This is an optimization exercise on Yosys and OpenROAD, whose aim is small area, not a production implementation.
Where RTL was checked, it was by simulation tests only, not by an equivalence proof against the original.
Some runs may be left out. An edit can pass the tests and still lose a function that they never use.
Function not checked in runs 2, 3, 7 and 8: the RTL went through the layout flow alone.

===== flow/config.mk =====
export PLATFORM = sky130hd
export DESIGN_NAME = sort16_top
export DESIGN_NICKNAME = sort16_top
export VERILOG_FILES = /design/flow/design.v
export SDC_FILE = /design/flow/constraint.sdc
export NUM_CORES = 8
export LEC_CHECK = 0
export CAP_MARGIN = 20
export CORE_MARGIN = 2
export CORE_UTILIZATION = 45
export SLEW_MARGIN = 20

===== flow/constraint.sdc =====
create_clock -name core_clock -period 5.0 [get_ports {clk}]
set_input_delay 1.0000 -clock core_clock [delete_from_list [all_inputs] [get_ports {clk}]]
set_output_delay 1.0000 -clock core_clock [all_outputs]
set_load 0.01 [all_outputs]

===== flow/design.v =====
`timescale 1ns / 1ps
module input_2_fp32 #(
    parameter DATA_WIDTH = 32,
    parameter ASCENDING = 1
) (
    input clk, rst, i_valid,
    input [DATA_WIDTH-1 : 0] x_0, x_1,
    output reg [DATA_WIDTH-1 : 0] y_0, y_1,
    output reg o_valid
);
wire flag_0, flag_1;
wire [7 : 0] exp_0, exp_1;
wire [22 : 0] frac_0, frac_1;
reg result;
wire exp_0_l_exp_1, exp_0_e_exp_1;
wire frac_0_l_frac_1, frac_0_e_frac_1;
assign {flag_0, exp_0, frac_0} = x_0;
assign {flag_1, exp_1, frac_1} = x_1;
assign exp_0_l_exp_1   = exp_0 < exp_1;
assign exp_0_e_exp_1   = exp_0 == exp_1;
assign frac_0_l_frac_1 = frac_0 < frac_1;
assign frac_0_e_frac_1 = frac_0 == frac_1;
always @(*) begin
    if(!exp_0_e_exp_1)
        result = exp_0_l_exp_1 ? 0: 1;
    else if(!frac_0_e_frac_1)
        result = frac_0_l_frac_1 ? 0: 1;
    else
        result = flag_0 & ~flag_1;   
end
always @(posedge clk or negedge rst) begin
    if (!rst) begin
        y_0 <= 0;
        y_1 <= 0;
        o_valid <= 0;
    end
    else begin
        if (ASCENDING) begin
            if (!result) begin
                y_0 <= x_0;
                y_1 <= x_1;
            end
            else begin
                y_0 <= x_1;
                y_1 <= x_0;
            end
        end
        else begin
            if (result) begin
                y_0 <= x_0;
                y_1 <= x_1;
            end
            else begin
                y_0 <= x_1;
                y_1 <= x_0;
            end
        end
        o_valid <= i_valid;
    end
end
endmodule
`timescale 1ns / 1ps
module bitonic_sorting_recursion_submodule #
(
    parameter LOG_INPUT_NUM = 4,  
    parameter DATA_WIDTH = 32,
    parameter ASCENDING = 1
)
(
    input clk, rst, i_valid,
    input [DATA_WIDTH*(2**LOG_INPUT_NUM)-1 : 0] x,
    output [DATA_WIDTH*(2**LOG_INPUT_NUM)-1 : 0] y,
    output o_valid
);
if (LOG_INPUT_NUM > 1) begin
    wire [DATA_WIDTH*(2**LOG_INPUT_NUM)-1 : 0] stage0_rslt;
    wire stage0_valid;
    genvar i;
    for ( i = 0; i < (2**(LOG_INPUT_NUM-1)); i = i + 1) begin: stage0
        input_2_fp32 #
        (
            .DATA_WIDTH(DATA_WIDTH),
            .ASCENDING(ASCENDING)
        )
        input_2_stage0
        (
            .clk(clk),
            .rst(rst),
            .i_valid(i_valid),
            .x_0(x[DATA_WIDTH*(i+1)-1:DATA_WIDTH*i]),
            .x_1(x[DATA_WIDTH*(i+1+(2**(LOG_INPUT_NUM-1)))-1:DATA_WIDTH*(i+(2**(LOG_INPUT_NUM-1)))]),
            .y_0(stage0_rslt[DATA_WIDTH*(i+1)-1:DATA_WIDTH*i]),
            .y_1(stage0_rslt[DATA_WIDTH*(i+1+(2**(LOG_INPUT_NUM-1)))-1:DATA_WIDTH*(i+(2**(LOG_INPUT_NUM-1)))]),
            .o_valid(stage0_valid)
        );
    end
    bitonic_sorting_recursion_submodule #
    (
        .LOG_INPUT_NUM(LOG_INPUT_NUM-1),
        .DATA_WIDTH(DATA_WIDTH),
        .ASCENDING(ASCENDING)
    )
    inst_stage1_0 
    (
        .clk(clk),
        .rst(rst),
        .i_valid(stage0_valid),
        .x(stage0_rslt[DATA_WIDTH*(2**(LOG_INPUT_NUM-1))-1:0]),
        .y(y[DATA_WIDTH*(2**(LOG_INPUT_NUM-1))-1:0]),
        .o_valid(o_valid)
    );
    bitonic_sorting_recursion_submodule #
    (
        .LOG_INPUT_NUM(LOG_INPUT_NUM-1),
        .DATA_WIDTH(DATA_WIDTH),
        .ASCENDING(ASCENDING)
    )
    inst_stage1_1 
    (
        .clk(clk),
        .rst(rst),
        .i_valid(stage0_valid),
        .x(stage0_rslt[DATA_WIDTH*(2**LOG_INPUT_NUM)-1:DATA_WIDTH*(2**(LOG_INPUT_NUM-1))]),
        .y(y[DATA_WIDTH*(2**LOG_INPUT_NUM)-1:DATA_WIDTH*(2**(LOG_INPUT_NUM-1))]),
        .o_valid()
    );
end else if (LOG_INPUT_NUM == 1) begin
    input_2_fp32 #
    (
        .DATA_WIDTH(DATA_WIDTH),
        .ASCENDING(ASCENDING)
    )
    input_2_stage0_1 
    (
        .clk(clk),
        .rst(rst),
        .i_valid(i_valid),
        .x_0(x[DATA_WIDTH-1:0]),
        .x_1(x[DATA_WIDTH*2-1:DATA_WIDTH]),
        .y_0(y[DATA_WIDTH-1:0]),
        .y_1(y[DATA_WIDTH*2-1:DATA_WIDTH]),
        .o_valid(o_valid)
    );
end
endmodule
`timescale 1ns / 1ps
module bitonic_sorting_recursion #
(
    parameter LOG_INPUT_NUM = 4,  
    parameter DATA_WIDTH = 32,
    parameter ASCENDING = 1
)
(
    input clk, rst, i_valid,
    input [DATA_WIDTH*(2**LOG_INPUT_NUM)-1 : 0] x,
    output [DATA_WIDTH*(2**LOG_INPUT_NUM)-1 : 0] y,
    output o_valid
);
if (LOG_INPUT_NUM > 1) begin
    wire [DATA_WIDTH*(2**LOG_INPUT_NUM)-1 : 0] stage0_rslt;
    wire stage0_valid;
    bitonic_sorting_recursion #
    (
        .LOG_INPUT_NUM(LOG_INPUT_NUM-1),
        .DATA_WIDTH(DATA_WIDTH),
        .ASCENDING(ASCENDING)
    )
    inst_stage0_0 
    (
        .clk(clk),
        .rst(rst),
        .i_valid(i_valid),
        .x(x[DATA_WIDTH*(2**(LOG_INPUT_NUM-1))-1:0]),
        .y(stage0_rslt[DATA_WIDTH*(2**(LOG_INPUT_NUM-1))-1:0]),  
        .o_valid(stage0_valid)
    );
    bitonic_sorting_recursion #
    (
        .LOG_INPUT_NUM(LOG_INPUT_NUM-1),
        .DATA_WIDTH(DATA_WIDTH),
        .ASCENDING(1-ASCENDING)
    )
    inst_stage0_1 
    (
        .clk(clk),
        .rst(rst),
        .i_valid(i_valid),
        .x(x[DATA_WIDTH*(2**LOG_INPUT_NUM)-1:DATA_WIDTH*(2**(LOG_INPUT_NUM-1))]),
        .y(stage0_rslt[DATA_WIDTH*(2**LOG_INPUT_NUM)-1:DATA_WIDTH*(2**(LOG_INPUT_NUM-1))]),  
        .o_valid()
    );
    bitonic_sorting_recursion_submodule #
    (
        .LOG_INPUT_NUM(LOG_INPUT_NUM),
        .DATA_WIDTH(DATA_WIDTH),
        .ASCENDING(ASCENDING)
    )
    inst_stage1 
    (
        .clk(clk),
        .rst(rst),
        .i_valid(stage0_valid),
        .x(stage0_rslt),
        .y(y),
        .o_valid(o_valid)
    );
end else if (LOG_INPUT_NUM == 1) begin
    input_2_fp32 #   
    (
        .DATA_WIDTH(DATA_WIDTH),
        .ASCENDING(ASCENDING)
    )
    input_2_stage0_1 
    (
        .clk(clk),
        .rst(rst),
        .i_valid(i_valid),
        .x_0(x[DATA_WIDTH-1:0]),
        .x_1(x[DATA_WIDTH*2-1:DATA_WIDTH]),
        .y_0(y[DATA_WIDTH-1:0]),
        .y_1(y[DATA_WIDTH*2-1:DATA_WIDTH]),
        .o_valid(o_valid)
    );
end
endmodule
`timescale 1ns / 1ps
module sort16_top (
    input          clk,
    input          rst,
    input          i_valid,
    input  [511:0] x,
    output [511:0] y,
    output         o_valid
);
bitonic_sorting_recursion #
(
    .LOG_INPUT_NUM(4),
    .DATA_WIDTH(32),
    .ASCENDING(1)
)
sorter
(
    .clk(clk),
    .rst(rst),
    .i_valid(i_valid),
    .x(x),
    .y(y),
    .o_valid(o_valid)
);
endmodule

===== flow/run.sh =====
#!/bin/bash
# synth_recipe.tcl (not shown) runs the flow's synth.tcl, then flattens the netlist and writes it again
# the make line also repeats each setting of config.mk as NAME=value (left out here)
make -C /OpenROAD-flow-scripts/flow DESIGN_CONFIG=/design/flow/config.mk WORK_HOME=/design/flow/orfs CLKGATE_MAP_FILE= SYNTH_SCRIPT=/design/flow/synth_recipe.tcl finish

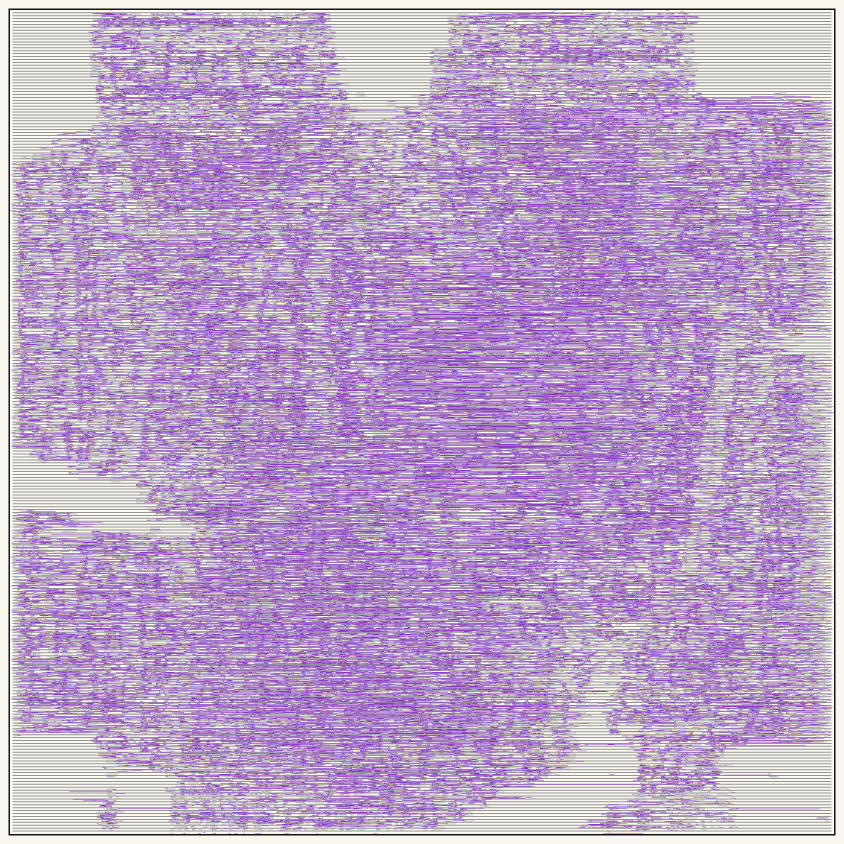
*Signal wires on met1, run 1*
Supply wires on this layer in gray.
main direction = horizontal
longest straight run = 220 microns
Via Count: 186200
routed wire length: 971.7 mm
met1 Use GR: 44.13%

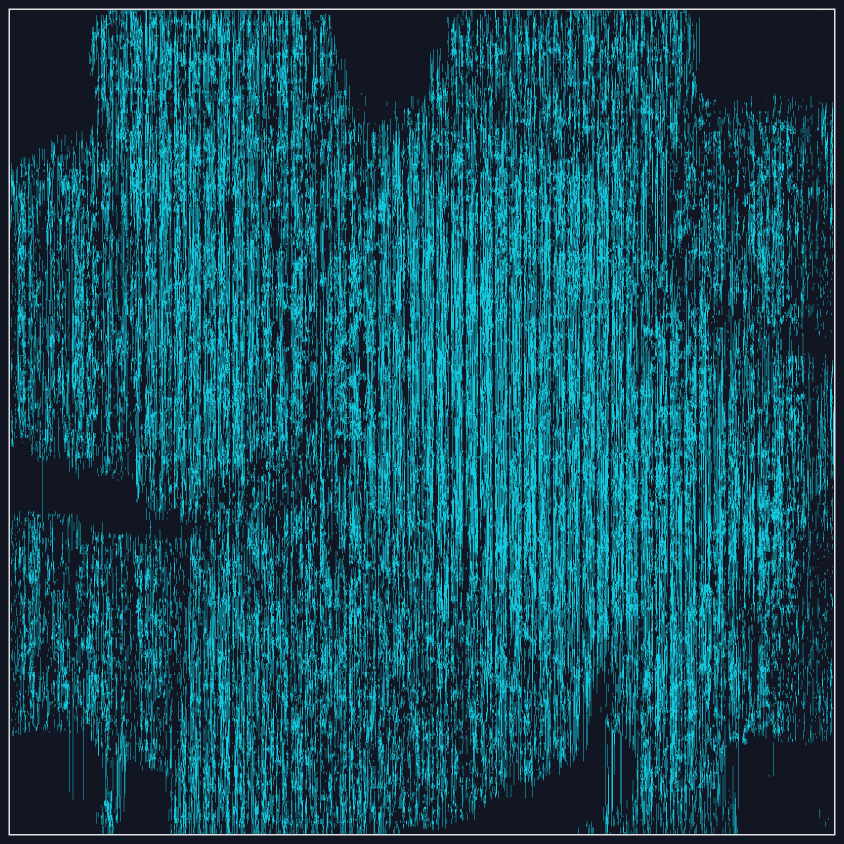
*M2 wires, run 1*
longest straight run = 342 microns
wire length on this layer = 423 mm
nets with wire on the layer = 22588
GR Layer Usage met2: 48.60%

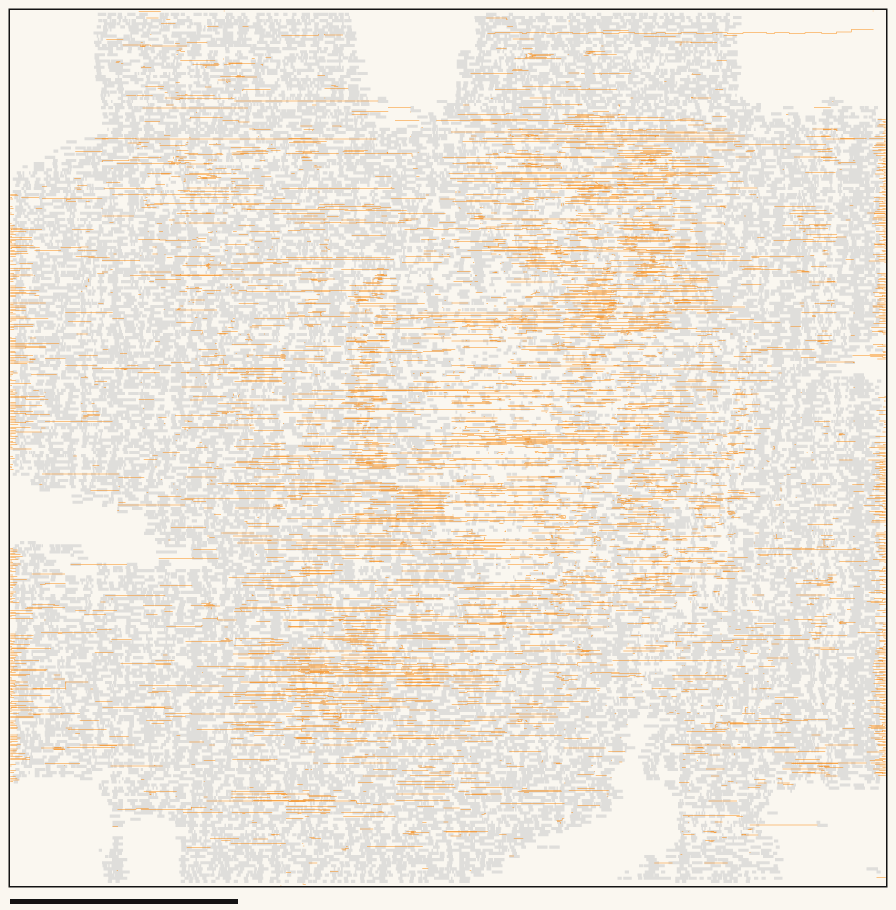
*The metal 3 layer, run 1*
The bar under the picture is 200 microns long.
nets with wire on the layer = 2846
share of all routed wire = 6.8%
longest straight run = 305 microns

==> results.ini, run 1 <==
[detailed_routing]
drc_errors=0
ant_nets=0
via_per_inst=5.777
wl_per_cell_microns=30.15
drt_iter0_drc=17190
dr.pass1.iters=9

[layout]
fin_nets=26810
most-common-layout-cells=dfrtp_1, mux2_2, inv_1, ha_1, nand2_1
drive_above_1_share_pct=21.77
utilization_pct=52.30
fin_cells=32230
mostFrequentLayoutCell=dfrtp_1

[synthesis]
synth_compound_area_share_pct=9.403
synth_nets=25730
synthMuxAreaShare_pct=16.70
synthTopCellsByArea=dfrtp_1, mux2_2, ha_1
synthAdderAreaFrac_pct=11.85
synthSimpleGateAreaFrac_pct=8.028
synth_top_family_by_area=multiplexers
syn_area_sq_um=261900
ys_seq_area_share_pct=49.02
synth_most_common_cell=dfrtp_1
synth_area_per_cell_sq_um=11.52
ys_warn_count=8
yosys.area.top_type_share_pct=49.02
synth_cells=22730
synth_top_area_cell=dfrtp_1
synth_commonest_cells=dfrtp_1, mux2_2, inv_1
synthArstFlopShare_pct=100.0
synth.distinct_cells=67
synth_enable_flop_cells=0

[worst_setup_path]
path_delay_family=simple AND/OR/NAND/NOR gates
worstSetupStartpointType=register
cpPeakStageDelay_ps=670
worstSetupPathType=reg -> reg
crit_buf_inv=2
path_max_fanout=36
rrSetupSlack_ps=950
crit_cells=10
path_cells=ha_1, nand4_1, nor4_1, nand2_1, a2111oi_0, buf_4, o21ai_0, o21ai_4, buf_12, mux2_2
arrival_ps=5050
end_kind=register
crit_slowest_cell=nor4_1
required_ps=6000

[clock_network]
cts-root-buf=clkbuf_16
cts_tree=done
insertion_delay_ps=1150
cts.sinks=5130
cts_made_buffers=571
htree_levels=6
cts.path.max_buffers=4
clk_pin_slew_ps=60
postCtsSetupBuffers=0

[grt]
grt_max_degree=191
grt.total_usage_pct=32.38
antenna_found_initial=193
grt_first_pass_wirelength_mm=1357
grt.overflow.total=0
grt_pass1_vias=179200

[die]
ios=1028
start_util_pct=45.11
core-area_sq_um=580500
row_count=280
die_area_sq_um=588000
dieHeight_microns=766.8
die_w_microns=766.8

[run]
max_cap_violations=0

[place]
io_buffers=1027
place_inst=30990
dpl.hpwl_mm=792.2

[sta]
rsz0062_at_grt=no
worst_pin_slew_ps=1272
setup_viol=0
clock_skew_ps=57.20
clock.fmax_ghz=0.2470
max-slew-margin-rel_pct=14.96
fin_crit_sh_pct=80.97
hold_viol=0
maxSlewViolCount=0

[min_path]
min_path_cells=1
hold_class=in -> reg
hold_start=i_valid

[status]
outcome=no timing/DRC/antenna violations

[run 1: per-stage QoR]
stage	area [sq um]	setup slack [ps]	hold slack (ps)
2_1_floorplan	261900	1308	331.2
3_3_place_gp	283100	653.0	334.2
3_5_place_dp	283100	706.2	334.7
4_1_cts	302900	1047	265.0
5_1_grt	303400	864.4	302.0
6_report	303600	951.3	325.4
[run 1: cell type report]
type | instances | area, sq um | share of cell area, %
tap | 7755 | 9703 | 3.196
sequential | 5130 | 128400 | 42.28
antenna | 216 | 540.5 | 0.1780
multi-input combinational | 14160 | 121800 | 40.11
inverter | 2591 | 9726 | 3.203
timing repair buffer | 1358 | 13720 | 4.519
clock buffer | 777 | 16320 | 5.374
clock inverter | 245 | 3438 | 1.132
[run 1: timing repair]
item                                    4_1_cts  5_1_grt
hold buffers                                  1        0
endpoints found under the setup margin        0        0
gates resized for setup                       0        0
hold endpoints to repair                     99        0
[run 1: layer usage]
metal	track usage (%)	wire, microns
met5	0	302
met4	18.80	66800
met3	5.805	66370
met2	48.60	423000
met1	44.13	415200
### M4 wires, run 1

The bar under the picture is 200 microns long. Supply wires on this layer in gray.
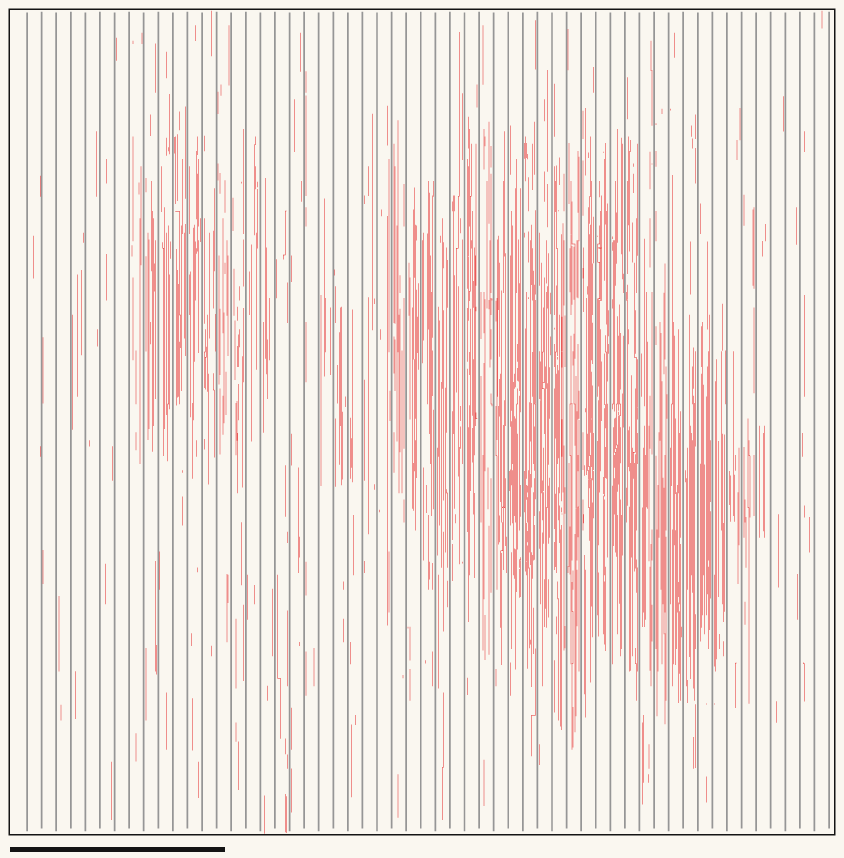

## Run 2: files that changed since run 1, shown whole
removed: flow/run.sh
==> flow/design.v <==
`timescale 1ns / 1ps
module cas32 (
    input  [31:0] a, b,
    output [31:0] lo, hi
);
wire [31:0] ka = {a[30:0], a[31]};
wire [31:0] kb = {b[30:0], b[31]};
wire [31:0] g0 = ka & ~kb;
wire [31:0] p0 = ka | ~kb;
wire [15:0] g1, p1; wire [7:0] g2, p2; wire [3:0] g3, p3; wire [1:0] g4, p4;
genvar i;
for (i = 0; i < 16; i = i + 1) begin : l1
    assign g1[i] = g0[2*i+1] | p0[2*i+1] & g0[2*i];
    assign p1[i] = p0[2*i+1] & p0[2*i];
end
for (i = 0; i < 8; i = i + 1) begin : l2
    assign g2[i] = g1[2*i+1] | p1[2*i+1] & g1[2*i];
    assign p2[i] = p1[2*i+1] & p1[2*i];
end
for (i = 0; i < 4; i = i + 1) begin : l3
    assign g3[i] = g2[2*i+1] | p2[2*i+1] & g2[2*i];
    assign p3[i] = p2[2*i+1] & p2[2*i];
end
for (i = 0; i < 2; i = i + 1) begin : l4
    assign g4[i] = g3[2*i+1] | p3[2*i+1] & g3[2*i];
    assign p4[i] = p3[2*i+1] & p3[2*i];
end
wire sw = g4[1] | p4[1] & g4[0];
assign lo = sw ? b : a;
assign hi = sw ? a : b;
endmodule
`timescale 1ns / 1ps
module sort16_top (
    input          clk,
    input          rst,
    input          i_valid,
    input  [511:0] x,
    output [511:0] y,
    output         o_valid
);
reg [3:0] vld;
always @(posedge clk or negedge rst)
    if (!rst) vld <= 0;
    else vld <= {vld[2:0], i_valid};
assign o_valid = vld[3];
wire [31:0] c1_0_1_lo, c1_0_1_hi;
cas32 c1_0_1 (.a(x[31:0]), .b(x[63:32]), .lo(c1_0_1_lo), .hi(c1_0_1_hi));
wire [31:0] c1_2_3_lo, c1_2_3_hi;
cas32 c1_2_3 (.a(x[95:64]), .b(x[127:96]), .lo(c1_2_3_lo), .hi(c1_2_3_hi));
wire [31:0] c1_4_5_lo, c1_4_5_hi;
cas32 c1_4_5 (.a(x[159:128]), .b(x[191:160]), .lo(c1_4_5_lo), .hi(c1_4_5_hi));
wire [31:0] c1_6_7_lo, c1_6_7_hi;
cas32 c1_6_7 (.a(x[223:192]), .b(x[255:224]), .lo(c1_6_7_lo), .hi(c1_6_7_hi));
wire [31:0] c1_8_9_lo, c1_8_9_hi;
cas32 c1_8_9 (.a(x[287:256]), .b(x[319:288]), .lo(c1_8_9_lo), .hi(c1_8_9_hi));
wire [31:0] c1_10_11_lo, c1_10_11_hi;
cas32 c1_10_11 (.a(x[351:320]), .b(x[383:352]), .lo(c1_10_11_lo), .hi(c1_10_11_hi));
wire [31:0] c1_12_13_lo, c1_12_13_hi;
cas32 c1_12_13 (.a(x[415:384]), .b(x[447:416]), .lo(c1_12_13_lo), .hi(c1_12_13_hi));
wire [31:0] c1_14_15_lo, c1_14_15_hi;
cas32 c1_14_15 (.a(x[479:448]), .b(x[511:480]), .lo(c1_14_15_lo), .hi(c1_14_15_hi));
wire [31:0] c2_0_2_lo, c2_0_2_hi;
cas32 c2_0_2 (.a(c1_0_1_lo), .b(c1_2_3_lo), .lo(c2_0_2_lo), .hi(c2_0_2_hi));
wire [31:0] c2_1_3_lo, c2_1_3_hi;
cas32 c2_1_3 (.a(c1_0_1_hi), .b(c1_2_3_hi), .lo(c2_1_3_lo), .hi(c2_1_3_hi));
wire [31:0] c2_4_6_lo, c2_4_6_hi;
cas32 c2_4_6 (.a(c1_4_5_lo), .b(c1_6_7_lo), .lo(c2_4_6_lo), .hi(c2_4_6_hi));
wire [31:0] c2_5_7_lo, c2_5_7_hi;
cas32 c2_5_7 (.a(c1_4_5_hi), .b(c1_6_7_hi), .lo(c2_5_7_lo), .hi(c2_5_7_hi));
wire [31:0] c2_8_10_lo, c2_8_10_hi;
cas32 c2_8_10 (.a(c1_8_9_lo), .b(c1_10_11_lo), .lo(c2_8_10_lo), .hi(c2_8_10_hi));
wire [31:0] c2_9_11_lo, c2_9_11_hi;
cas32 c2_9_11 (.a(c1_8_9_hi), .b(c1_10_11_hi), .lo(c2_9_11_lo), .hi(c2_9_11_hi));
wire [31:0] c2_12_14_lo, c2_12_14_hi;
cas32 c2_12_14 (.a(c1_12_13_lo), .b(c1_14_15_lo), .lo(c2_12_14_lo), .hi(c2_12_14_hi));
wire [31:0] c2_13_15_lo, c2_13_15_hi;
cas32 c2_13_15 (.a(c1_12_13_hi), .b(c1_14_15_hi), .lo(c2_13_15_lo), .hi(c2_13_15_hi));
reg [31:0] r2_0, r2_1, r2_2, r2_3, r2_4, r2_5, r2_6, r2_7, r2_8, r2_9, r2_10, r2_11, r2_12, r2_13, r2_14, r2_15;
always @(posedge clk) begin
    r2_0 <= c2_0_2_lo;
    r2_1 <= c2_1_3_lo;
    r2_2 <= c2_0_2_hi;
    r2_3 <= c2_1_3_hi;
    r2_4 <= c2_4_6_lo;
    r2_5 <= c2_5_7_lo;
    r2_6 <= c2_4_6_hi;
    r2_7 <= c2_5_7_hi;
    r2_8 <= c2_8_10_lo;
    r2_9 <= c2_9_11_lo;
    r2_10 <= c2_8_10_hi;
    r2_11 <= c2_9_11_hi;
    r2_12 <= c2_12_14_lo;
    r2_13 <= c2_13_15_lo;
    r2_14 <= c2_12_14_hi;
    r2_15 <= c2_13_15_hi;
end
wire [31:0] c3_0_4_lo, c3_0_4_hi;
cas32 c3_0_4 (.a(r2_0), .b(r2_4), .lo(c3_0_4_lo), .hi(c3_0_4_hi));
wire [31:0] c3_1_5_lo, c3_1_5_hi;
cas32 c3_1_5 (.a(r2_1), .b(r2_5), .lo(c3_1_5_lo), .hi(c3_1_5_hi));
wire [31:0] c3_2_6_lo, c3_2_6_hi;
cas32 c3_2_6 (.a(r2_2), .b(r2_6), .lo(c3_2_6_lo), .hi(c3_2_6_hi));
wire [31:0] c3_3_7_lo, c3_3_7_hi;
cas32 c3_3_7 (.a(r2_3), .b(r2_7), .lo(c3_3_7_lo), .hi(c3_3_7_hi));
wire [31:0] c3_8_12_lo, c3_8_12_hi;
cas32 c3_8_12 (.a(r2_8), .b(r2_12), .lo(c3_8_12_lo), .hi(c3_8_12_hi));
wire [31:0] c3_9_13_lo, c3_9_13_hi;
cas32 c3_9_13 (.a(r2_9), .b(r2_13), .lo(c3_9_13_lo), .hi(c3_9_13_hi));
wire [31:0] c3_10_14_lo, c3_10_14_hi;
cas32 c3_10_14 (.a(r2_10), .b(r2_14), .lo(c3_10_14_lo), .hi(c3_10_14_hi));
wire [31:0] c3_11_15_lo, c3_11_15_hi;
cas32 c3_11_15 (.a(r2_11), .b(r2_15), .lo(c3_11_15_lo), .hi(c3_11_15_hi));
wire [31:0] c4_0_8_lo, c4_0_8_hi;
cas32 c4_0_8 (.a(c3_0_4_lo), .b(c3_8_12_lo), .lo(c4_0_8_lo), .hi(c4_0_8_hi));
wire [31:0] c4_1_12_lo, c4_1_12_hi;
cas32 c4_1_12 (.a(c3_1_5_lo), .b(c3_8_12_hi), .lo(c4_1_12_lo), .hi(c4_1_12_hi));
wire [31:0] c4_2_10_lo, c4_2_10_hi;
cas32 c4_2_10 (.a(c3_2_6_lo), .b(c3_10_14_lo), .lo(c4_2_10_lo), .hi(c4_2_10_hi));
wire [31:0] c4_3_14_lo, c4_3_14_hi;
cas32 c4_3_14 (.a(c3_3_7_lo), .b(c3_10_14_hi), .lo(c4_3_14_lo), .hi(c4_3_14_hi));
wire [31:0] c4_4_9_lo, c4_4_9_hi;
cas32 c4_4_9 (.a(c3_0_4_hi), .b(c3_9_13_lo), .lo(c4_4_9_lo), .hi(c4_4_9_hi));
wire [31:0] c4_5_13_lo, c4_5_13_hi;
cas32 c4_5_13 (.a(c3_1_5_hi), .b(c3_9_13_hi), .lo(c4_5_13_lo), .hi(c4_5_13_hi));
wire [31:0] c4_6_11_lo, c4_6_11_hi;
cas32 c4_6_11 (.a(c3_2_6_hi), .b(c3_11_15_lo), .lo(c4_6_11_lo), .hi(c4_6_11_hi));
wire [31:0] c4_7_15_lo, c4_7_15_hi;
cas32 c4_7_15 (.a(c3_3_7_hi), .b(c3_11_15_hi), .lo(c4_7_15_lo), .hi(c4_7_15_hi));
reg [31:0] r4_0, r4_1, r4_2, r4_3, r4_4, r4_5, r4_6, r4_7, r4_8, r4_9, r4_10, r4_11, r4_12, r4_13, r4_14, r4_15;
always @(posedge clk) begin
    r4_0 <= c4_0_8_lo;
    r4_1 <= c4_1_12_lo;
    r4_2 <= c4_2_10_lo;
    r4_3 <= c4_3_14_lo;
    r4_4 <= c4_4_9_lo;
    r4_5 <= c4_5_13_lo;
    r4_6 <= c4_6_11_lo;
    r4_7 <= c4_7_15_lo;
    r4_8 <= c4_0_8_hi;
    r4_9 <= c4_4_9_hi;
    r4_10 <= c4_2_10_hi;
    r4_11 <= c4_6_11_hi;
    r4_12 <= c4_1_12_hi;
    r4_13 <= c4_5_13_hi;
    r4_14 <= c4_3_14_hi;
    r4_15 <= c4_7_15_hi;
end
wire [31:0] c5_1_8_lo, c5_1_8_hi;
cas32 c5_1_8 (.a(r4_1), .b(r4_8), .lo(c5_1_8_lo), .hi(c5_1_8_hi));
wire [31:0] c5_2_4_lo, c5_2_4_hi;
cas32 c5_2_4 (.a(r4_2), .b(r4_4), .lo(c5_2_4_lo), .hi(c5_2_4_hi));
wire [31:0] c5_3_12_lo, c5_3_12_hi;
cas32 c5_3_12 (.a(r4_3), .b(r4_12), .lo(c5_3_12_lo), .hi(c5_3_12_hi));
wire [31:0] c5_5_9_lo, c5_5_9_hi;
cas32 c5_5_9 (.a(r4_5), .b(r4_9), .lo(c5_5_9_lo), .hi(c5_5_9_hi));
wire [31:0] c5_6_10_lo, c5_6_10_hi;
cas32 c5_6_10 (.a(r4_6), .b(r4_10), .lo(c5_6_10_lo), .hi(c5_6_10_hi));
wire [31:0] c5_7_14_lo, c5_7_14_hi;
cas32 c5_7_14 (.a(r4_7), .b(r4_14), .lo(c5_7_14_lo), .hi(c5_7_14_hi));
wire [31:0] c5_11_13_lo, c5_11_13_hi;
cas32 c5_11_13 (.a(r4_11), .b(r4_13), .lo(c5_11_13_lo), .hi(c5_11_13_hi));
wire [31:0] c6_3_10_lo, c6_3_10_hi;
cas32 c6_3_10 (.a(c5_3_12_lo), .b(c5_6_10_hi), .lo(c6_3_10_lo), .hi(c6_3_10_hi));
wire [31:0] c6_4_8_lo, c6_4_8_hi;
cas32 c6_4_8 (.a(c5_2_4_hi), .b(c5_1_8_hi), .lo(c6_4_8_lo), .hi(c6_4_8_hi));
wire [31:0] c6_5_12_lo, c6_5_12_hi;
cas32 c6_5_12 (.a(c5_5_9_lo), .b(c5_3_12_hi), .lo(c6_5_12_lo), .hi(c6_5_12_hi));
wire [31:0] c6_6_9_lo, c6_6_9_hi;
cas32 c6_6_9 (.a(c5_6_10_lo), .b(c5_5_9_hi), .lo(c6_6_9_lo), .hi(c6_6_9_hi));
wire [31:0] c6_7_11_lo, c6_7_11_hi;
cas32 c6_7_11 (.a(c5_7_14_lo), .b(c5_11_13_lo), .lo(c6_7_11_lo), .hi(c6_7_11_hi));
reg [31:0] r6_0, r6_1, r6_2, r6_3, r6_4, r6_5, r6_6, r6_7, r6_8, r6_9, r6_10, r6_11, r6_12, r6_13, r6_14, r6_15;
always @(posedge clk) begin
    r6_0 <= r4_0;
    r6_1 <= c5_1_8_lo;
    r6_2 <= c5_2_4_lo;
    r6_3 <= c6_3_10_lo;
    r6_4 <= c6_4_8_lo;
    r6_5 <= c6_5_12_lo;
    r6_6 <= c6_6_9_lo;
    r6_7 <= c6_7_11_lo;
    r6_8 <= c6_4_8_hi;
    r6_9 <= c6_6_9_hi;
    r6_10 <= c6_3_10_hi;
    r6_11 <= c6_7_11_hi;
    r6_12 <= c6_5_12_hi;
    r6_13 <= c5_11_13_hi;
    r6_14 <= c5_7_14_hi;
    r6_15 <= r4_15;
end
wire [31:0] c7_2_4_lo, c7_2_4_hi;
cas32 c7_2_4 (.a(r6_2), .b(r6_4), .lo(c7_2_4_lo), .hi(c7_2_4_hi));
wire [31:0] c7_3_5_lo, c7_3_5_hi;
cas32 c7_3_5 (.a(r6_3), .b(r6_5), .lo(c7_3_5_lo), .hi(c7_3_5_hi));
wire [31:0] c7_6_8_lo, c7_6_8_hi;
cas32 c7_6_8 (.a(r6_6), .b(r6_8), .lo(c7_6_8_lo), .hi(c7_6_8_hi));
wire [31:0] c7_7_9_lo, c7_7_9_hi;
cas32 c7_7_9 (.a(r6_7), .b(r6_9), .lo(c7_7_9_lo), .hi(c7_7_9_hi));
wire [31:0] c7_10_12_lo, c7_10_12_hi;
cas32 c7_10_12 (.a(r6_10), .b(r6_12), .lo(c7_10_12_lo), .hi(c7_10_12_hi));
wire [31:0] c7_11_13_lo, c7_11_13_hi;
cas32 c7_11_13 (.a(r6_11), .b(r6_13), .lo(c7_11_13_lo), .hi(c7_11_13_hi));
wire [31:0] c8_1_4_lo, c8_1_4_hi;
cas32 c8_1_4 (.a(r6_1), .b(c7_2_4_hi), .lo(c8_1_4_lo), .hi(c8_1_4_hi));
wire [31:0] c8_3_6_lo, c8_3_6_hi;
cas32 c8_3_6 (.a(c7_3_5_lo), .b(c7_6_8_lo), .lo(c8_3_6_lo), .hi(c8_3_6_hi));
wire [31:0] c8_5_8_lo, c8_5_8_hi;
cas32 c8_5_8 (.a(c7_3_5_hi), .b(c7_6_8_hi), .lo(c8_5_8_lo), .hi(c8_5_8_hi));
wire [31:0] c8_7_10_lo, c8_7_10_hi;
cas32 c8_7_10 (.a(c7_7_9_lo), .b(c7_10_12_lo), .lo(c8_7_10_lo), .hi(c8_7_10_hi));
wire [31:0] c8_9_12_lo, c8_9_12_hi;
cas32 c8_9_12 (.a(c7_7_9_hi), .b(c7_10_12_hi), .lo(c8_9_12_lo), .hi(c8_9_12_hi));
wire [31:0] c8_11_14_lo, c8_11_14_hi;
cas32 c8_11_14 (.a(c7_11_13_lo), .b(r6_14), .lo(c8_11_14_lo), .hi(c8_11_14_hi));
reg [31:0] r8_0, r8_1, r8_2, r8_3, r8_4, r8_5, r8_6, r8_7, r8_8, r8_9, r8_10, r8_11, r8_12, r8_13, r8_14, r8_15;
always @(posedge clk) begin
    r8_0 <= r6_0;
    r8_1 <= c8_1_4_lo;
    r8_2 <= c7_2_4_lo;
    r8_3 <= c8_3_6_lo;
    r8_4 <= c8_1_4_hi;
    r8_5 <= c8_5_8_lo;
    r8_6 <= c8_3_6_hi;
    r8_7 <= c8_7_10_lo;
    r8_8 <= c8_5_8_hi;
    r8_9 <= c8_9_12_lo;
    r8_10 <= c8_7_10_hi;
    r8_11 <= c8_11_14_lo;
    r8_12 <= c8_9_12_hi;
    r8_13 <= c7_11_13_hi;
    r8_14 <= c8_11_14_hi;
    r8_15 <= r6_15;
end
wire [31:0] c9_1_2_lo, c9_1_2_hi;
cas32 c9_1_2 (.a(r8_1), .b(r8_2), .lo(c9_1_2_lo), .hi(c9_1_2_hi));
wire [31:0] c9_3_4_lo, c9_3_4_hi;
cas32 c9_3_4 (.a(r8_3), .b(r8_4), .lo(c9_3_4_lo), .hi(c9_3_4_hi));
wire [31:0] c9_5_6_lo, c9_5_6_hi;
cas32 c9_5_6 (.a(r8_5), .b(r8_6), .lo(c9_5_6_lo), .hi(c9_5_6_hi));
wire [31:0] c9_7_8_lo, c9_7_8_hi;
cas32 c9_7_8 (.a(r8_7), .b(r8_8), .lo(c9_7_8_lo), .hi(c9_7_8_hi));
wire [31:0] c9_9_10_lo, c9_9_10_hi;
cas32 c9_9_10 (.a(r8_9), .b(r8_10), .lo(c9_9_10_lo), .hi(c9_9_10_hi));
wire [31:0] c9_11_12_lo, c9_11_12_hi;
cas32 c9_11_12 (.a(r8_11), .b(r8_12), .lo(c9_11_12_lo), .hi(c9_11_12_hi));
wire [31:0] c9_13_14_lo, c9_13_14_hi;
cas32 c9_13_14 (.a(r8_13), .b(r8_14), .lo(c9_13_14_lo), .hi(c9_13_14_hi));
assign y = {r8_15, c9_13_14_hi, c9_13_14_lo, c9_11_12_hi, c9_11_12_lo, c9_9_10_hi, c9_9_10_lo, c9_7_8_hi, c9_7_8_lo, c9_5_6_hi, c9_5_6_lo, c9_3_4_hi, c9_3_4_lo, c9_1_2_hi, c9_1_2_lo, r8_0};
endmodule
==> flow/flow/run.sh <==
#!/bin/bash
# Standard ORFS layout (standard.sh), except that ports are buffered with
# the smallest plain buffer instead of a delay cell.
set -euo pipefail
here=$(pwd)
bash standard.sh \
  "BUFFER_PORTS_ARGS=-buffer_cell sky130_fd_sc_hd__buf_1" \
  finish > "$here/standard_flow.log" 2>&1
==> flow/standard.sh <==
#!/bin/bash
# synth_recipe.tcl (not shown) runs the flow's synth.tcl, then flattens the netlist and writes it again
# the make line also repeats each setting of config.mk as NAME=value (left out here)
make -C /OpenROAD-flow-scripts/flow DESIGN_CONFIG=/design/flow/config.mk WORK_HOME=/design/flow/orfs CLKGATE_MAP_FILE= SYNTH_SCRIPT=/design/flow/synth_recipe.tcl "${@:-finish}"
==> flow/config.mk <==
export PLATFORM = sky130hd
export DESIGN_NAME = sort16_top
export DESIGN_NICKNAME = sort16_top
export VERILOG_FILES = /design/flow/design.v
export SDC_FILE = /design/flow/constraint.sdc
export NUM_CORES = 8
export LEC_CHECK = 0
export ABC_AREA = 1
export CAP_MARGIN = 20
export CORE_MARGIN = 2
export CORE_UTILIZATION = 45
export CTS_BUF_LIST = sky130_fd_sc_hd__clkbuf_8
export SLEW_MARGIN = 20
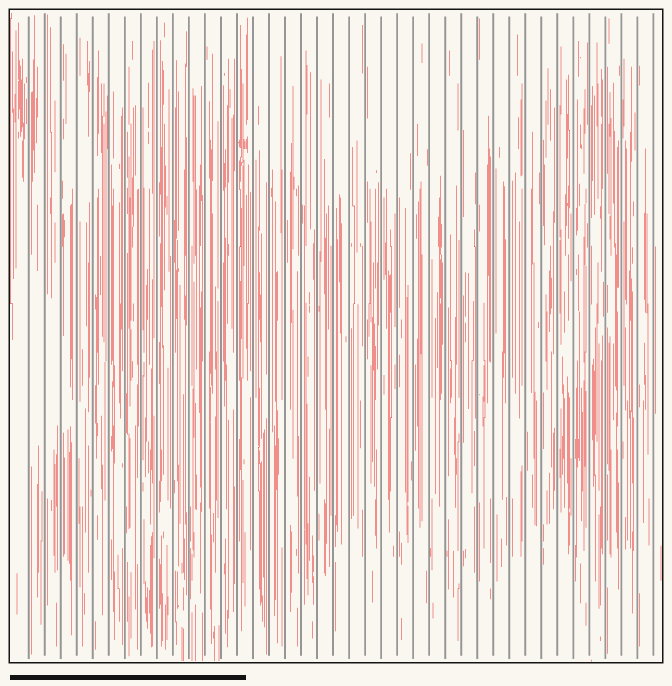
*M4 wires, run 2*
The bar under the picture is 200 microns long. Supply wires on this layer in gray.
longest straight run = 287 microns
share of all routed wire = 8.5%
wire length on this layer = 58.1 mm
nets with wire on the layer = 589
main direction = vertical
Via Count: 158500
routed wire length: 680.0 mm

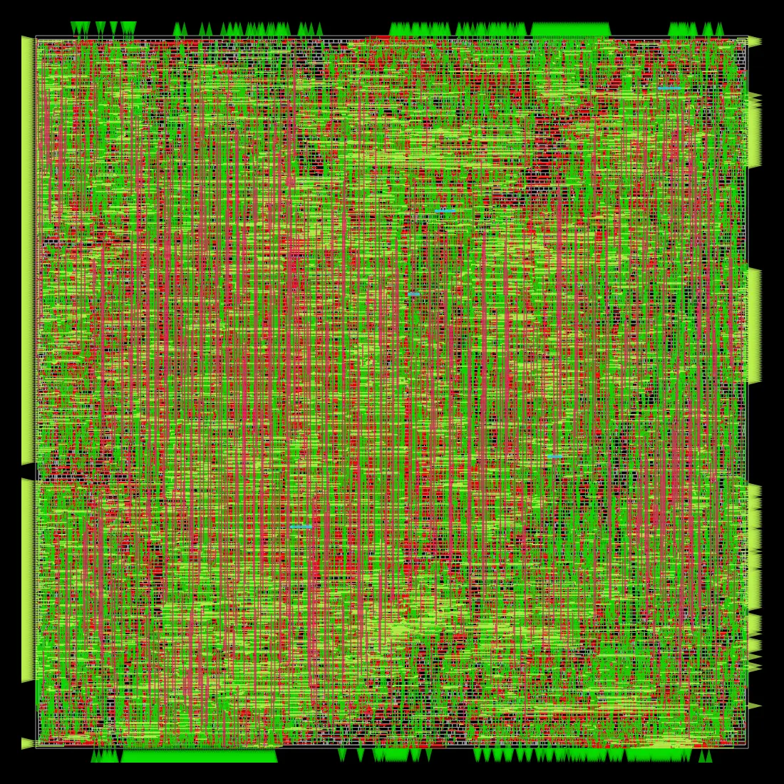
*The routed nets, run 2*
Routed met1 length: 273.4 mm
metal3 WL: 61.43 mm

==> run 2 against run 1 <==
Compared with the run above:
- critical path depth unchanged
- global-route usage increased by 9.9 points
- non-clock buffer count increased by 225
- via count decreased by 15%
- synthesized cell count increased by 6.6%
- register-to-register slack got worse by 740 ps
- count of clock-buffer cells in the layout decreased by 359
- final cell count decreased by 9.1%
- critical path type is now reg -> out
- highest routed layer unchanged
- clock skew increased by 73 ps
==> results.ini, run 2 <==
[clock_network]
ctsResizeCount=6
htree_levels=5
clk_pin_slew_ps=60
insertion_delay_ps=1120
cts.sinks=2052
cts-hold-fix-buffers=2
cts.path.max_buffers=4

[synthesis]
synth_most_common_cell=nand2_1
synth_enable_flop_cells=0
synthTopCellsByArea=dfxtp_1, nand2_1, nand3_1
synthArstFlopShare_pct=0.1949
syn_area_sq_um=135300
synthMuxAreaShare_pct=0
synth_cells=24230
yosys.area.top_type_share_pct=30.30
synth_commonest_cells=nand2_1, nand3_1, inv_1
synthSimpleGateAreaFrac_pct=45.29
synth_area_per_cell_sq_um=5.585

[grt]
grt.overflow.total=0
gr-usage-met3_pct=7.458
met2_usage_pct=64.36
grt_pass1_vias=134500
grt_first_pass_wirelength_mm=941.3
grt_max_degree=114
antenna_found_initial=56
met1_usage_pct=53.80

[worst_setup_path]
worstSetupStartpointType=register
rrSetupSlack_ps=210
end_kind=output pin

[run]
max_cap_violations=0

[detailed_routing]
dr_wl_met2_mm=287.1
dr.pass1.iters=9
drc_errors=0

[die]
ios=1028
die_area_sq_um=305100
row_count=201
core-area_sq_um=299500
die_w_microns=552.4

[status]
outcome=no timing/DRC/antenna violations

[sta]
worst_pin_slew_ps=1296
fin_crit_sh_pct=96.57
hold_viol=0
setup_viol=0
max-slew-margin-rel_pct=12.68

[layout]
final_cell_area_sq_um=151800
most-common-layout-cells=nand2_1, inv_1, nand3_1, dfxtp_1, o21ai_0
drive_above_1_share_pct=5.474
fin_nets=25560
mostFrequentLayoutCell=nand2_1

[place]
io_buffers=1027
dpl.hpwl_mm=574.1
postPlaceCellArea_sq_um=143800

run 2: stage by stage:
stage	util (%)	instances	hold WS, ps	TNS, ps
2_1_floorplan	-	24230	309.6	0
3_3_place_gp	48.03	28650	309.8	0
3_5_place_dp	48.03	28650	312.1	0
4_1_cts	50.59	29270	172.5	0
5_1_grt	50.67	29300	234.5	-2537
6_report	50.68	29310	252.8	0
run 2: final cells by class:
type | instances | area, sq um | area share [%]
tap | 3958 | 4952 | 3.262
antenna | 30 | 75.07 | 0.04945
clock inverter | 202 | 1893 | 1.247
timing repair buffer | 1583 | 9156 | 6.032
clock buffer | 418 | 5753 | 3.790
inverter | 3130 | 11750 | 7.740
sequential | 2052 | 41100 | 27.07
multi-input combinational | 17940 | 77130 | 50.81
run 2: critical path, cell delays in order, from the launching register on:
cell and delay [ps]:
dfxtp_1 350, inv_1 70, o221ai_1 220, a21oi_1 80, a221oi_1 320, o211ai_1 200, a21oi_2 410, nand2_8 190
buf_4 240, o21ai_0 380, buf_1 240
### Finished layout with every layer on, run 2

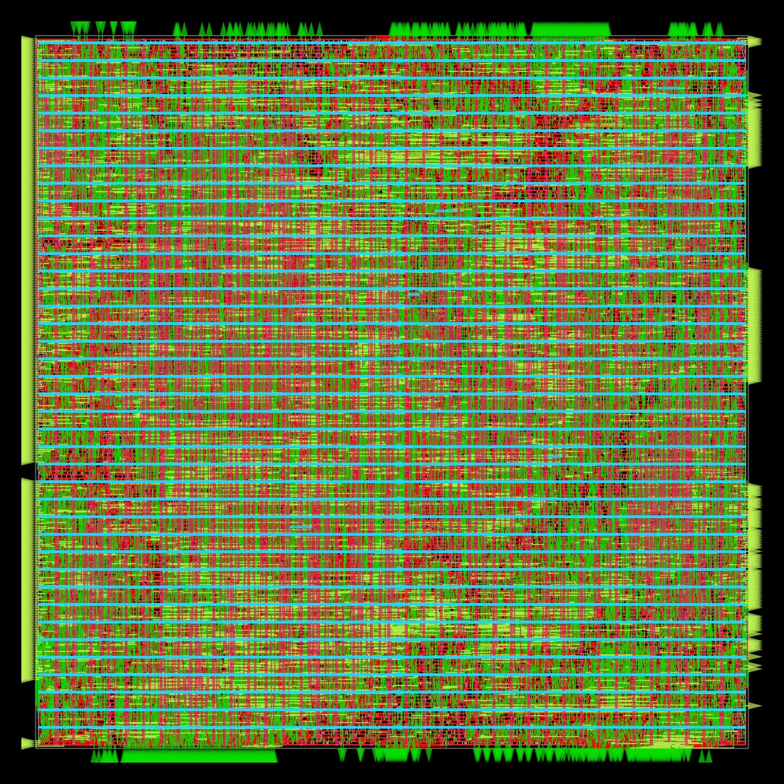

## Run 3: files that changed since run 2, shown whole
removed: flow/flow/run.sh
removed: flow/standard.sh
==> flow/design.v <==
`timescale 1ns / 1ps
module cas32 (
    input  [31:0] a, b,
    output [31:0] lo, hi
);
wire [31:0] ka = {a[30:0], a[31]};
wire [31:0] kb = {b[30:0], b[31]};
wire [31:0] g0 = ka & ~kb;
wire [31:0] p0 = ka | ~kb;
wire [15:0] g1, p1; wire [7:0] g2, p2; wire [3:0] g3, p3; wire [1:0] g4, p4;
genvar i;
for (i = 0; i < 16; i = i + 1) begin : l1
    assign g1[i] = g0[2*i+1] | p0[2*i+1] & g0[2*i];
    assign p1[i] = p0[2*i+1] & p0[2*i];
end
for (i = 0; i < 8; i = i + 1) begin : l2
    assign g2[i] = g1[2*i+1] | p1[2*i+1] & g1[2*i];
    assign p2[i] = p1[2*i+1] & p1[2*i];
end
for (i = 0; i < 4; i = i + 1) begin : l3
    assign g3[i] = g2[2*i+1] | p2[2*i+1] & g2[2*i];
    assign p3[i] = p2[2*i+1] & p2[2*i];
end
for (i = 0; i < 2; i = i + 1) begin : l4
    assign g4[i] = g3[2*i+1] | p3[2*i+1] & g3[2*i];
    assign p4[i] = p3[2*i+1] & p3[2*i];
end
wire sw = g4[1] | p4[1] & g4[0];
assign lo = sw ? b : a;
assign hi = sw ? a : b;
endmodule
`timescale 1ns / 1ps
module sort16_top (
    input          clk,
    input          rst,
    input          i_valid,
    input  [511:0] x,
    output [511:0] y,
    output         o_valid
);
reg [3:0] vld;
always @(posedge clk or negedge rst)
    if (!rst) vld <= 0;
    else vld <= {vld[2:0], i_valid};
assign o_valid = vld[3];
wire [31:0] c1_0_13_lo, c1_0_13_hi;
cas32 c1_0_13 (.a(x[31:0]), .b(x[447:416]), .lo(c1_0_13_lo), .hi(c1_0_13_hi));
wire [31:0] c1_1_12_lo, c1_1_12_hi;
cas32 c1_1_12 (.a(x[63:32]), .b(x[415:384]), .lo(c1_1_12_lo), .hi(c1_1_12_hi));
wire [31:0] c1_2_15_lo, c1_2_15_hi;
cas32 c1_2_15 (.a(x[95:64]), .b(x[511:480]), .lo(c1_2_15_lo), .hi(c1_2_15_hi));
wire [31:0] c1_3_14_lo, c1_3_14_hi;
cas32 c1_3_14 (.a(x[127:96]), .b(x[479:448]), .lo(c1_3_14_lo), .hi(c1_3_14_hi));
wire [31:0] c1_4_8_lo, c1_4_8_hi;
cas32 c1_4_8 (.a(x[159:128]), .b(x[287:256]), .lo(c1_4_8_lo), .hi(c1_4_8_hi));
wire [31:0] c1_5_6_lo, c1_5_6_hi;
cas32 c1_5_6 (.a(x[191:160]), .b(x[223:192]), .lo(c1_5_6_lo), .hi(c1_5_6_hi));
wire [31:0] c1_7_11_lo, c1_7_11_hi;
cas32 c1_7_11 (.a(x[255:224]), .b(x[383:352]), .lo(c1_7_11_lo), .hi(c1_7_11_hi));
wire [31:0] c1_9_10_lo, c1_9_10_hi;
cas32 c1_9_10 (.a(x[319:288]), .b(x[351:320]), .lo(c1_9_10_lo), .hi(c1_9_10_hi));
wire [31:0] c2_0_5_lo, c2_0_5_hi;
cas32 c2_0_5 (.a(c1_0_13_lo), .b(c1_5_6_lo), .lo(c2_0_5_lo), .hi(c2_0_5_hi));
wire [31:0] c2_1_7_lo, c2_1_7_hi;
cas32 c2_1_7 (.a(c1_1_12_lo), .b(c1_7_11_lo), .lo(c2_1_7_lo), .hi(c2_1_7_hi));
wire [31:0] c2_2_9_lo, c2_2_9_hi;
cas32 c2_2_9 (.a(c1_2_15_lo), .b(c1_9_10_lo), .lo(c2_2_9_lo), .hi(c2_2_9_hi));
wire [31:0] c2_3_4_lo, c2_3_4_hi;
cas32 c2_3_4 (.a(c1_3_14_lo), .b(c1_4_8_lo), .lo(c2_3_4_lo), .hi(c2_3_4_hi));
wire [31:0] c2_6_13_lo, c2_6_13_hi;
cas32 c2_6_13 (.a(c1_5_6_hi), .b(c1_0_13_hi), .lo(c2_6_13_lo), .hi(c2_6_13_hi));
wire [31:0] c2_8_14_lo, c2_8_14_hi;
cas32 c2_8_14 (.a(c1_4_8_hi), .b(c1_3_14_hi), .lo(c2_8_14_lo), .hi(c2_8_14_hi));
wire [31:0] c2_10_15_lo, c2_10_15_hi;
cas32 c2_10_15 (.a(c1_9_10_hi), .b(c1_2_15_hi), .lo(c2_10_15_lo), .hi(c2_10_15_hi));
wire [31:0] c2_11_12_lo, c2_11_12_hi;
cas32 c2_11_12 (.a(c1_7_11_hi), .b(c1_1_12_hi), .lo(c2_11_12_lo), .hi(c2_11_12_hi));
reg [31:0] r2_0, r2_1, r2_2, r2_3, r2_4, r2_5, r2_6, r2_7, r2_8, r2_9, r2_10, r2_11, r2_12, r2_13, r2_14, r2_15;
always @(posedge clk) begin
    r2_0 <= c2_0_5_lo;
    r2_1 <= c2_1_7_lo;
    r2_2 <= c2_2_9_lo;
    r2_3 <= c2_3_4_lo;
    r2_4 <= c2_3_4_hi;
    r2_5 <= c2_0_5_hi;
    r2_6 <= c2_6_13_lo;
    r2_7 <= c2_1_7_hi;
    r2_8 <= c2_8_14_lo;
    r2_9 <= c2_2_9_hi;
    r2_10 <= c2_10_15_lo;
    r2_11 <= c2_11_12_lo;
    r2_12 <= c2_11_12_hi;
    r2_13 <= c2_6_13_hi;
    r2_14 <= c2_8_14_hi;
    r2_15 <= c2_10_15_hi;
end
wire [31:0] c3_0_1_lo, c3_0_1_hi;
cas32 c3_0_1 (.a(r2_0), .b(r2_1), .lo(c3_0_1_lo), .hi(c3_0_1_hi));
wire [31:0] c3_2_3_lo, c3_2_3_hi;
cas32 c3_2_3 (.a(r2_2), .b(r2_3), .lo(c3_2_3_lo), .hi(c3_2_3_hi));
wire [31:0] c3_4_5_lo, c3_4_5_hi;
cas32 c3_4_5 (.a(r2_4), .b(r2_5), .lo(c3_4_5_lo), .hi(c3_4_5_hi));
wire [31:0] c3_6_8_lo, c3_6_8_hi;
cas32 c3_6_8 (.a(r2_6), .b(r2_8), .lo(c3_6_8_lo), .hi(c3_6_8_hi));
wire [31:0] c3_7_9_lo, c3_7_9_hi;
cas32 c3_7_9 (.a(r2_7), .b(r2_9), .lo(c3_7_9_lo), .hi(c3_7_9_hi));
wire [31:0] c3_10_11_lo, c3_10_11_hi;
cas32 c3_10_11 (.a(r2_10), .b(r2_11), .lo(c3_10_11_lo), .hi(c3_10_11_hi));
wire [31:0] c3_12_13_lo, c3_12_13_hi;
cas32 c3_12_13 (.a(r2_12), .b(r2_13), .lo(c3_12_13_lo), .hi(c3_12_13_hi));
wire [31:0] c3_14_15_lo, c3_14_15_hi;
cas32 c3_14_15 (.a(r2_14), .b(r2_15), .lo(c3_14_15_lo), .hi(c3_14_15_hi));
wire [31:0] c4_0_2_lo, c4_0_2_hi;
cas32 c4_0_2 (.a(c3_0_1_lo), .b(c3_2_3_lo), .lo(c4_0_2_lo), .hi(c4_0_2_hi));
wire [31:0] c4_1_3_lo, c4_1_3_hi;
cas32 c4_1_3 (.a(c3_0_1_hi), .b(c3_2_3_hi), .lo(c4_1_3_lo), .hi(c4_1_3_hi));
wire [31:0] c4_4_10_lo, c4_4_10_hi;
cas32 c4_4_10 (.a(c3_4_5_lo), .b(c3_10_11_lo), .lo(c4_4_10_lo), .hi(c4_4_10_hi));
wire [31:0] c4_5_11_lo, c4_5_11_hi;
cas32 c4_5_11 (.a(c3_4_5_hi), .b(c3_10_11_hi), .lo(c4_5_11_lo), .hi(c4_5_11_hi));
wire [31:0] c4_6_7_lo, c4_6_7_hi;
cas32 c4_6_7 (.a(c3_6_8_lo), .b(c3_7_9_lo), .lo(c4_6_7_lo), .hi(c4_6_7_hi));
wire [31:0] c4_8_9_lo, c4_8_9_hi;
cas32 c4_8_9 (.a(c3_6_8_hi), .b(c3_7_9_hi), .lo(c4_8_9_lo), .hi(c4_8_9_hi));
wire [31:0] c4_12_14_lo, c4_12_14_hi;
cas32 c4_12_14 (.a(c3_12_13_lo), .b(c3_14_15_lo), .lo(c4_12_14_lo), .hi(c4_12_14_hi));
wire [31:0] c4_13_15_lo, c4_13_15_hi;
cas32 c4_13_15 (.a(c3_12_13_hi), .b(c3_14_15_hi), .lo(c4_13_15_lo), .hi(c4_13_15_hi));
reg [31:0] r4_0, r4_1, r4_2, r4_3, r4_4, r4_5, r4_6, r4_7, r4_8, r4_9, r4_10, r4_11, r4_12, r4_13, r4_14, r4_15;
always @(posedge clk) begin
    r4_0 <= c4_0_2_lo;
    r4_1 <= c4_1_3_lo;
    r4_2 <= c4_0_2_hi;
    r4_3 <= c4_1_3_hi;
    r4_4 <= c4_4_10_lo;
    r4_5 <= c4_5_11_lo;
    r4_6 <= c4_6_7_lo;
    r4_7 <= c4_6_7_hi;
    r4_8 <= c4_8_9_lo;
    r4_9 <= c4_8_9_hi;
    r4_10 <= c4_4_10_hi;
    r4_11 <= c4_5_11_hi;
    r4_12 <= c4_12_14_lo;
    r4_13 <= c4_13_15_lo;
    r4_14 <= c4_12_14_hi;
    r4_15 <= c4_13_15_hi;
end
wire [31:0] c5_1_2_lo, c5_1_2_hi;
cas32 c5_1_2 (.a(r4_1), .b(r4_2), .lo(c5_1_2_lo), .hi(c5_1_2_hi));
wire [31:0] c5_3_12_lo, c5_3_12_hi;
cas32 c5_3_12 (.a(r4_3), .b(r4_12), .lo(c5_3_12_lo), .hi(c5_3_12_hi));
wire [31:0] c5_4_6_lo, c5_4_6_hi;
cas32 c5_4_6 (.a(r4_4), .b(r4_6), .lo(c5_4_6_lo), .hi(c5_4_6_hi));
wire [31:0] c5_5_7_lo, c5_5_7_hi;
cas32 c5_5_7 (.a(r4_5), .b(r4_7), .lo(c5_5_7_lo), .hi(c5_5_7_hi));
wire [31:0] c5_8_10_lo, c5_8_10_hi;
cas32 c5_8_10 (.a(r4_8), .b(r4_10), .lo(c5_8_10_lo), .hi(c5_8_10_hi));
wire [31:0] c5_9_11_lo, c5_9_11_hi;
cas32 c5_9_11 (.a(r4_9), .b(r4_11), .lo(c5_9_11_lo), .hi(c5_9_11_hi));
wire [31:0] c5_13_14_lo, c5_13_14_hi;
cas32 c5_13_14 (.a(r4_13), .b(r4_14), .lo(c5_13_14_lo), .hi(c5_13_14_hi));
wire [31:0] c6_1_4_lo, c6_1_4_hi;
cas32 c6_1_4 (.a(c5_1_2_lo), .b(c5_4_6_lo), .lo(c6_1_4_lo), .hi(c6_1_4_hi));
wire [31:0] c6_2_6_lo, c6_2_6_hi;
cas32 c6_2_6 (.a(c5_1_2_hi), .b(c5_4_6_hi), .lo(c6_2_6_lo), .hi(c6_2_6_hi));
wire [31:0] c6_5_8_lo, c6_5_8_hi;
cas32 c6_5_8 (.a(c5_5_7_lo), .b(c5_8_10_lo), .lo(c6_5_8_lo), .hi(c6_5_8_hi));
wire [31:0] c6_7_10_lo, c6_7_10_hi;
cas32 c6_7_10 (.a(c5_5_7_hi), .b(c5_8_10_hi), .lo(c6_7_10_lo), .hi(c6_7_10_hi));
wire [31:0] c6_9_13_lo, c6_9_13_hi;
cas32 c6_9_13 (.a(c5_9_11_lo), .b(c5_13_14_lo), .lo(c6_9_13_lo), .hi(c6_9_13_hi));
wire [31:0] c6_11_14_lo, c6_11_14_hi;
cas32 c6_11_14 (.a(c5_9_11_hi), .b(c5_13_14_hi), .lo(c6_11_14_lo), .hi(c6_11_14_hi));
reg [31:0] r6_0, r6_1, r6_2, r6_3, r6_4, r6_5, r6_6, r6_7, r6_8, r6_9, r6_10, r6_11, r6_12, r6_13, r6_14, r6_15;
always @(posedge clk) begin
    r6_0 <= r4_0;
    r6_1 <= c6_1_4_lo;
    r6_2 <= c6_2_6_lo;
    r6_3 <= c5_3_12_lo;
    r6_4 <= c6_1_4_hi;
    r6_5 <= c6_5_8_lo;
    r6_6 <= c6_2_6_hi;
    r6_7 <= c6_7_10_lo;
    r6_8 <= c6_5_8_hi;
    r6_9 <= c6_9_13_lo;
    r6_10 <= c6_7_10_hi;
    r6_11 <= c6_11_14_lo;
    r6_12 <= c5_3_12_hi;
    r6_13 <= c6_9_13_hi;
    r6_14 <= c6_11_14_hi;
    r6_15 <= r4_15;
end
wire [31:0] c7_2_4_lo, c7_2_4_hi;
cas32 c7_2_4 (.a(r6_2), .b(r6_4), .lo(c7_2_4_lo), .hi(c7_2_4_hi));
wire [31:0] c7_3_6_lo, c7_3_6_hi;
cas32 c7_3_6 (.a(r6_3), .b(r6_6), .lo(c7_3_6_lo), .hi(c7_3_6_hi));
wire [31:0] c7_9_12_lo, c7_9_12_hi;
cas32 c7_9_12 (.a(r6_9), .b(r6_12), .lo(c7_9_12_lo), .hi(c7_9_12_hi));
wire [31:0] c7_11_13_lo, c7_11_13_hi;
cas32 c7_11_13 (.a(r6_11), .b(r6_13), .lo(c7_11_13_lo), .hi(c7_11_13_hi));
wire [31:0] c8_3_5_lo, c8_3_5_hi;
cas32 c8_3_5 (.a(c7_3_6_lo), .b(r6_5), .lo(c8_3_5_lo), .hi(c8_3_5_hi));
wire [31:0] c8_6_8_lo, c8_6_8_hi;
cas32 c8_6_8 (.a(c7_3_6_hi), .b(r6_8), .lo(c8_6_8_lo), .hi(c8_6_8_hi));
wire [31:0] c8_7_9_lo, c8_7_9_hi;
cas32 c8_7_9 (.a(r6_7), .b(c7_9_12_lo), .lo(c8_7_9_lo), .hi(c8_7_9_hi));
wire [31:0] c8_10_12_lo, c8_10_12_hi;
cas32 c8_10_12 (.a(r6_10), .b(c7_9_12_hi), .lo(c8_10_12_lo), .hi(c8_10_12_hi));
reg [31:0] r8_0, r8_1, r8_2, r8_3, r8_4, r8_5, r8_6, r8_7, r8_8, r8_9, r8_10, r8_11, r8_12, r8_13, r8_14, r8_15;
always @(posedge clk) begin
    r8_0 <= r6_0;
    r8_1 <= r6_1;
    r8_2 <= c7_2_4_lo;
    r8_3 <= c8_3_5_lo;
    r8_4 <= c7_2_4_hi;
    r8_5 <= c8_3_5_hi;
    r8_6 <= c8_6_8_lo;
    r8_7 <= c8_7_9_lo;
    r8_8 <= c8_6_8_hi;
    r8_9 <= c8_7_9_hi;
    r8_10 <= c8_10_12_lo;
    r8_11 <= c7_11_13_lo;
    r8_12 <= c8_10_12_hi;
    r8_13 <= c7_11_13_hi;
    r8_14 <= r6_14;
    r8_15 <= r6_15;
end
wire [31:0] c9_3_4_lo, c9_3_4_hi;
cas32 c9_3_4 (.a(r8_3), .b(r8_4), .lo(c9_3_4_lo), .hi(c9_3_4_hi));
wire [31:0] c9_5_6_lo, c9_5_6_hi;
cas32 c9_5_6 (.a(r8_5), .b(r8_6), .lo(c9_5_6_lo), .hi(c9_5_6_hi));
wire [31:0] c9_7_8_lo, c9_7_8_hi;
cas32 c9_7_8 (.a(r8_7), .b(r8_8), .lo(c9_7_8_lo), .hi(c9_7_8_hi));
wire [31:0] c9_9_10_lo, c9_9_10_hi;
cas32 c9_9_10 (.a(r8_9), .b(r8_10), .lo(c9_9_10_lo), .hi(c9_9_10_hi));
wire [31:0] c9_11_12_lo, c9_11_12_hi;
cas32 c9_11_12 (.a(r8_11), .b(r8_12), .lo(c9_11_12_lo), .hi(c9_11_12_hi));
wire [31:0] c10_6_7_lo, c10_6_7_hi;
cas32 c10_6_7 (.a(c9_5_6_hi), .b(c9_7_8_lo), .lo(c10_6_7_lo), .hi(c10_6_7_hi));
wire [31:0] c10_8_9_lo, c10_8_9_hi;
cas32 c10_8_9 (.a(c9_7_8_hi), .b(c9_9_10_lo), .lo(c10_8_9_lo), .hi(c10_8_9_hi));
assign y = {r8_15, r8_14, r8_13, c9_11_12_hi, c9_11_12_lo, c9_9_10_hi, c10_8_9_hi, c10_8_9_lo, c10_6_7_hi, c10_6_7_lo, c9_5_6_lo, c9_3_4_hi, c9_3_4_lo, r8_2, r8_1, r8_0};
endmodule
==> flow/run.sh <==
#!/bin/bash
# synth_recipe.tcl (not shown) runs the flow's synth.tcl, then flattens the netlist and writes it again
# the make line also repeats each setting of config.mk as NAME=value (left out here)
make -C /OpenROAD-flow-scripts/flow DESIGN_CONFIG=/design/flow/config.mk WORK_HOME=/design/flow/orfs CLKGATE_MAP_FILE= SYNTH_SCRIPT=/design/flow/synth_recipe.tcl finish
==> flow/config.mk <==
export PLATFORM = sky130hd
export DESIGN_NAME = sort16_top
export DESIGN_NICKNAME = sort16_top
export VERILOG_FILES = /design/flow/design.v
export SDC_FILE = /design/flow/constraint.sdc
export NUM_CORES = 8
export LEC_CHECK = 0
export CAP_MARGIN = 20
export CORE_MARGIN = 2
export CORE_UTILIZATION = 45
export SLEW_MARGIN = 20
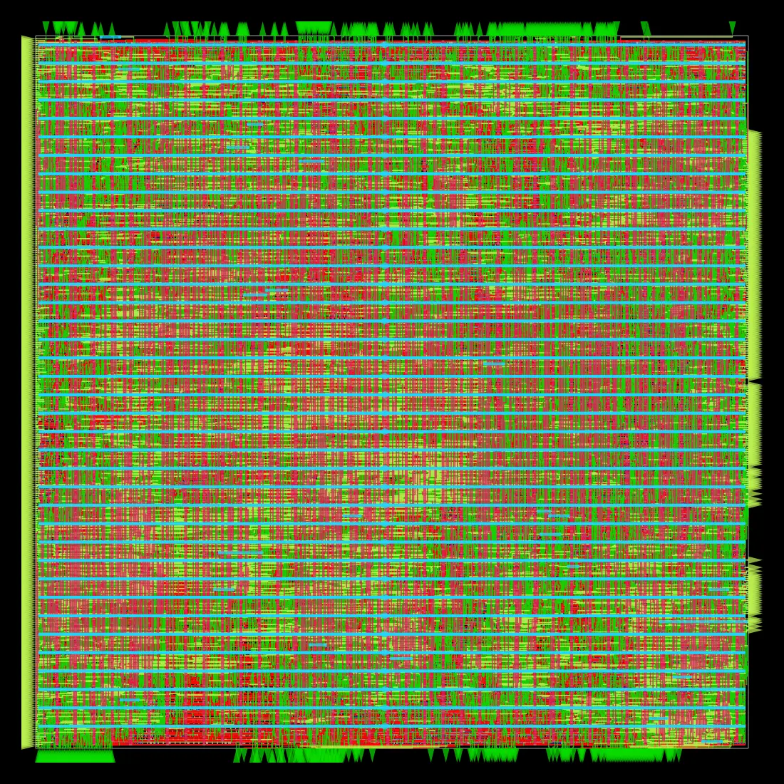
*Finished layout with every layer on, run 3*
width of the die: 526.3 microns
Layout Cells excl Fill: 22820
routed wire length: 710.4 mm
Ports: 1028

==> run 3 against run 2 <==
Compared with the run above:
- the layout now fails its checks (capacitance limit, slew limit, setup timing)
- via count shrank 13%
- non-clock buffer count rose by 3919
- area after synthesis decreased by 9.3%
- cell area is 21% higher
- fmax decreased by 27%
- sequential cell count unchanged
- count of clock-buffer cells in the layout fell by 143
- die area decreased by 9.2%
- core utilization rose by 17 points
- global-route usage is 4.7 points higher
- critical endpoint is now y[235]
- largest cell class unchanged
==> results.ini, run 3 <==
[clock_network]
cts.path.max_buffers=4
cts.sinks=2052
cts_made_buffers=217
ctsResizeCount=1138
cts-hold-fix-buffers=0
insertion_delay_ps=1000
cts_tree=done
cts-root-buf=clkbuf_16

[worst_setup_path]
crit_buf_inv=10
crit_slowest_cell=mux2i_2
path_delay_family=compound AO/OA/AOI/OAI gates
worstSetupStartpointType=register
required_ps=4000
worstSetupPathType=reg -> out
arrival_ps=5600
path_max_fanout=7

[synthesis]
synthArstFlopShare_pct=0.1949
synth.distinct_cells=111
synth_compound_area_share_pct=19.39
synth_nets=14440
synth_top_area_cell=dfxtp_1
ys_seq_area_share_pct=33.48
synthAdderAreaFrac_pct=3.953
synthTopCellsByArea=dfxtp_1, mux2i_1, a21oi_1
synth_top_family_by_area=multiplexers
ys_warn_count=1
synth_commonest_cells=mux2i_1, dfxtp_1, inv_1

[layout]
seq-cell-share_pct=22.38
clk_share_pct=4.144
most-common-layout-cells=buf_4, mux2i_1, dfxtp_1, inv_1, a21oi_1
num-nonclk-inverters=1299
utilization_pct=67.98
ff_latch_area_sq_um=41230
diodes=52
drive_above_1_share_pct=33.39
clockBufferCount=275
non_clock_buffer_area_share_pct=25.86
nMultiInputCombCells=9949
seq_cells=2052
dominant_cells=multi-input combinational cells
final_cell_area_sq_um=184200
multi_input_area_share_pct=42.47
fin_nets=19540

[sta]
whs_ps=239.7
fin_ws_ps=-1600
fin_crit_sh_pct=132.0
max-slew-margin-rel_pct=-6.277
fin_setup_tns_ps=-409330
clock.fmax_ghz=0.1515
rsz0062_at_grt=yes
worst_pin_slew_ps=1594
hold_viol=0
maxSlewViolCount=3
setup_viol=707

[place]
place_inst=22040
io_buffers=1027
postPlaceCellArea_sq_um=167700
dpl.hpwl_mm=585.7

[die]
die_area_sq_um=277000
core-area_sq_um=271000
row_count=191

[min_path]
hold_class=reg -> reg
min_path_cells=0

[detailed_routing]
wl_per_cell_microns=31.13
ant_nets=0
dr.pass1.iters=10

[run]
max_cap_violations=1

[status]
outcome=failed layout checks
violations=capacitance limit, slew limit, setup timing

[grt]
grt_first_pass_wirelength_mm=931.9
grt_pass1_vias=125300
grt_max_degree=70
antenna_found_initial=96
grt.overflow.total=0

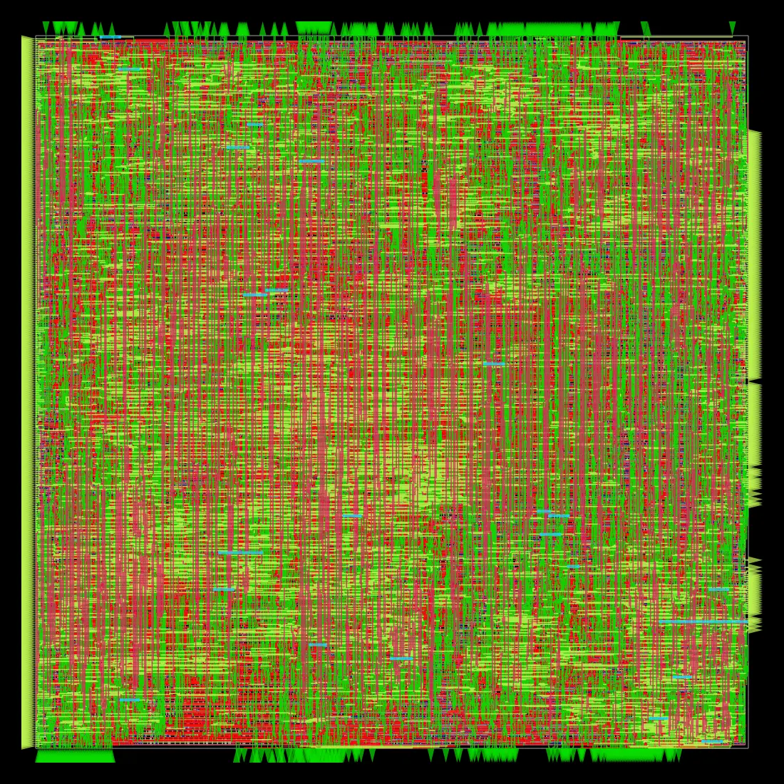
*The routed nets, run 3*
Via Count: 137900
Tot GR Track Use: 47.06%
uppermost layer routed: met5

-- run 3: final timing paths --
path | startpoint | end | slack [ps]
min in group asynchronous | rst | vld[3]$_DFF_PN0_ | 300
worst max-delay path | r8_5[6]$_DFF_P_ | y[235] | -1600
max in group asynchronous | rst | vld[0]$_DFF_PN0_ | 4520
worst min register to register | r6_15[29]$_DFF_P_ | r8_15[29]$_DFF_P_ | 240
worst min-delay path | r6_15[29]$_DFF_P_ | r8_15[29]$_DFF_P_ | 240
worst max register to register | r2_1[17]$_DFF_P_ | r4_2[8]$_DFF_P_ | -400
-- run 3: routing by layer --
layer,up-vias,track usage (%),part of all wire [%]
met3,2523,11.02,11
met5,-,0,0.052
met2,8946,70.37,41
met1,65580,56.82,37
li1,60850,-,-
met4,46,40.45,11
-- run 3: kinds of logic after synthesis --
group	Yosys count
AOI/OAI and AO/OA	3586
muxes	3019
and+or+nand+nor	2854
DFF	2052
buffers and inverters	1935
adders and majority gates	483
### Signal wires on met1, run 3

Supply wires on this layer in gray.
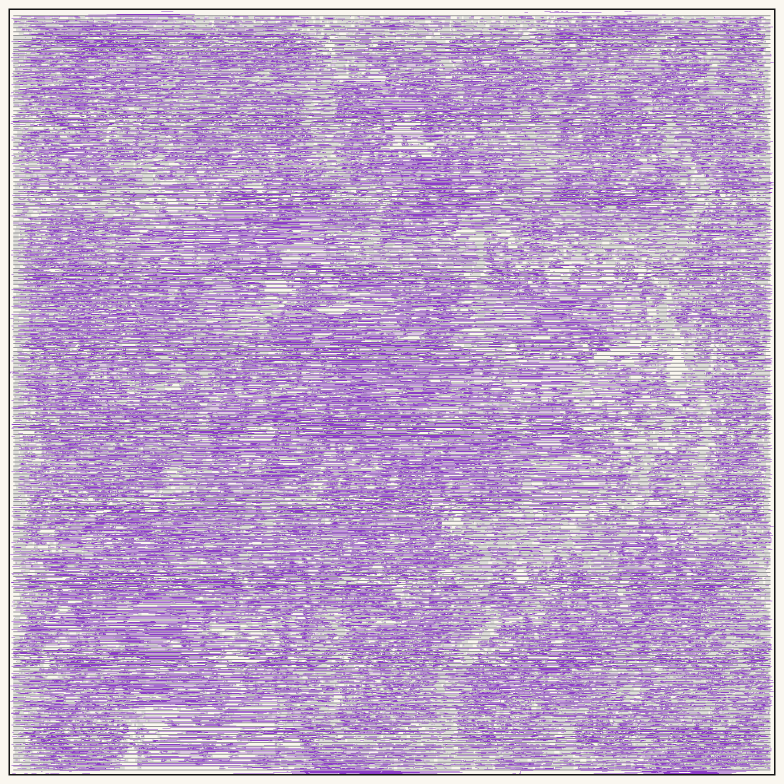

==> inputs of run 4 (changes only) <==
--- a/flow/design.v
+++ b/flow/design.v
@@ -39,9 +39,9 @@
     output         o_valid
 );
-reg [3:0] vld;
+reg [4:0] vld;
 always @(posedge clk or negedge rst)
     if (!rst) vld <= 0;
-    else vld <= {vld[2:0], i_valid};
-assign o_valid = vld[3];
+    else vld <= {vld[3:0], i_valid};
+assign o_valid = vld[4];
 wire [31:0] c1_0_13_lo, c1_0_13_hi;
 cas32 c1_0_13 (.a(x[31:0]), .b(x[447:416]), .lo(c1_0_13_lo), .hi(c1_0_13_hi));
@@ -240,4 +240,23 @@
 wire [31:0] c10_8_9_lo, c10_8_9_hi;
 cas32 c10_8_9 (.a(c9_7_8_hi), .b(c9_9_10_lo), .lo(c10_8_9_lo), .hi(c10_8_9_hi));
-assign y = {r8_15, r8_14, r8_13, c9_11_12_hi, c9_11_12_lo, c9_9_10_hi, c10_8_9_hi, c10_8_9_lo, c10_6_7_hi, c10_6_7_lo, c9_5_6_lo, c9_3_4_hi, c9_3_4_lo, r8_2, r8_1, r8_0};
+reg [31:0] r10_0, r10_1, r10_2, r10_3, r10_4, r10_5, r10_6, r10_7, r10_8, r10_9, r10_10, r10_11, r10_12, r10_13, r10_14, r10_15;
+always @(posedge clk) begin
+    r10_0 <= r8_0;
+    r10_1 <= r8_1;
+    r10_2 <= r8_2;
+    r10_3 <= c9_3_4_lo;
+    r10_4 <= c9_3_4_hi;
+    r10_5 <= c9_5_6_lo;
+    r10_6 <= c10_6_7_lo;
+    r10_7 <= c10_6_7_hi;
+    r10_8 <= c10_8_9_lo;
+    r10_9 <= c10_8_9_hi;
+    r10_10 <= c9_9_10_hi;
+    r10_11 <= c9_11_12_lo;
+    r10_12 <= c9_11_12_hi;
+    r10_13 <= r8_13;
+    r10_14 <= r8_14;
+    r10_15 <= r8_15;
+end
+assign y = {r10_15, r10_14, r10_13, r10_12, r10_11, r10_10, r10_9, r10_8, r10_7, r10_6, r10_5, r10_4, r10_3, r10_2, r10_1, r10_0};
 endmodule
--- a/flow/config.mk
+++ b/flow/config.mk
@@ -6,4 +6,5 @@
 export NUM_CORES = 8
 export LEC_CHECK = 0
+export ABC_AREA = 1
 export CAP_MARGIN = 20
 export CORE_MARGIN = 2
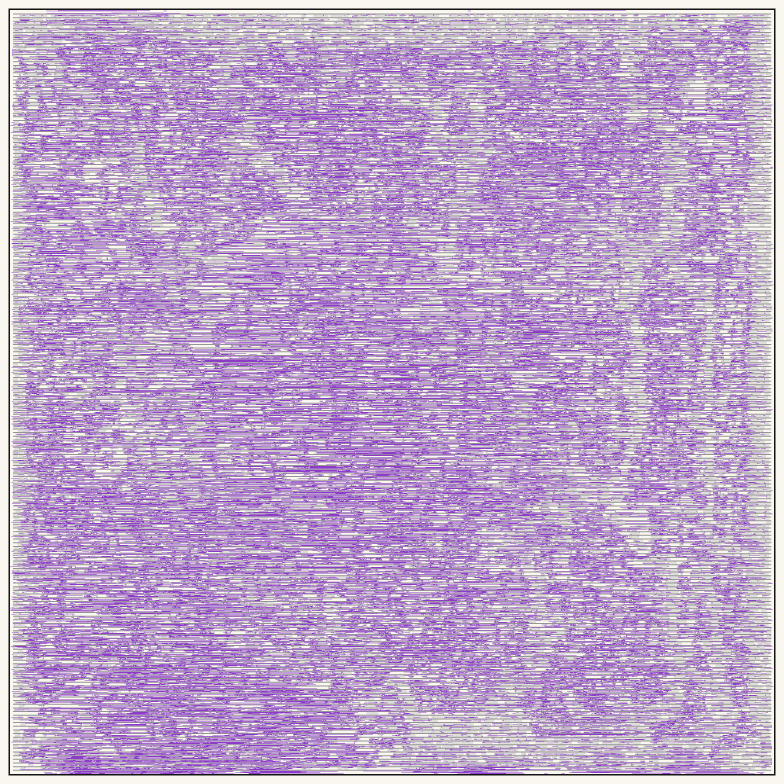
*Signal wires on met1, run 4*
Supply wires on this layer in gray.
Via Count: 158000
met1 Use GR: 52.90%
routed wire length: 696.7 mm

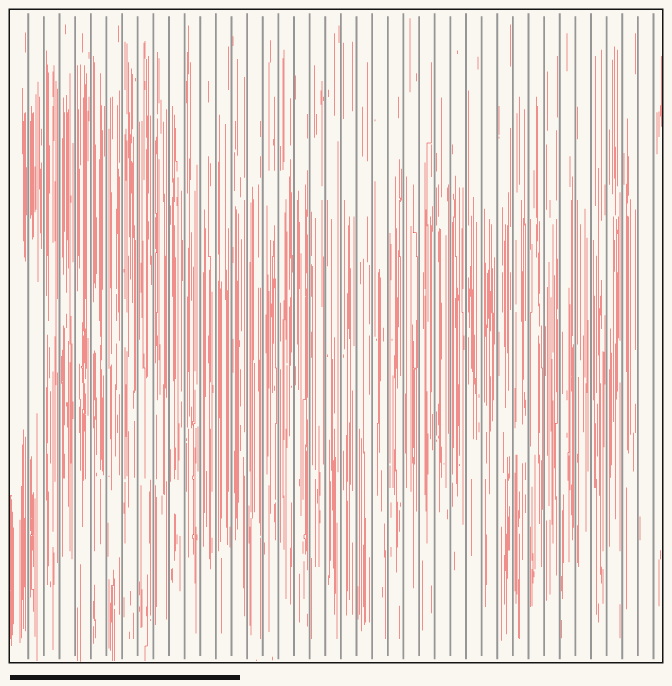
*M4 wires, run 4*
The bar under the picture is 200 microns long. Supply wires on this layer in gray.
nets with wire on the layer = 627
longest straight run = 290 microns
main direction = vertical

==> run 4 against run 3 <==
Compared with the run above:
- the run now finishes clean
- sequential cell count is 513 higher
- first-iteration DRC count is 15% higher
- critical path type is now reg -> reg
- highest routed layer unchanged
==> results.ini, run 4 <==
[die]
die_area_sq_um=320400
ios=1028
row_count=206
start_util_pct=45.17
dieHeight_microns=566.0
die_w_microns=566.0
core-area_sq_um=314700

[clock_network]
cts_tree=done
cts-hold-fix-buffers=0
postCtsSetupBuffers=0
clk_pin_slew_ps=60
ctsResizeCount=0
cts_made_buffers=272
htree_levels=5
cts.path.max_buffers=4

[layout]
fin_cells=29500
fin_nets=25590
multi_input_area_sq_um=74090
utilization_pct=54.44
final_cell_area_sq_um=171300

[detailed_routing]
via_per_inst=5.355
wl_per_cell_microns=23.62
drt_iter0_drc=20960
drc_errors=0
dr.pass1.iters=9
ant_nets=0

[place]
postPlaceCellArea_sq_um=161700
pre_cts_slack_ps=91.22
io_buffers=1027

[worst_setup_path]
arrival_ps=5300
end_kind=register
path_cells=buf_4, inv_1, o21ai_1, inv_1, nand2_1, nand2_1, nand2_1, nand2_1, a21oi_1, nand2_2, buf_12, buf_4, o21ai_0, buf_4, nand2_1, a21oi_1, nand2_1, nand2_1, nand2_1, a21oi_4, nand2_2, buf_4, nand2_1, nand2_1
required_ps=5720
crit_buf_inv=7
worstSetupStartpointType=register
path_max_fanout=58
crit_slowest_cell=o21ai_0
worstSetupPathType=reg -> reg
cpPeakStageDelay_ps=420
path_delay_family=compound AO/OA/AOI/OAI gates

[synthesis]
synth_compound_area_share_pct=9.987
synthAdderAreaFrac_pct=0
synth_cells=23810
synthSimpleGateAreaFrac_pct=41.85
synthTopCellsByArea=dfxtp_1, nand2_1, nand3_1
yosys.area.top_type_share_pct=36.05
synth_commonest_cells=nand2_1, nand3_1, inv_1
ys_warn_count=1
synth_nets=24320
syn_area_sq_um=142100
synth_area_per_cell_sq_um=5.971
synth_most_common_cell=nand2_1

[grt]
grt_pass1_vias=136200
antenna_found_initial=83
grt_max_degree=129
grt_first_pass_wirelength_mm=969.1

[status]
outcome=no timing/DRC/antenna violations

[sta]
max-slew-margin-rel_pct=27.04
worst_pin_slew_ps=1083
setup_viol=0
hold_viol=0
fin_ws_ps=418.5
fin_setup_tns_ps=0
maxSlewViolCount=0
rsz0062_at_grt=no
whs_ps=282.0

[run]
max_cap_violations=0

[min_path]
hold_class=in -> async

-- run 4: layout make-up --
cell class              count  share of cell area [%]
diodes                     42                 0.06135
clock buffers             360                   4.431
multi-input cells       17270                   43.25
flip-flops and latches   2565                   29.99
inverters                2921                   6.400
clock inverters           133                   1.126
well taps                4160                   3.038
repair buffers           2049                   11.71
-- run 4: path summary, 6_finish.rpt --
check / endpoint / slack, ps / from
min: vld[4]$_DFF_PN0_ / 280 / rst
max: r4_4[8]$_DFF_P_ / 420 / r2_11[17]$_DFF_P_
max reg2reg: r4_4[8]$_DFF_P_ / 420 / r2_11[17]$_DFF_P_
min in group core_clock: r8_0[7]$_DFF_P_ / 280 / r6_0[7]$_DFF_P_
min reg2reg: r8_0[7]$_DFF_P_ / 280 / r6_0[7]$_DFF_P_
max in group asynchronous: vld[2]$_DFF_PN0_ / 4530 / rst
-- run 4: per-layer routing --
metal  routed length, microns  track usage (%)
met1                   277000            52.90
met3                    64760            7.564
met2                   289500            62.41
met4                    65260            32.47
met5                      172                0
### The metal 3 layer, run 4

The bar under the picture is 200 microns long.
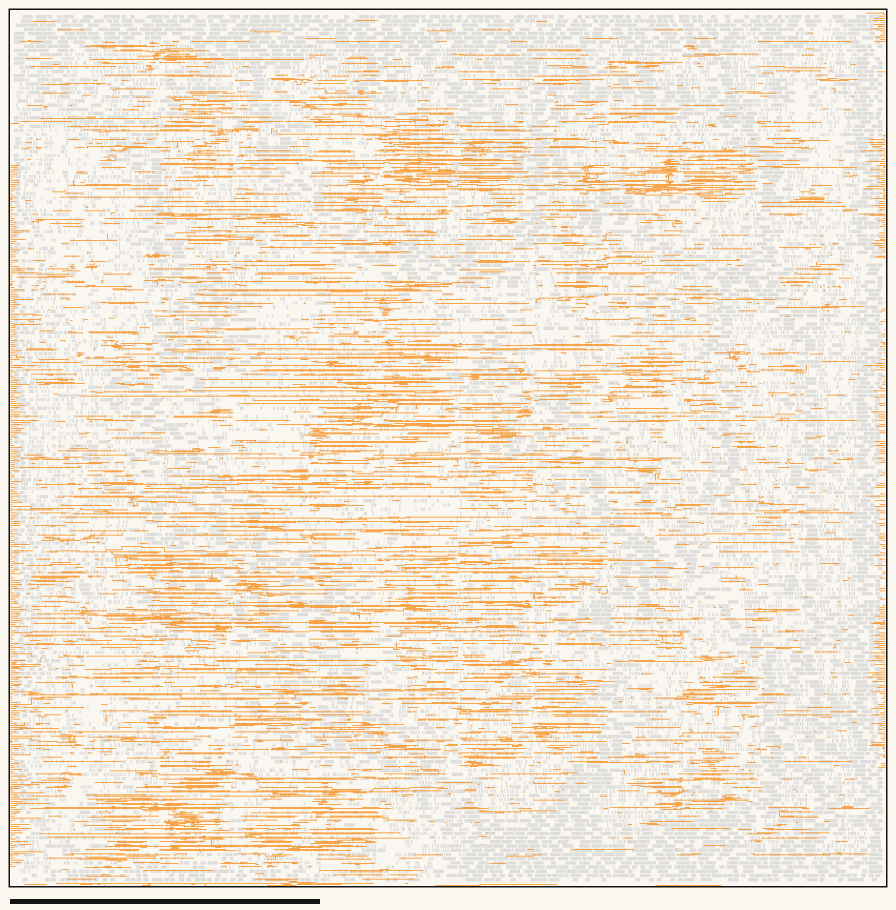

==> inputs of run 5 (changes only) <==
--- a/flow/config.mk
+++ b/flow/config.mk
@@ -9,4 +9,6 @@
 export CAP_MARGIN = 20
 export CORE_MARGIN = 2
-export CORE_UTILIZATION = 45
+export CORE_UTILIZATION = 60
+export GPL_TIMING_DRIVEN = 0
+export PLACE_DENSITY = 0.75
 export SLEW_MARGIN = 20
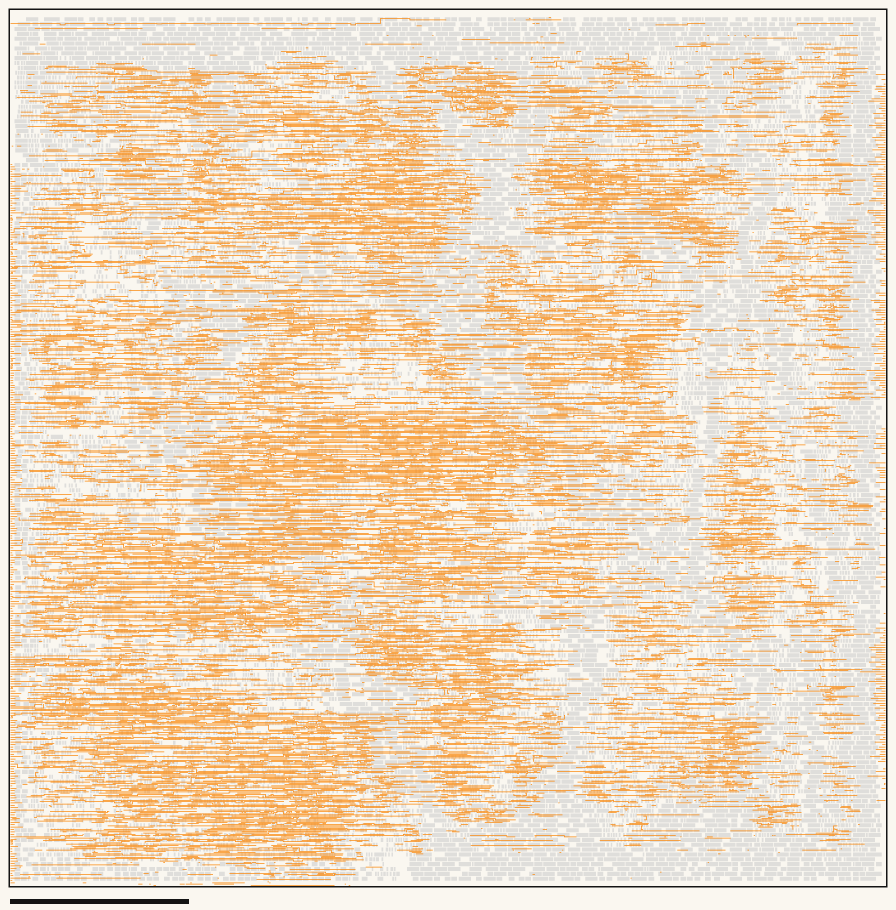
*The metal 3 layer, run 5*
The bar under the picture is 100 microns long.
main direction = horizontal
share of all routed wire = 16%
longest straight run = 146 microns
routed wire length: 682.1 mm
GR Util met3: 22.03%
Via Count: 170200

==> run 5 against run 4 <==
Compared with the run above:
- now fails the layout checks on capacitance limit, slew limit, setup timing
- sequential share of layout area up 1.2 points
- count of clock-buffer cells in the layout down 54
- register-to-register slack worse by 540 ps
- critical path type is now in -> reg
- critical endpoint is now r2_15[3]$_DFF_P_
- highest routed layer unchanged
==> results.ini, run 5 <==
[status]
outcome=failed layout checks
violations=capacitance limit, slew limit, setup timing

[layout]
diodes=81
non_clock_buffer_area_share_pct=10.01
ff_latch_area_sq_um=51370
most-common-layout-cells=nand2_1, nand3_1, inv_1, dfxtp_1, nor2_1
dominant_cells=multi-input combinational cells
clockBufferCount=306
drive_above_1_share_pct=6.253
fin_nets=25600
mostFrequentLayoutCell=nand2_1
seq_cells=2565
nNonClkBuffers=2095
multi_input_area_sq_um=73740
num-nonclk-inverters=2921
nMultiInputCombCells=17270
multi_input_area_share_pct=44.71
seq-cell-share_pct=31.15
clk_share_pct=4.981

[synthesis]
synth.distinct_cells=49
yosys.area.top_type_share_pct=36.05
synthTopCellsByArea=dfxtp_1, nand2_1, nand3_1
synthSimpleGateAreaFrac_pct=41.85
synth_commonest_cells=nand2_1, nand3_1, inv_1
synthAdderAreaFrac_pct=0
ys_warn_count=1
synth_top_family_by_area=simple AND/OR/NAND/NOR gates
synth_cells=23810
ys_seq_area_share_pct=36.14
synth_enable_flop_cells=0
synth_compound_area_share_pct=9.987
syn_area_sq_um=142100
synthMuxAreaShare_pct=0
synth_top_area_cell=dfxtp_1
synth_area_per_cell_sq_um=5.971
synth_most_common_cell=nand2_1
synthArstFlopShare_pct=0.1949
synth_nets=24320

[detailed_routing]
via_per_inst=5.969
ant_nets=0
drc_errors=0
dr.pass1.iters=14
drt_iter0_drc=30340

[worst_setup_path]
crit_buf_inv=6
crit_slowest_cell=clkdlybuf4s50_1
arrival_ps=5820
worstSetupPathType=in -> reg
path_delay_family=simple AND/OR/NAND/NOR gates
required_ps=5570
r2r_start=r2_9[25]$_DFF_P_
cpPeakStageDelay_ps=840
worstSetupStartpointType=input pin
path_common_cell=nand2_1
critical_path.startpoint=x[341]
path_cells=clkdlybuf4s50_1, inv_1, o211ai_1, nor2_1, nand2_1, nand2_1, a21oi_4, nand2_1, buf_4, buf_4, o21ai_0, nand2_1, nand2_1, nand2_1, nand2_1, nand2_1, nand2_1, nand2_1, nand2_1, nand2_1, buf_4, buf_2, nand3_1, nand2_1
end_kind=register
path_max_fanout=10

[clock_network]
cts.sinks=2565
clk_pin_slew_ps=70
ctsResizeCount=0
htree_levels=4
postCtsSetupBuffers=0
cts-hold-fix-buffers=0
cts_tree=done
cts_made_buffers=233
cts.path.max_buffers=3
cts-root-buf=clkbuf_16
insertion_delay_ps=940

[grt]
grt.total_usage_pct=54.30
grt.overflow.total=0
antenna_found_initial=123
grt_max_degree=21
grt_first_pass_wirelength_mm=973.9
grt_pass1_vias=148200

[sta]
clock.fmax_ghz=0.1904
maxSlewViolCount=4
fin_crit_sh_pct=105.0
worst_pin_slew_ps=1572
whs_ps=254.2
clock_skew_ps=95.67
setup_viol=24
max-slew-margin-rel_pct=-5.881
hold_viol=0
fin_ws_ps=-251.7

[place]
gp_congestion=1.236
postPlaceCellArea_sq_um=156400
io_buffers=1027
dpl.hpwl_mm=548.5
pre_cts_slack_ps=-671.5

[run]
max_cap_violations=3

[die]
tap_cells=3150
die_area_sq_um=240800
core-area_sq_um=235400
start_util_pct=60.38
ios=1028

[min_path]
hold_start=r4_0[20]$_DFF_P_
hold_class=reg -> reg

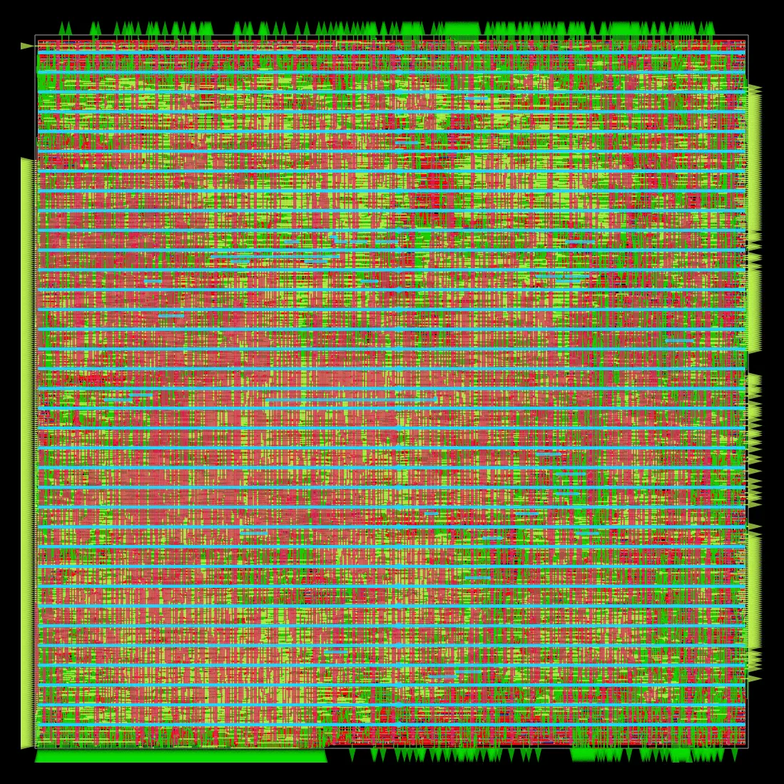
*Finished layout with every layer on, run 5*
final core utilization: 70.07%
Layout Cells excl Fill: 28510
std cell rows: 178
width of the die: 490.7 microns
Layout Cell Area excl Fill: 165000 sq um

[run 5: cell counts after synthesis]
No cell type changed its count.
[run 5: routing by layer]
layer / vias up / global-route usage, % / wire [microns]
li1: 76840 / - / -
met1: 74180 / 62.59 / 223600
met2: 15020 / 75.80 / 260900
met3: 4106 / 22.03 / 111900
met4: 64 / 50.97 / 85190
met5: - / 0.7540 / 625
[run 5: stage by stage]
stage          TNS [ps]  cells
3_3_place_gp     -73780  27980
2_1_floorplan         0  23810
5_1_grt          -90.77  28480
6_report          -1303  28510
4_1_cts               0  28430
3_5_place_dp     -61120  27990
[run 5: final timing paths]
path	endpoint	slack, ps	depth (start not counted)
worst max-delay path	r2_15[3]$_DFF_P_	-250	24
min in group asynchronous	vld[4]$_DFF_PN0_	260	1
worst min-delay path	r6_0[20]$_DFF_P_	250	0
worst min register to register	r6_0[20]$_DFF_P_	250	0
max in group asynchronous	vld[2]$_DFF_PN0_	4550	1
worst max register to register	r4_6[7]$_DFF_P_	-120	23
### The routed nets, run 5

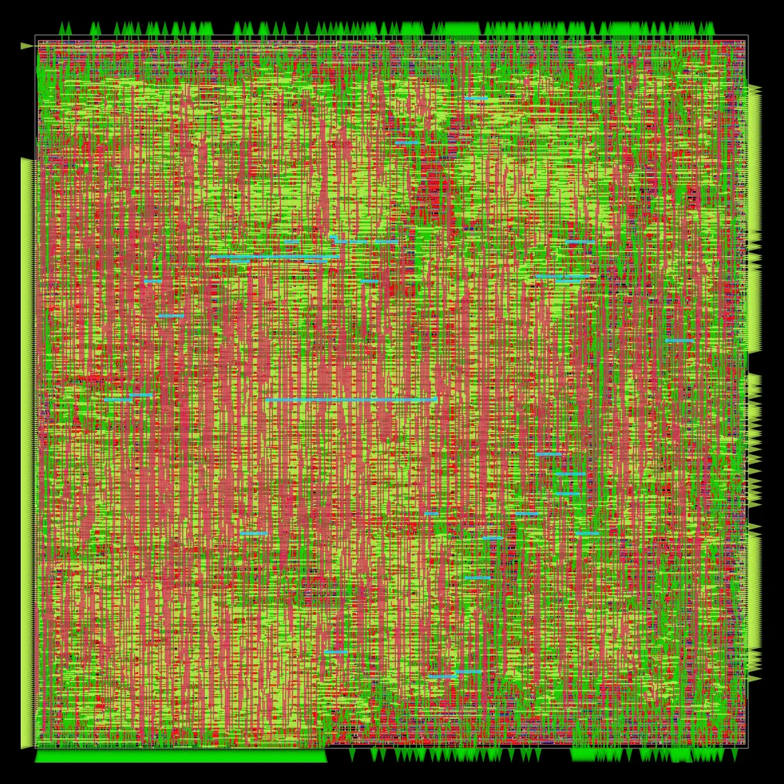

==> inputs of run 6 (changes only) <==
==> flow/flow/run.sh (new file) <==
#!/bin/bash
# Standard ORFS layout (standard.sh), except that ports are buffered with
# the smallest plain buffer instead of a delay cell.
set -euo pipefail
here=$(pwd)
bash standard.sh \
  "BUFFER_PORTS_ARGS=-buffer_cell sky130_fd_sc_hd__buf_1" \
  finish > "$here/standard_flow.log" 2>&1
==> flow/standard.sh (new file) <==
#!/bin/bash
# synth_recipe.tcl (not shown) runs the flow's synth.tcl, then flattens the netlist and writes it again
# the make line also repeats each setting of config.mk as NAME=value (left out here)
make -C /OpenROAD-flow-scripts/flow DESIGN_CONFIG=/design/flow/config.mk WORK_HOME=/design/flow/orfs CLKGATE_MAP_FILE= SYNTH_SCRIPT=/design/flow/synth_recipe.tcl "${@:-finish}"
--- a/flow/config.mk
+++ b/flow/config.mk
@@ -9,6 +9,5 @@
 export CAP_MARGIN = 20
 export CORE_MARGIN = 2
-export CORE_UTILIZATION = 60
-export GPL_TIMING_DRIVEN = 0
-export PLACE_DENSITY = 0.75
+export CORE_UTILIZATION = 45
+export CTS_BUF_LIST = sky130_fd_sc_hd__clkbuf_8
 export SLEW_MARGIN = 20
removed: flow/run.sh
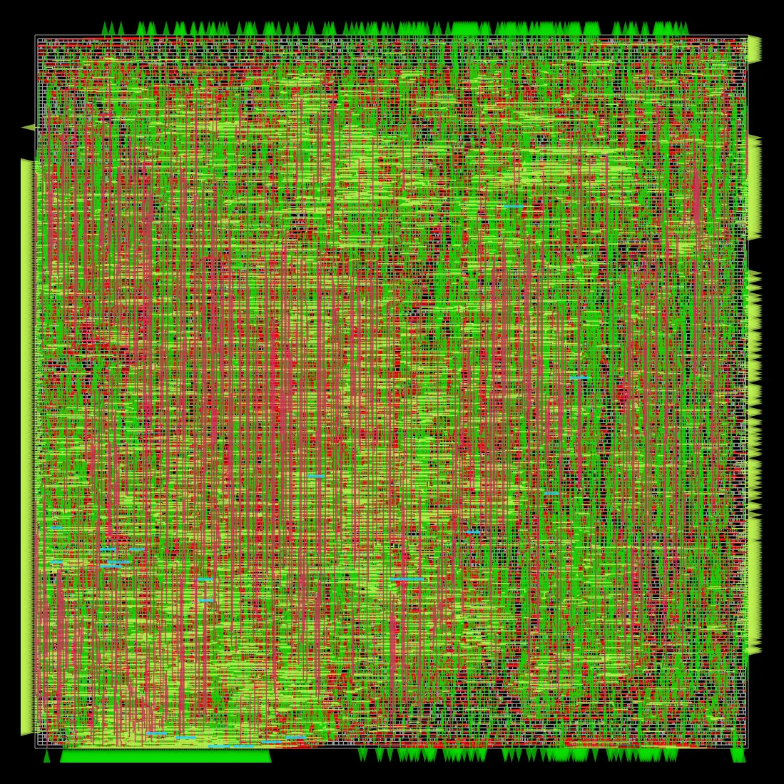
*The routed nets, run 6*
Tot GR Track Use: 40.99%
Via Count: 156700

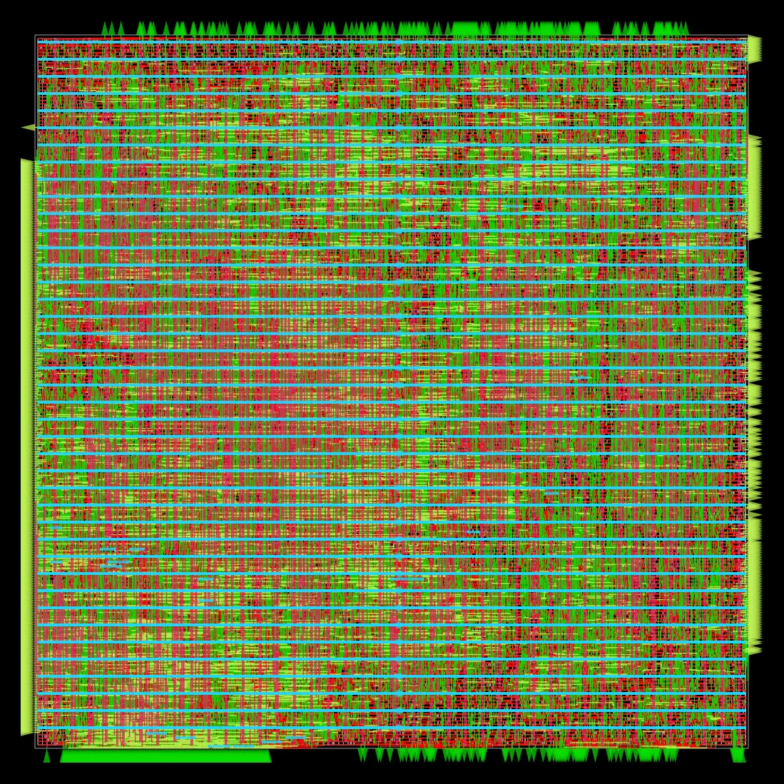
*Finished layout with every layer on, run 6*
width of the die: 566.0 microns
chip height: 566.0 microns
Layout Cells excl Fill: 29530

==> run 6 against run 5 <==
Compared with the run above:
- the run now finishes clean
- critical path depth shrank 2
- fmax increased by 10%
- final cell count is 3.5% higher
- critical path type is now reg -> reg
==> results.ini, run 6 <==
[die]
ios=1028
die_area_sq_um=320400
row_count=206
start_util_pct=45.17

[place]
place_inst=28710
pre_cts_slack_ps=183.3
gp_congestion=1.138
postPlaceCellArea_sq_um=152700

[sta]
fin_crit_sh_pct=95.47
max-slew-margin-rel_pct=18.40
clock.fmax_ghz=0.2095
worst_pin_slew_ps=1211
fin_ws_ps=226.3

[detailed_routing]
dr.pass1.iters=7
wirelength_mm=686.0
ant_nets=0
drt_iter0_drc=20910
top_layer_used=met5
wl_met3_mm=64.59
wl_met1_mm=276.0

[worst_setup_path]
rrSetupSlack_ps=230
worst_setup_path_endpoint=r4_3[6]$_DFF_P_
path_delay_family=simple AND/OR/NAND/NOR gates
worstSetupPathType=reg -> reg
arrival_ps=5740
required_ps=5960
crit_cells=22
r2r_end=r4_3[6]$_DFF_P_
crit_buf_inv=4

[status]
outcome=no timing/DRC/antenna violations

[clock_network]
cts.sinks=2565
ctsResizeCount=0
cts_made_buffers=410
cts-root-buf=clkbuf_8
clk_pin_slew_ps=60
htree_levels=5

[synthesis]
ys_seq_area_share_pct=36.14
synthMuxAreaShare_pct=0
synth_compound_area_share_pct=9.987
synth_nets=24320
ys_warn_count=1
synth_most_common_cell=nand2_1
syn_area_sq_um=142100
synthArstFlopShare_pct=0.1949
synth_area_per_cell_sq_um=5.971
synth_enable_flop_cells=0
synthAdderAreaFrac_pct=0
synth_top_area_cell=dfxtp_1
synthTopCellsByArea=dfxtp_1, nand2_1, nand3_1

[grt]
grt_pass1_vias=134600
grt_max_degree=129
grt.overflow.total=0

[layout]
utilization_pct=51.45
most-common-layout-cells=nand2_1, nand3_1, inv_1, dfxtp_1, o21ai_0
drive_above_1_share_pct=6.999

[min_path]
hold_class=in -> async

[run]
max_cap_violations=0

## run 6: cell counts after synthesis
No cell type changed its count.
## run 6: cells by family (layout without fill, tap and decap cells)
| group | Yosys count | count (layout) |
|---|---|---|
| compound gates | 2631 | 2631 |
| buf+inv | 3974 | 5471 |
| flops | 2565 | 2565 |
| other cells | 0 | 62 |
| simple gates | 14640 | 14640 |
## run 6: layout make-up
class                      instances  area [sq um]
fill                           32930        152800
multi-input combinational      17270         74090
sequential                      2565         51370
timing repair buffer            1802         11130
inverter                        2921         10960
clock buffer                     502          6909
tap                             4160          5205
clock inverter                   246          2100
antenna                           62         155.1
## run 6: metal layers
layer,global-route usage [%],vias to the layer above
met5,0,-
met3,7.586,1549
li1,-,76640
met2,61.14,8054
met1,52.65,70450
met4,30.62,40
## run 6: worst min-delay path by stage
stage | end | startpoint
after floorplan | r10_0[0]$_DFF_P_ | r8_0[0]$_DFF_P_
after global placement | r8_1[21]$_DFF_P_ | r6_1[21]$_DFF_P_
after detailed placement | r10_13[7]$_DFF_P_ | r8_13[7]$_DFF_P_
after CTS | vld[2]$_DFF_PN0_ | rst
after global routing | vld[3]$_DFF_PN0_ | rst
final | vld[2]$_DFF_PN0_ | rst
### The metal 3 layer, run 6

The bar under the picture is 200 microns long.
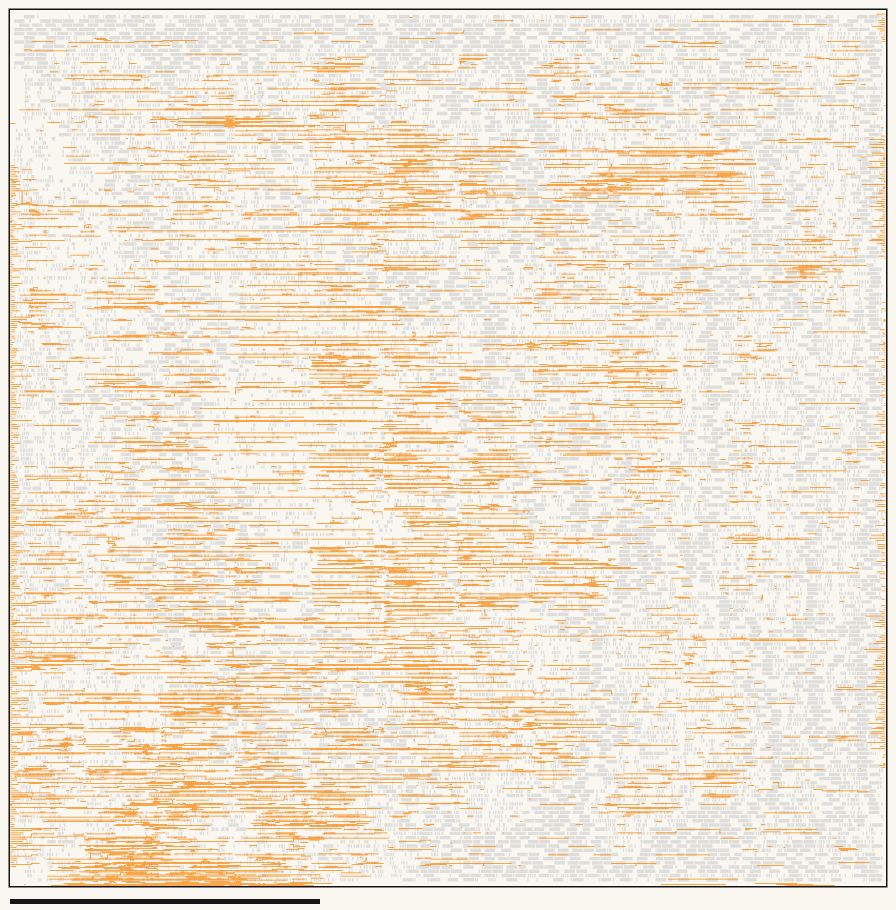

==> run 7: too many edits to list; what changed since run 6 <==
flow/design.v: 262 -> 224 lines; modules unchanged: 1
  sort16_top: edited, 230 -> 192 lines
==> flow/run.sh (new file) <==
#!/bin/bash
# synth_recipe.tcl (not shown) runs the flow's synth.tcl, then flattens the netlist and writes it again
# the make line also repeats each setting of config.mk as NAME=value (left out here)
make -C /OpenROAD-flow-scripts/flow DESIGN_CONFIG=/design/flow/config.mk WORK_HOME=/design/flow/orfs CLKGATE_MAP_FILE= SYNTH_SCRIPT=/design/flow/synth_recipe.tcl finish
--- a/flow/config.mk
+++ b/flow/config.mk
@@ -10,4 +10,3 @@
 export CORE_MARGIN = 2
 export CORE_UTILIZATION = 45
-export CTS_BUF_LIST = sky130_fd_sc_hd__clkbuf_8
 export SLEW_MARGIN = 20
removed: flow/flow/run.sh
removed: flow/standard.sh
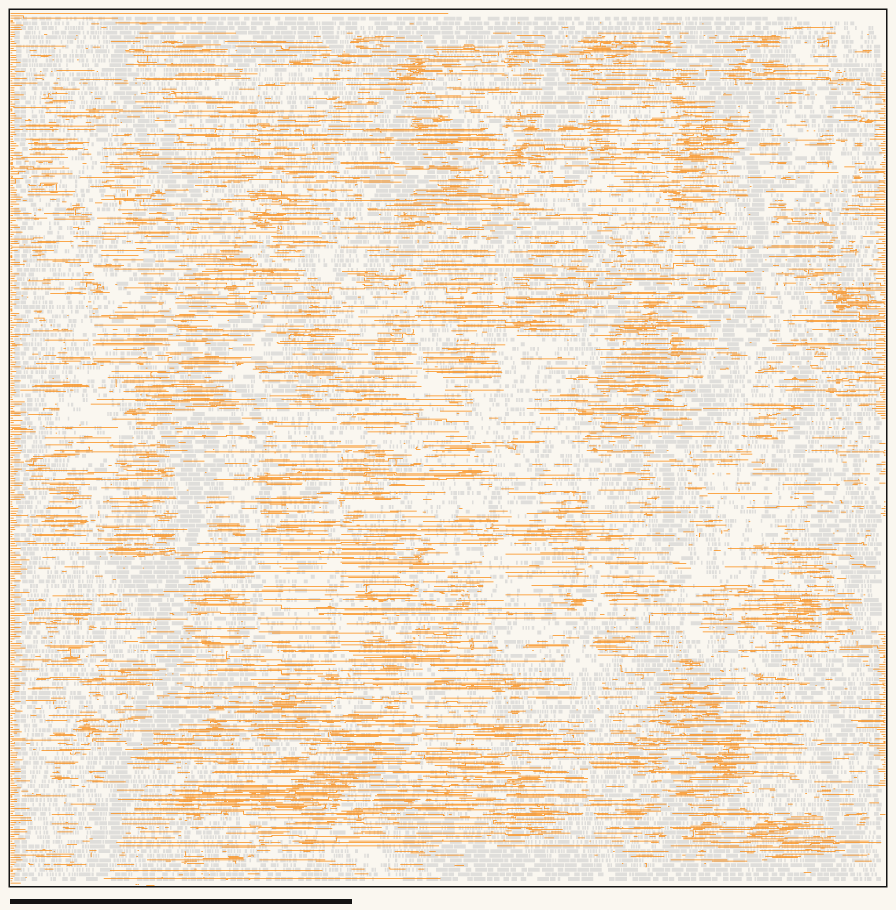
*The metal 3 layer, run 7*
The bar under the picture is 200 microns long.
share of all routed wire = 11%
main direction = horizontal
nets with wire on the layer = 3895
longest straight run = 256 microns
wire length on this layer = 67.7 mm
Via Count: 153400
routed wire length: 643.0 mm
GR Util met3: 9.051%

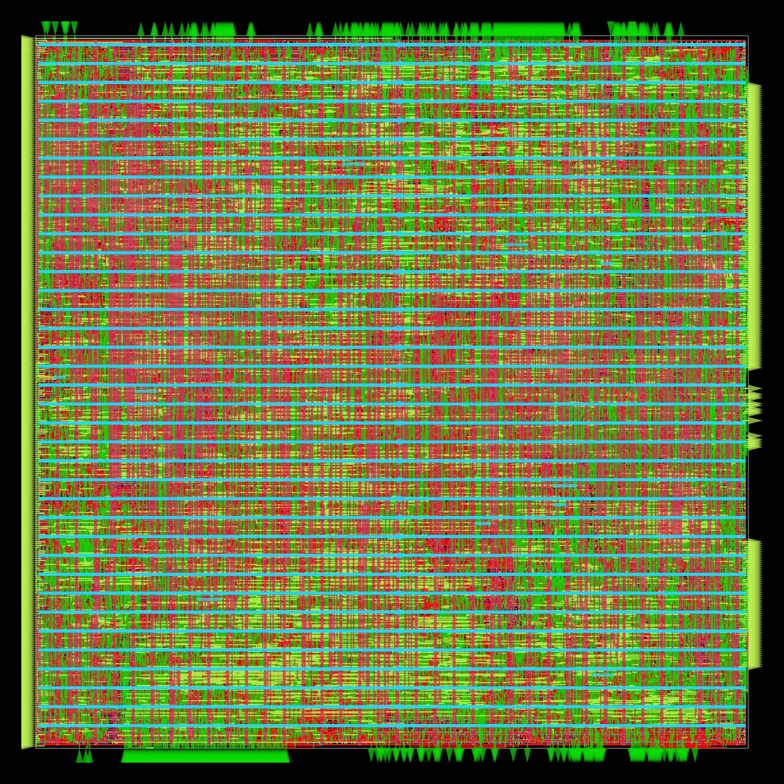
*Finished layout with every layer on, run 7*
width of the die: 512.4 microns
final core utilization: 62.07%
chip height: 512.4 microns
Layout Cell Area excl Fill: 159500 sq um
die area: 262500 sq um

==> run 7 against run 6 <==
Compared with the run above:
- now fails the layout checks on setup timing
- setup slack got worse by 740 ps
- die area decreased by 18%
- core utilization increased by 11 points
- hold slack improved by 55 ps
- global-route usage increased by 5.3 points
- register-to-register slack got worse by 630 ps
- area after synthesis decreased by 18%
- via count decreased by 2.1%
- synthesized cell count decreased by 10%
- routed wire length decreased by 6.3%
- highest routed layer unchanged
==> results.ini, run 7 <==
[detailed_routing]
via_per_inst=5.498
ant_nets=0
drc_errors=0
drt_iter0_drc=21280

[synthesis]
synth_commonest_cells=nand2_1, inv_1, nand3_1
synth_cells=21330
syn_area_sq_um=116300
synth_top_family_by_area=simple AND/OR/NAND/NOR gates
yosys.area.top_type_share_pct=27.40
synth_compound_area_share_pct=16.60
ys_seq_area_share_pct=26.51
synth.distinct_cells=59
synthArstFlopShare_pct=0.1949
synthSimpleGateAreaFrac_pct=43.43
ys.flop_type=dfxtp_1
ys_warn_count=1
synth_top_area_cell=nand2_1
synth_nets=21840
synthMuxAreaShare_pct=0
synthAdderAreaFrac_pct=0
synth_area_per_cell_sq_um=5.452
synth_enable_flop_cells=0
synth_most_common_cell=nand2_1

[clock_network]
htree_levels=4
insertion_delay_ps=900
cts-root-buf=clkbuf_16
cts.path.max_buffers=3
cts_tree=done
cts.sinks=1539

[sta]
fin_crit_sh_pct=110.3
worst_pin_slew_ps=1133
max-slew-margin-rel_pct=23.64
clock_skew_ps=85.03
maxSlewViolCount=0
setup_viol=690
whs_ps=307.2
clock.fmax_ghz=0.1814
fin_ws_ps=-513.2

[worst_setup_path]
crit_buf_inv=8
end_kind=output pin
crit_slowest_cell=dfxtp_1
r2r_start=r2_6[30]$_DFF_P_
worstSetupPathType=reg -> out
path_max_fanout=13
required_ps=4000
cpPeakStageDelay_ps=360
r2r_end=r5_10[25]$_DFF_P_
worstSetupStartpointType=register
crit_cells=26
path_common_cell=nand2_1
path_delay_family=compound AO/OA/AOI/OAI gates
rrSetupSlack_ps=-400
critical_path.startpoint=r8_5[21]$_DFF_P_
arrival_ps=4510
worst_setup_path_endpoint=y[228]

[place]
gp_congestion=1.125
postPlaceCellArea_sq_um=149900
pre_cts_slack_ps=-420.6
place_inst=27430

[layout]
fin_cells=27900
fin_nets=24870
most-common-layout-cells=nand2_1, inv_1, buf_4, nand3_1, o21ai_0
drive_above_1_share_pct=16.31

[status]
outcome=failed layout checks
violations=setup timing

[min_path]
hold_class=reg -> reg
min_path_cells=0
hold_start=r5_15[6]$_DFF_P_

[run]
max_cap_violations=0

[grt]
antenna_found_initial=50
grt_first_pass_wirelength_mm=890.7
grt_pass1_vias=131400
grt.total_usage_pct=46.33

[die]
ios=1028
core-area_sq_um=256900
start_util_pct=45.26

## run 7: cell count changes after synthesis, moves of 44 or more
cell	delta
nor2_1	-240
nand2_1	-1458
a21oi_1	+198
o221ai_1	+44
dfxtp_1	-1024
clkbuf_1	+300
buf_6	-45
buf_1	+62
o21a_1	+87
nand3_1	-560
o21ai_0	+286
buf_4	-118
buf_2	-260
o22ai_1	+87
## run 7: per-layer routing
layer	part of all wire [%]	GRT usage [%]	wire [microns]	vias to the layer above
li1	-	-	-	73560
met1	37	56.16	239600	68580
met2	41	69.67	266000	9273
met3	11	9.051	67730	1965
met4	11	41.05	69640	20
met5	0.018	0	115	-
## run 7: kinds of logic after synthesis
family | count (synthesis)
simple gates | 12430
compound gates | 3477
buf+inv | 3887
flops | 1539
## run 7: area by class of cell
type                    count  area [sq um]
inverters                2894         10870
clock inverters            98          1331
flip-flops and latches   1539         30970
diodes                     28         70.07
clock buffers             201          4390
multi-input cells       15910         71880
repair buffers           3848         35720
fillers                 24630         97460
well taps                3384          4234
## run 7: timing repair
item                                    CTS  global route
hold buffers                              0             0
endpoints found under the setup margin  720           962
pin swaps                                18           102
gates cloned                             13            37
buffers inserted                         15            82
gates resized for setup                 448           837
==> inputs of run 8 (changes only) <==
==> flow/flow/run.sh (new file) <==
#!/bin/bash
# Standard ORFS layout, with two changes: the data pins are placed in bit-slice
# order (flow/io.tcl, run just before pin placement), and ports are buffered with
# the smallest buffer instead of a delay cell.
set -euo pipefail
here=$(pwd)
bash standard.sh \
  "PRE_IO_PLACEMENT_TCL=$here/flow/io.tcl" \
  "BUFFER_PORTS_ARGS=-buffer_cell sky130_fd_sc_hd__buf_1" \
  finish > "$here/standard_flow.log" 2>&1
==> flow/flow/io.tcl (new file) <==
# Bit-slice pin order: inputs on the left edge and outputs on the right edge,
# bit k of all 16 values next to each other.
set xs {}
set ys {}
for {set k 0} {$k < 32} {incr k} {
  for {set i 0} {$i < 16} {incr i} {
    set b [expr {32 * $i + $k}]
    lappend xs "x\[$b\]"
    lappend ys "y\[$b\]"
  }
}
set_io_pin_constraint -pin_names $xs -region left:* -group -order
set_io_pin_constraint -pin_names $ys -region right:* -group -order
==> flow/standard.sh (new file) <==
#!/bin/bash
# synth_recipe.tcl (not shown) runs the flow's synth.tcl, then flattens the netlist and writes it again
# the make line also repeats each setting of config.mk as NAME=value (left out here)
make -C /OpenROAD-flow-scripts/flow DESIGN_CONFIG=/design/flow/config.mk WORK_HOME=/design/flow/orfs CLKGATE_MAP_FILE= SYNTH_SCRIPT=/design/flow/synth_recipe.tcl "${@:-finish}"
removed: flow/run.sh
==> run 8 against run 7 <==
Compared with the run above:
- the flow now stops in I/O pin placement
- synthesized cell count unchanged
- area after synthesis unchanged
==> results.ini, run 8 <==
[synthesis]
synth.distinct_cells=59
synth_area_per_cell_sq_um=5.452
synth_top_area_cell=nand2_1
yosys.area.top_type_share_pct=27.40
ys.flop_type=dfxtp_1
synth_nets=21840
syn_area_sq_um=116300
ys_seq_area_share_pct=26.51
synth_cells=21330
synth_compound_area_share_pct=16.60
synthSimpleGateAreaFrac_pct=43.43
synth_xor_area_share_pct=0
synthTopCellsByArea=nand2_1, dfxtp_1, nand3_1
synthMuxAreaShare_pct=0
synthAdderAreaFrac_pct=0
synth_commonest_cells=nand2_1, inv_1, nand3_1
ys_warn_count=1
synth_enable_flop_cells=0
synthArstFlopShare_pct=0.1949
synth_most_common_cell=nand2_1
synth_top_family_by_area=simple AND/OR/NAND/NOR gates
ys_ff_latch=1539

[die]
dieHeight_microns=512.4
die_w_microns=512.4
start_util_pct=45.26
row_count=186

[status]
error=[ERROR PPL-0111] 2 constraint(s) does not have available slots for the pins.
outcome=stopped before the end
lastStage=I/O pin placement

run 8: kinds of logic after synthesis:
family | count (synthesis)
AND/OR/NAND/NOR | 12430
AO/OA/AOI/OAI | 3477
flip-flops | 1539
buffers and inverters | 3887

==> screenshots <==
Signal wires on met1.
Supply wires on this layer in gray.
(a)
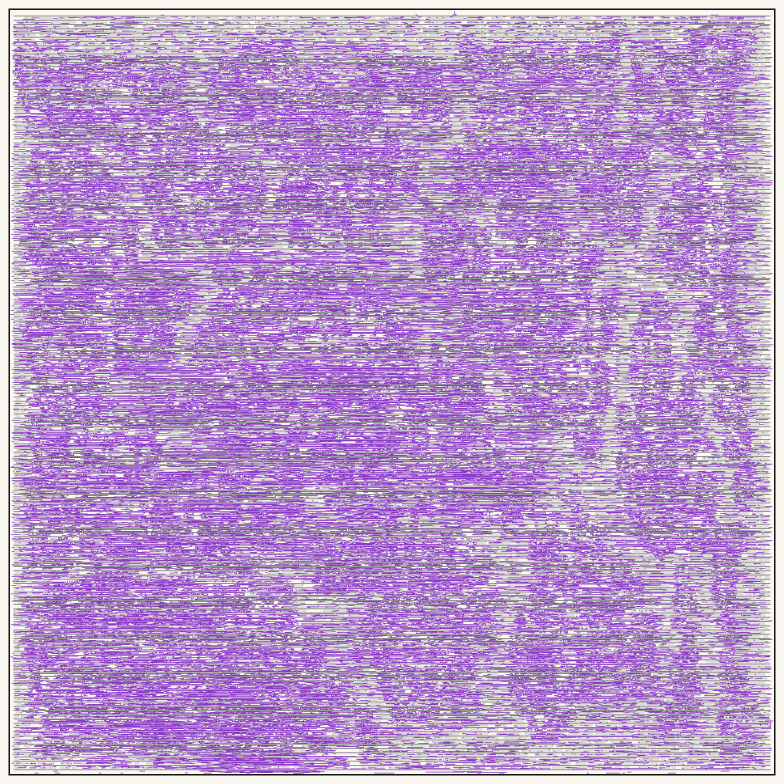
(b)
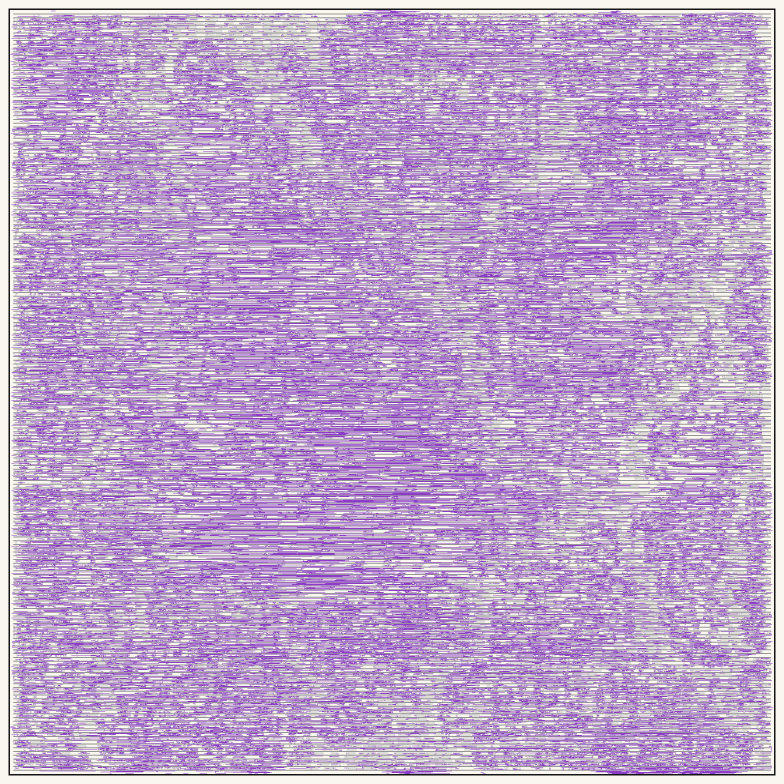
- run 2 = (b)
- run 5 = (a)


==> layout pictures side by side <==
M2 wires.
picture 1
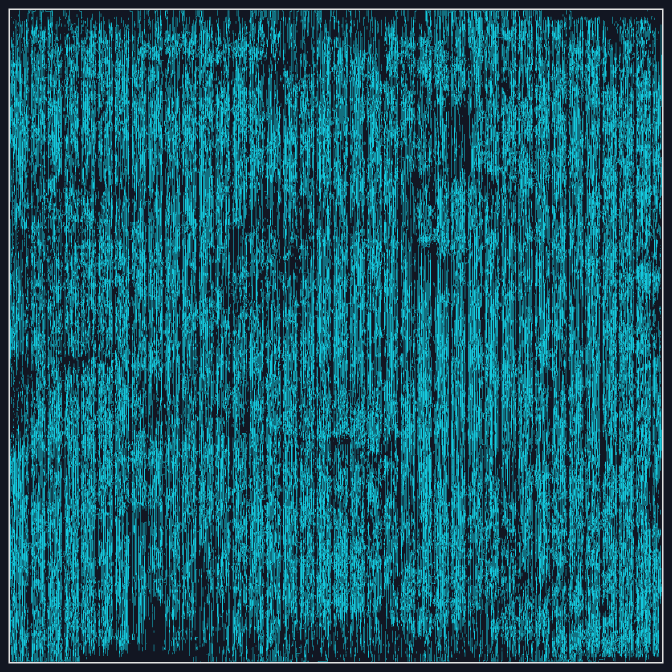
picture 2
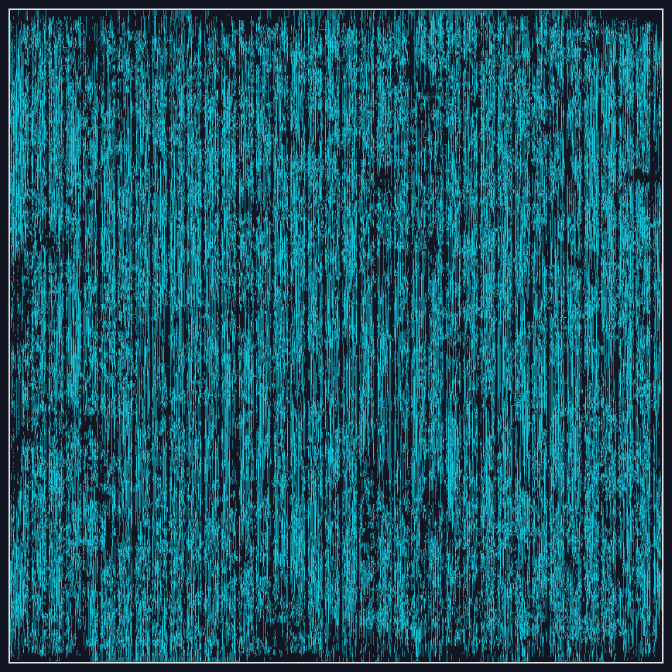
picture 3
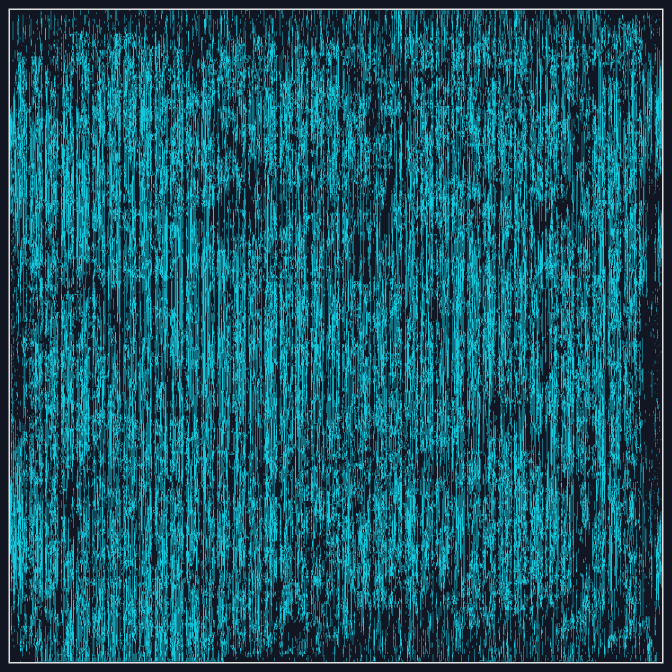
picture 4
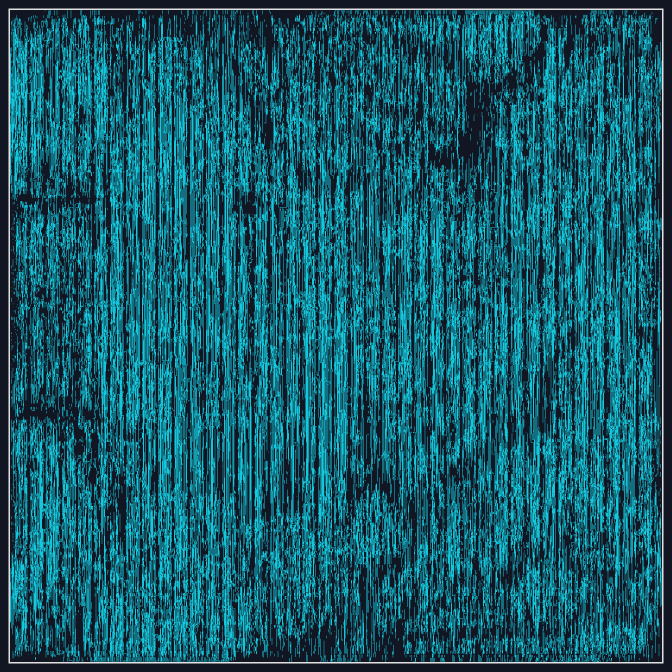
| from | picture |
|---|---|
| run 2 | picture 4 |
| run 7 | picture 2 |
| run 4 | picture 3 |
| run 3 | picture 1 |

port drivers added, routing unchanged:
The flow's constraints put no driver on any port. The routed layouts listed below were extracted and timed again, unchanged, in two steps.
Step 1 (the two cells are an assumption about what drives the block):
set clk [get_ports {clk}]
set_driving_cell -lib_cell sky130_fd_sc_hd__clkbuf_16 $clk
set_driving_cell -lib_cell sky130_fd_sc_hd__buf_2 [delete_from_list [all_inputs] $clk]
Step 2 times the ports against the registers' clock, not the clock port: input delays grow and output delays shrink by t, the midpoint of the rising clock arrivals with the driver on.
Three values: ideal ports, drivers, drivers and shift; two values: the first two.
run | t, ns | setup slack, ns | worst setup path at the end | worst data-port slew with drivers (ns)
run 1 | 1.262 | 0.951 / 0.951 / 0.581 | input to register | 0.07
run 2 | 1.183 | 0.171 / 0.050 / 0.069 | input to register | 0.25
run 3 | 1.020 | -1.600 / -1.713 / -1.072 | input to register | 0.28
run 4 | 1.032 | 0.418 / 0.418 / -0.111 | input to register | 0.20
run 5 | 1.008 | -0.252 / -0.178 / -1.187 | input to register | 0.21
run 6 | 1.242 | 0.226 / 0.226 / -0.225 | input to register | 0.25
run 7 | 0.968 | -0.513 / -0.621 / -0.425 | input to register | 0.34
Met with ideal ports but missed after step 2: setup timing in run 4 and run 6. For run 5, which loses most, drivers alone change the setup slack by +0.074 ns; drivers and shift together by -0.935 ns.
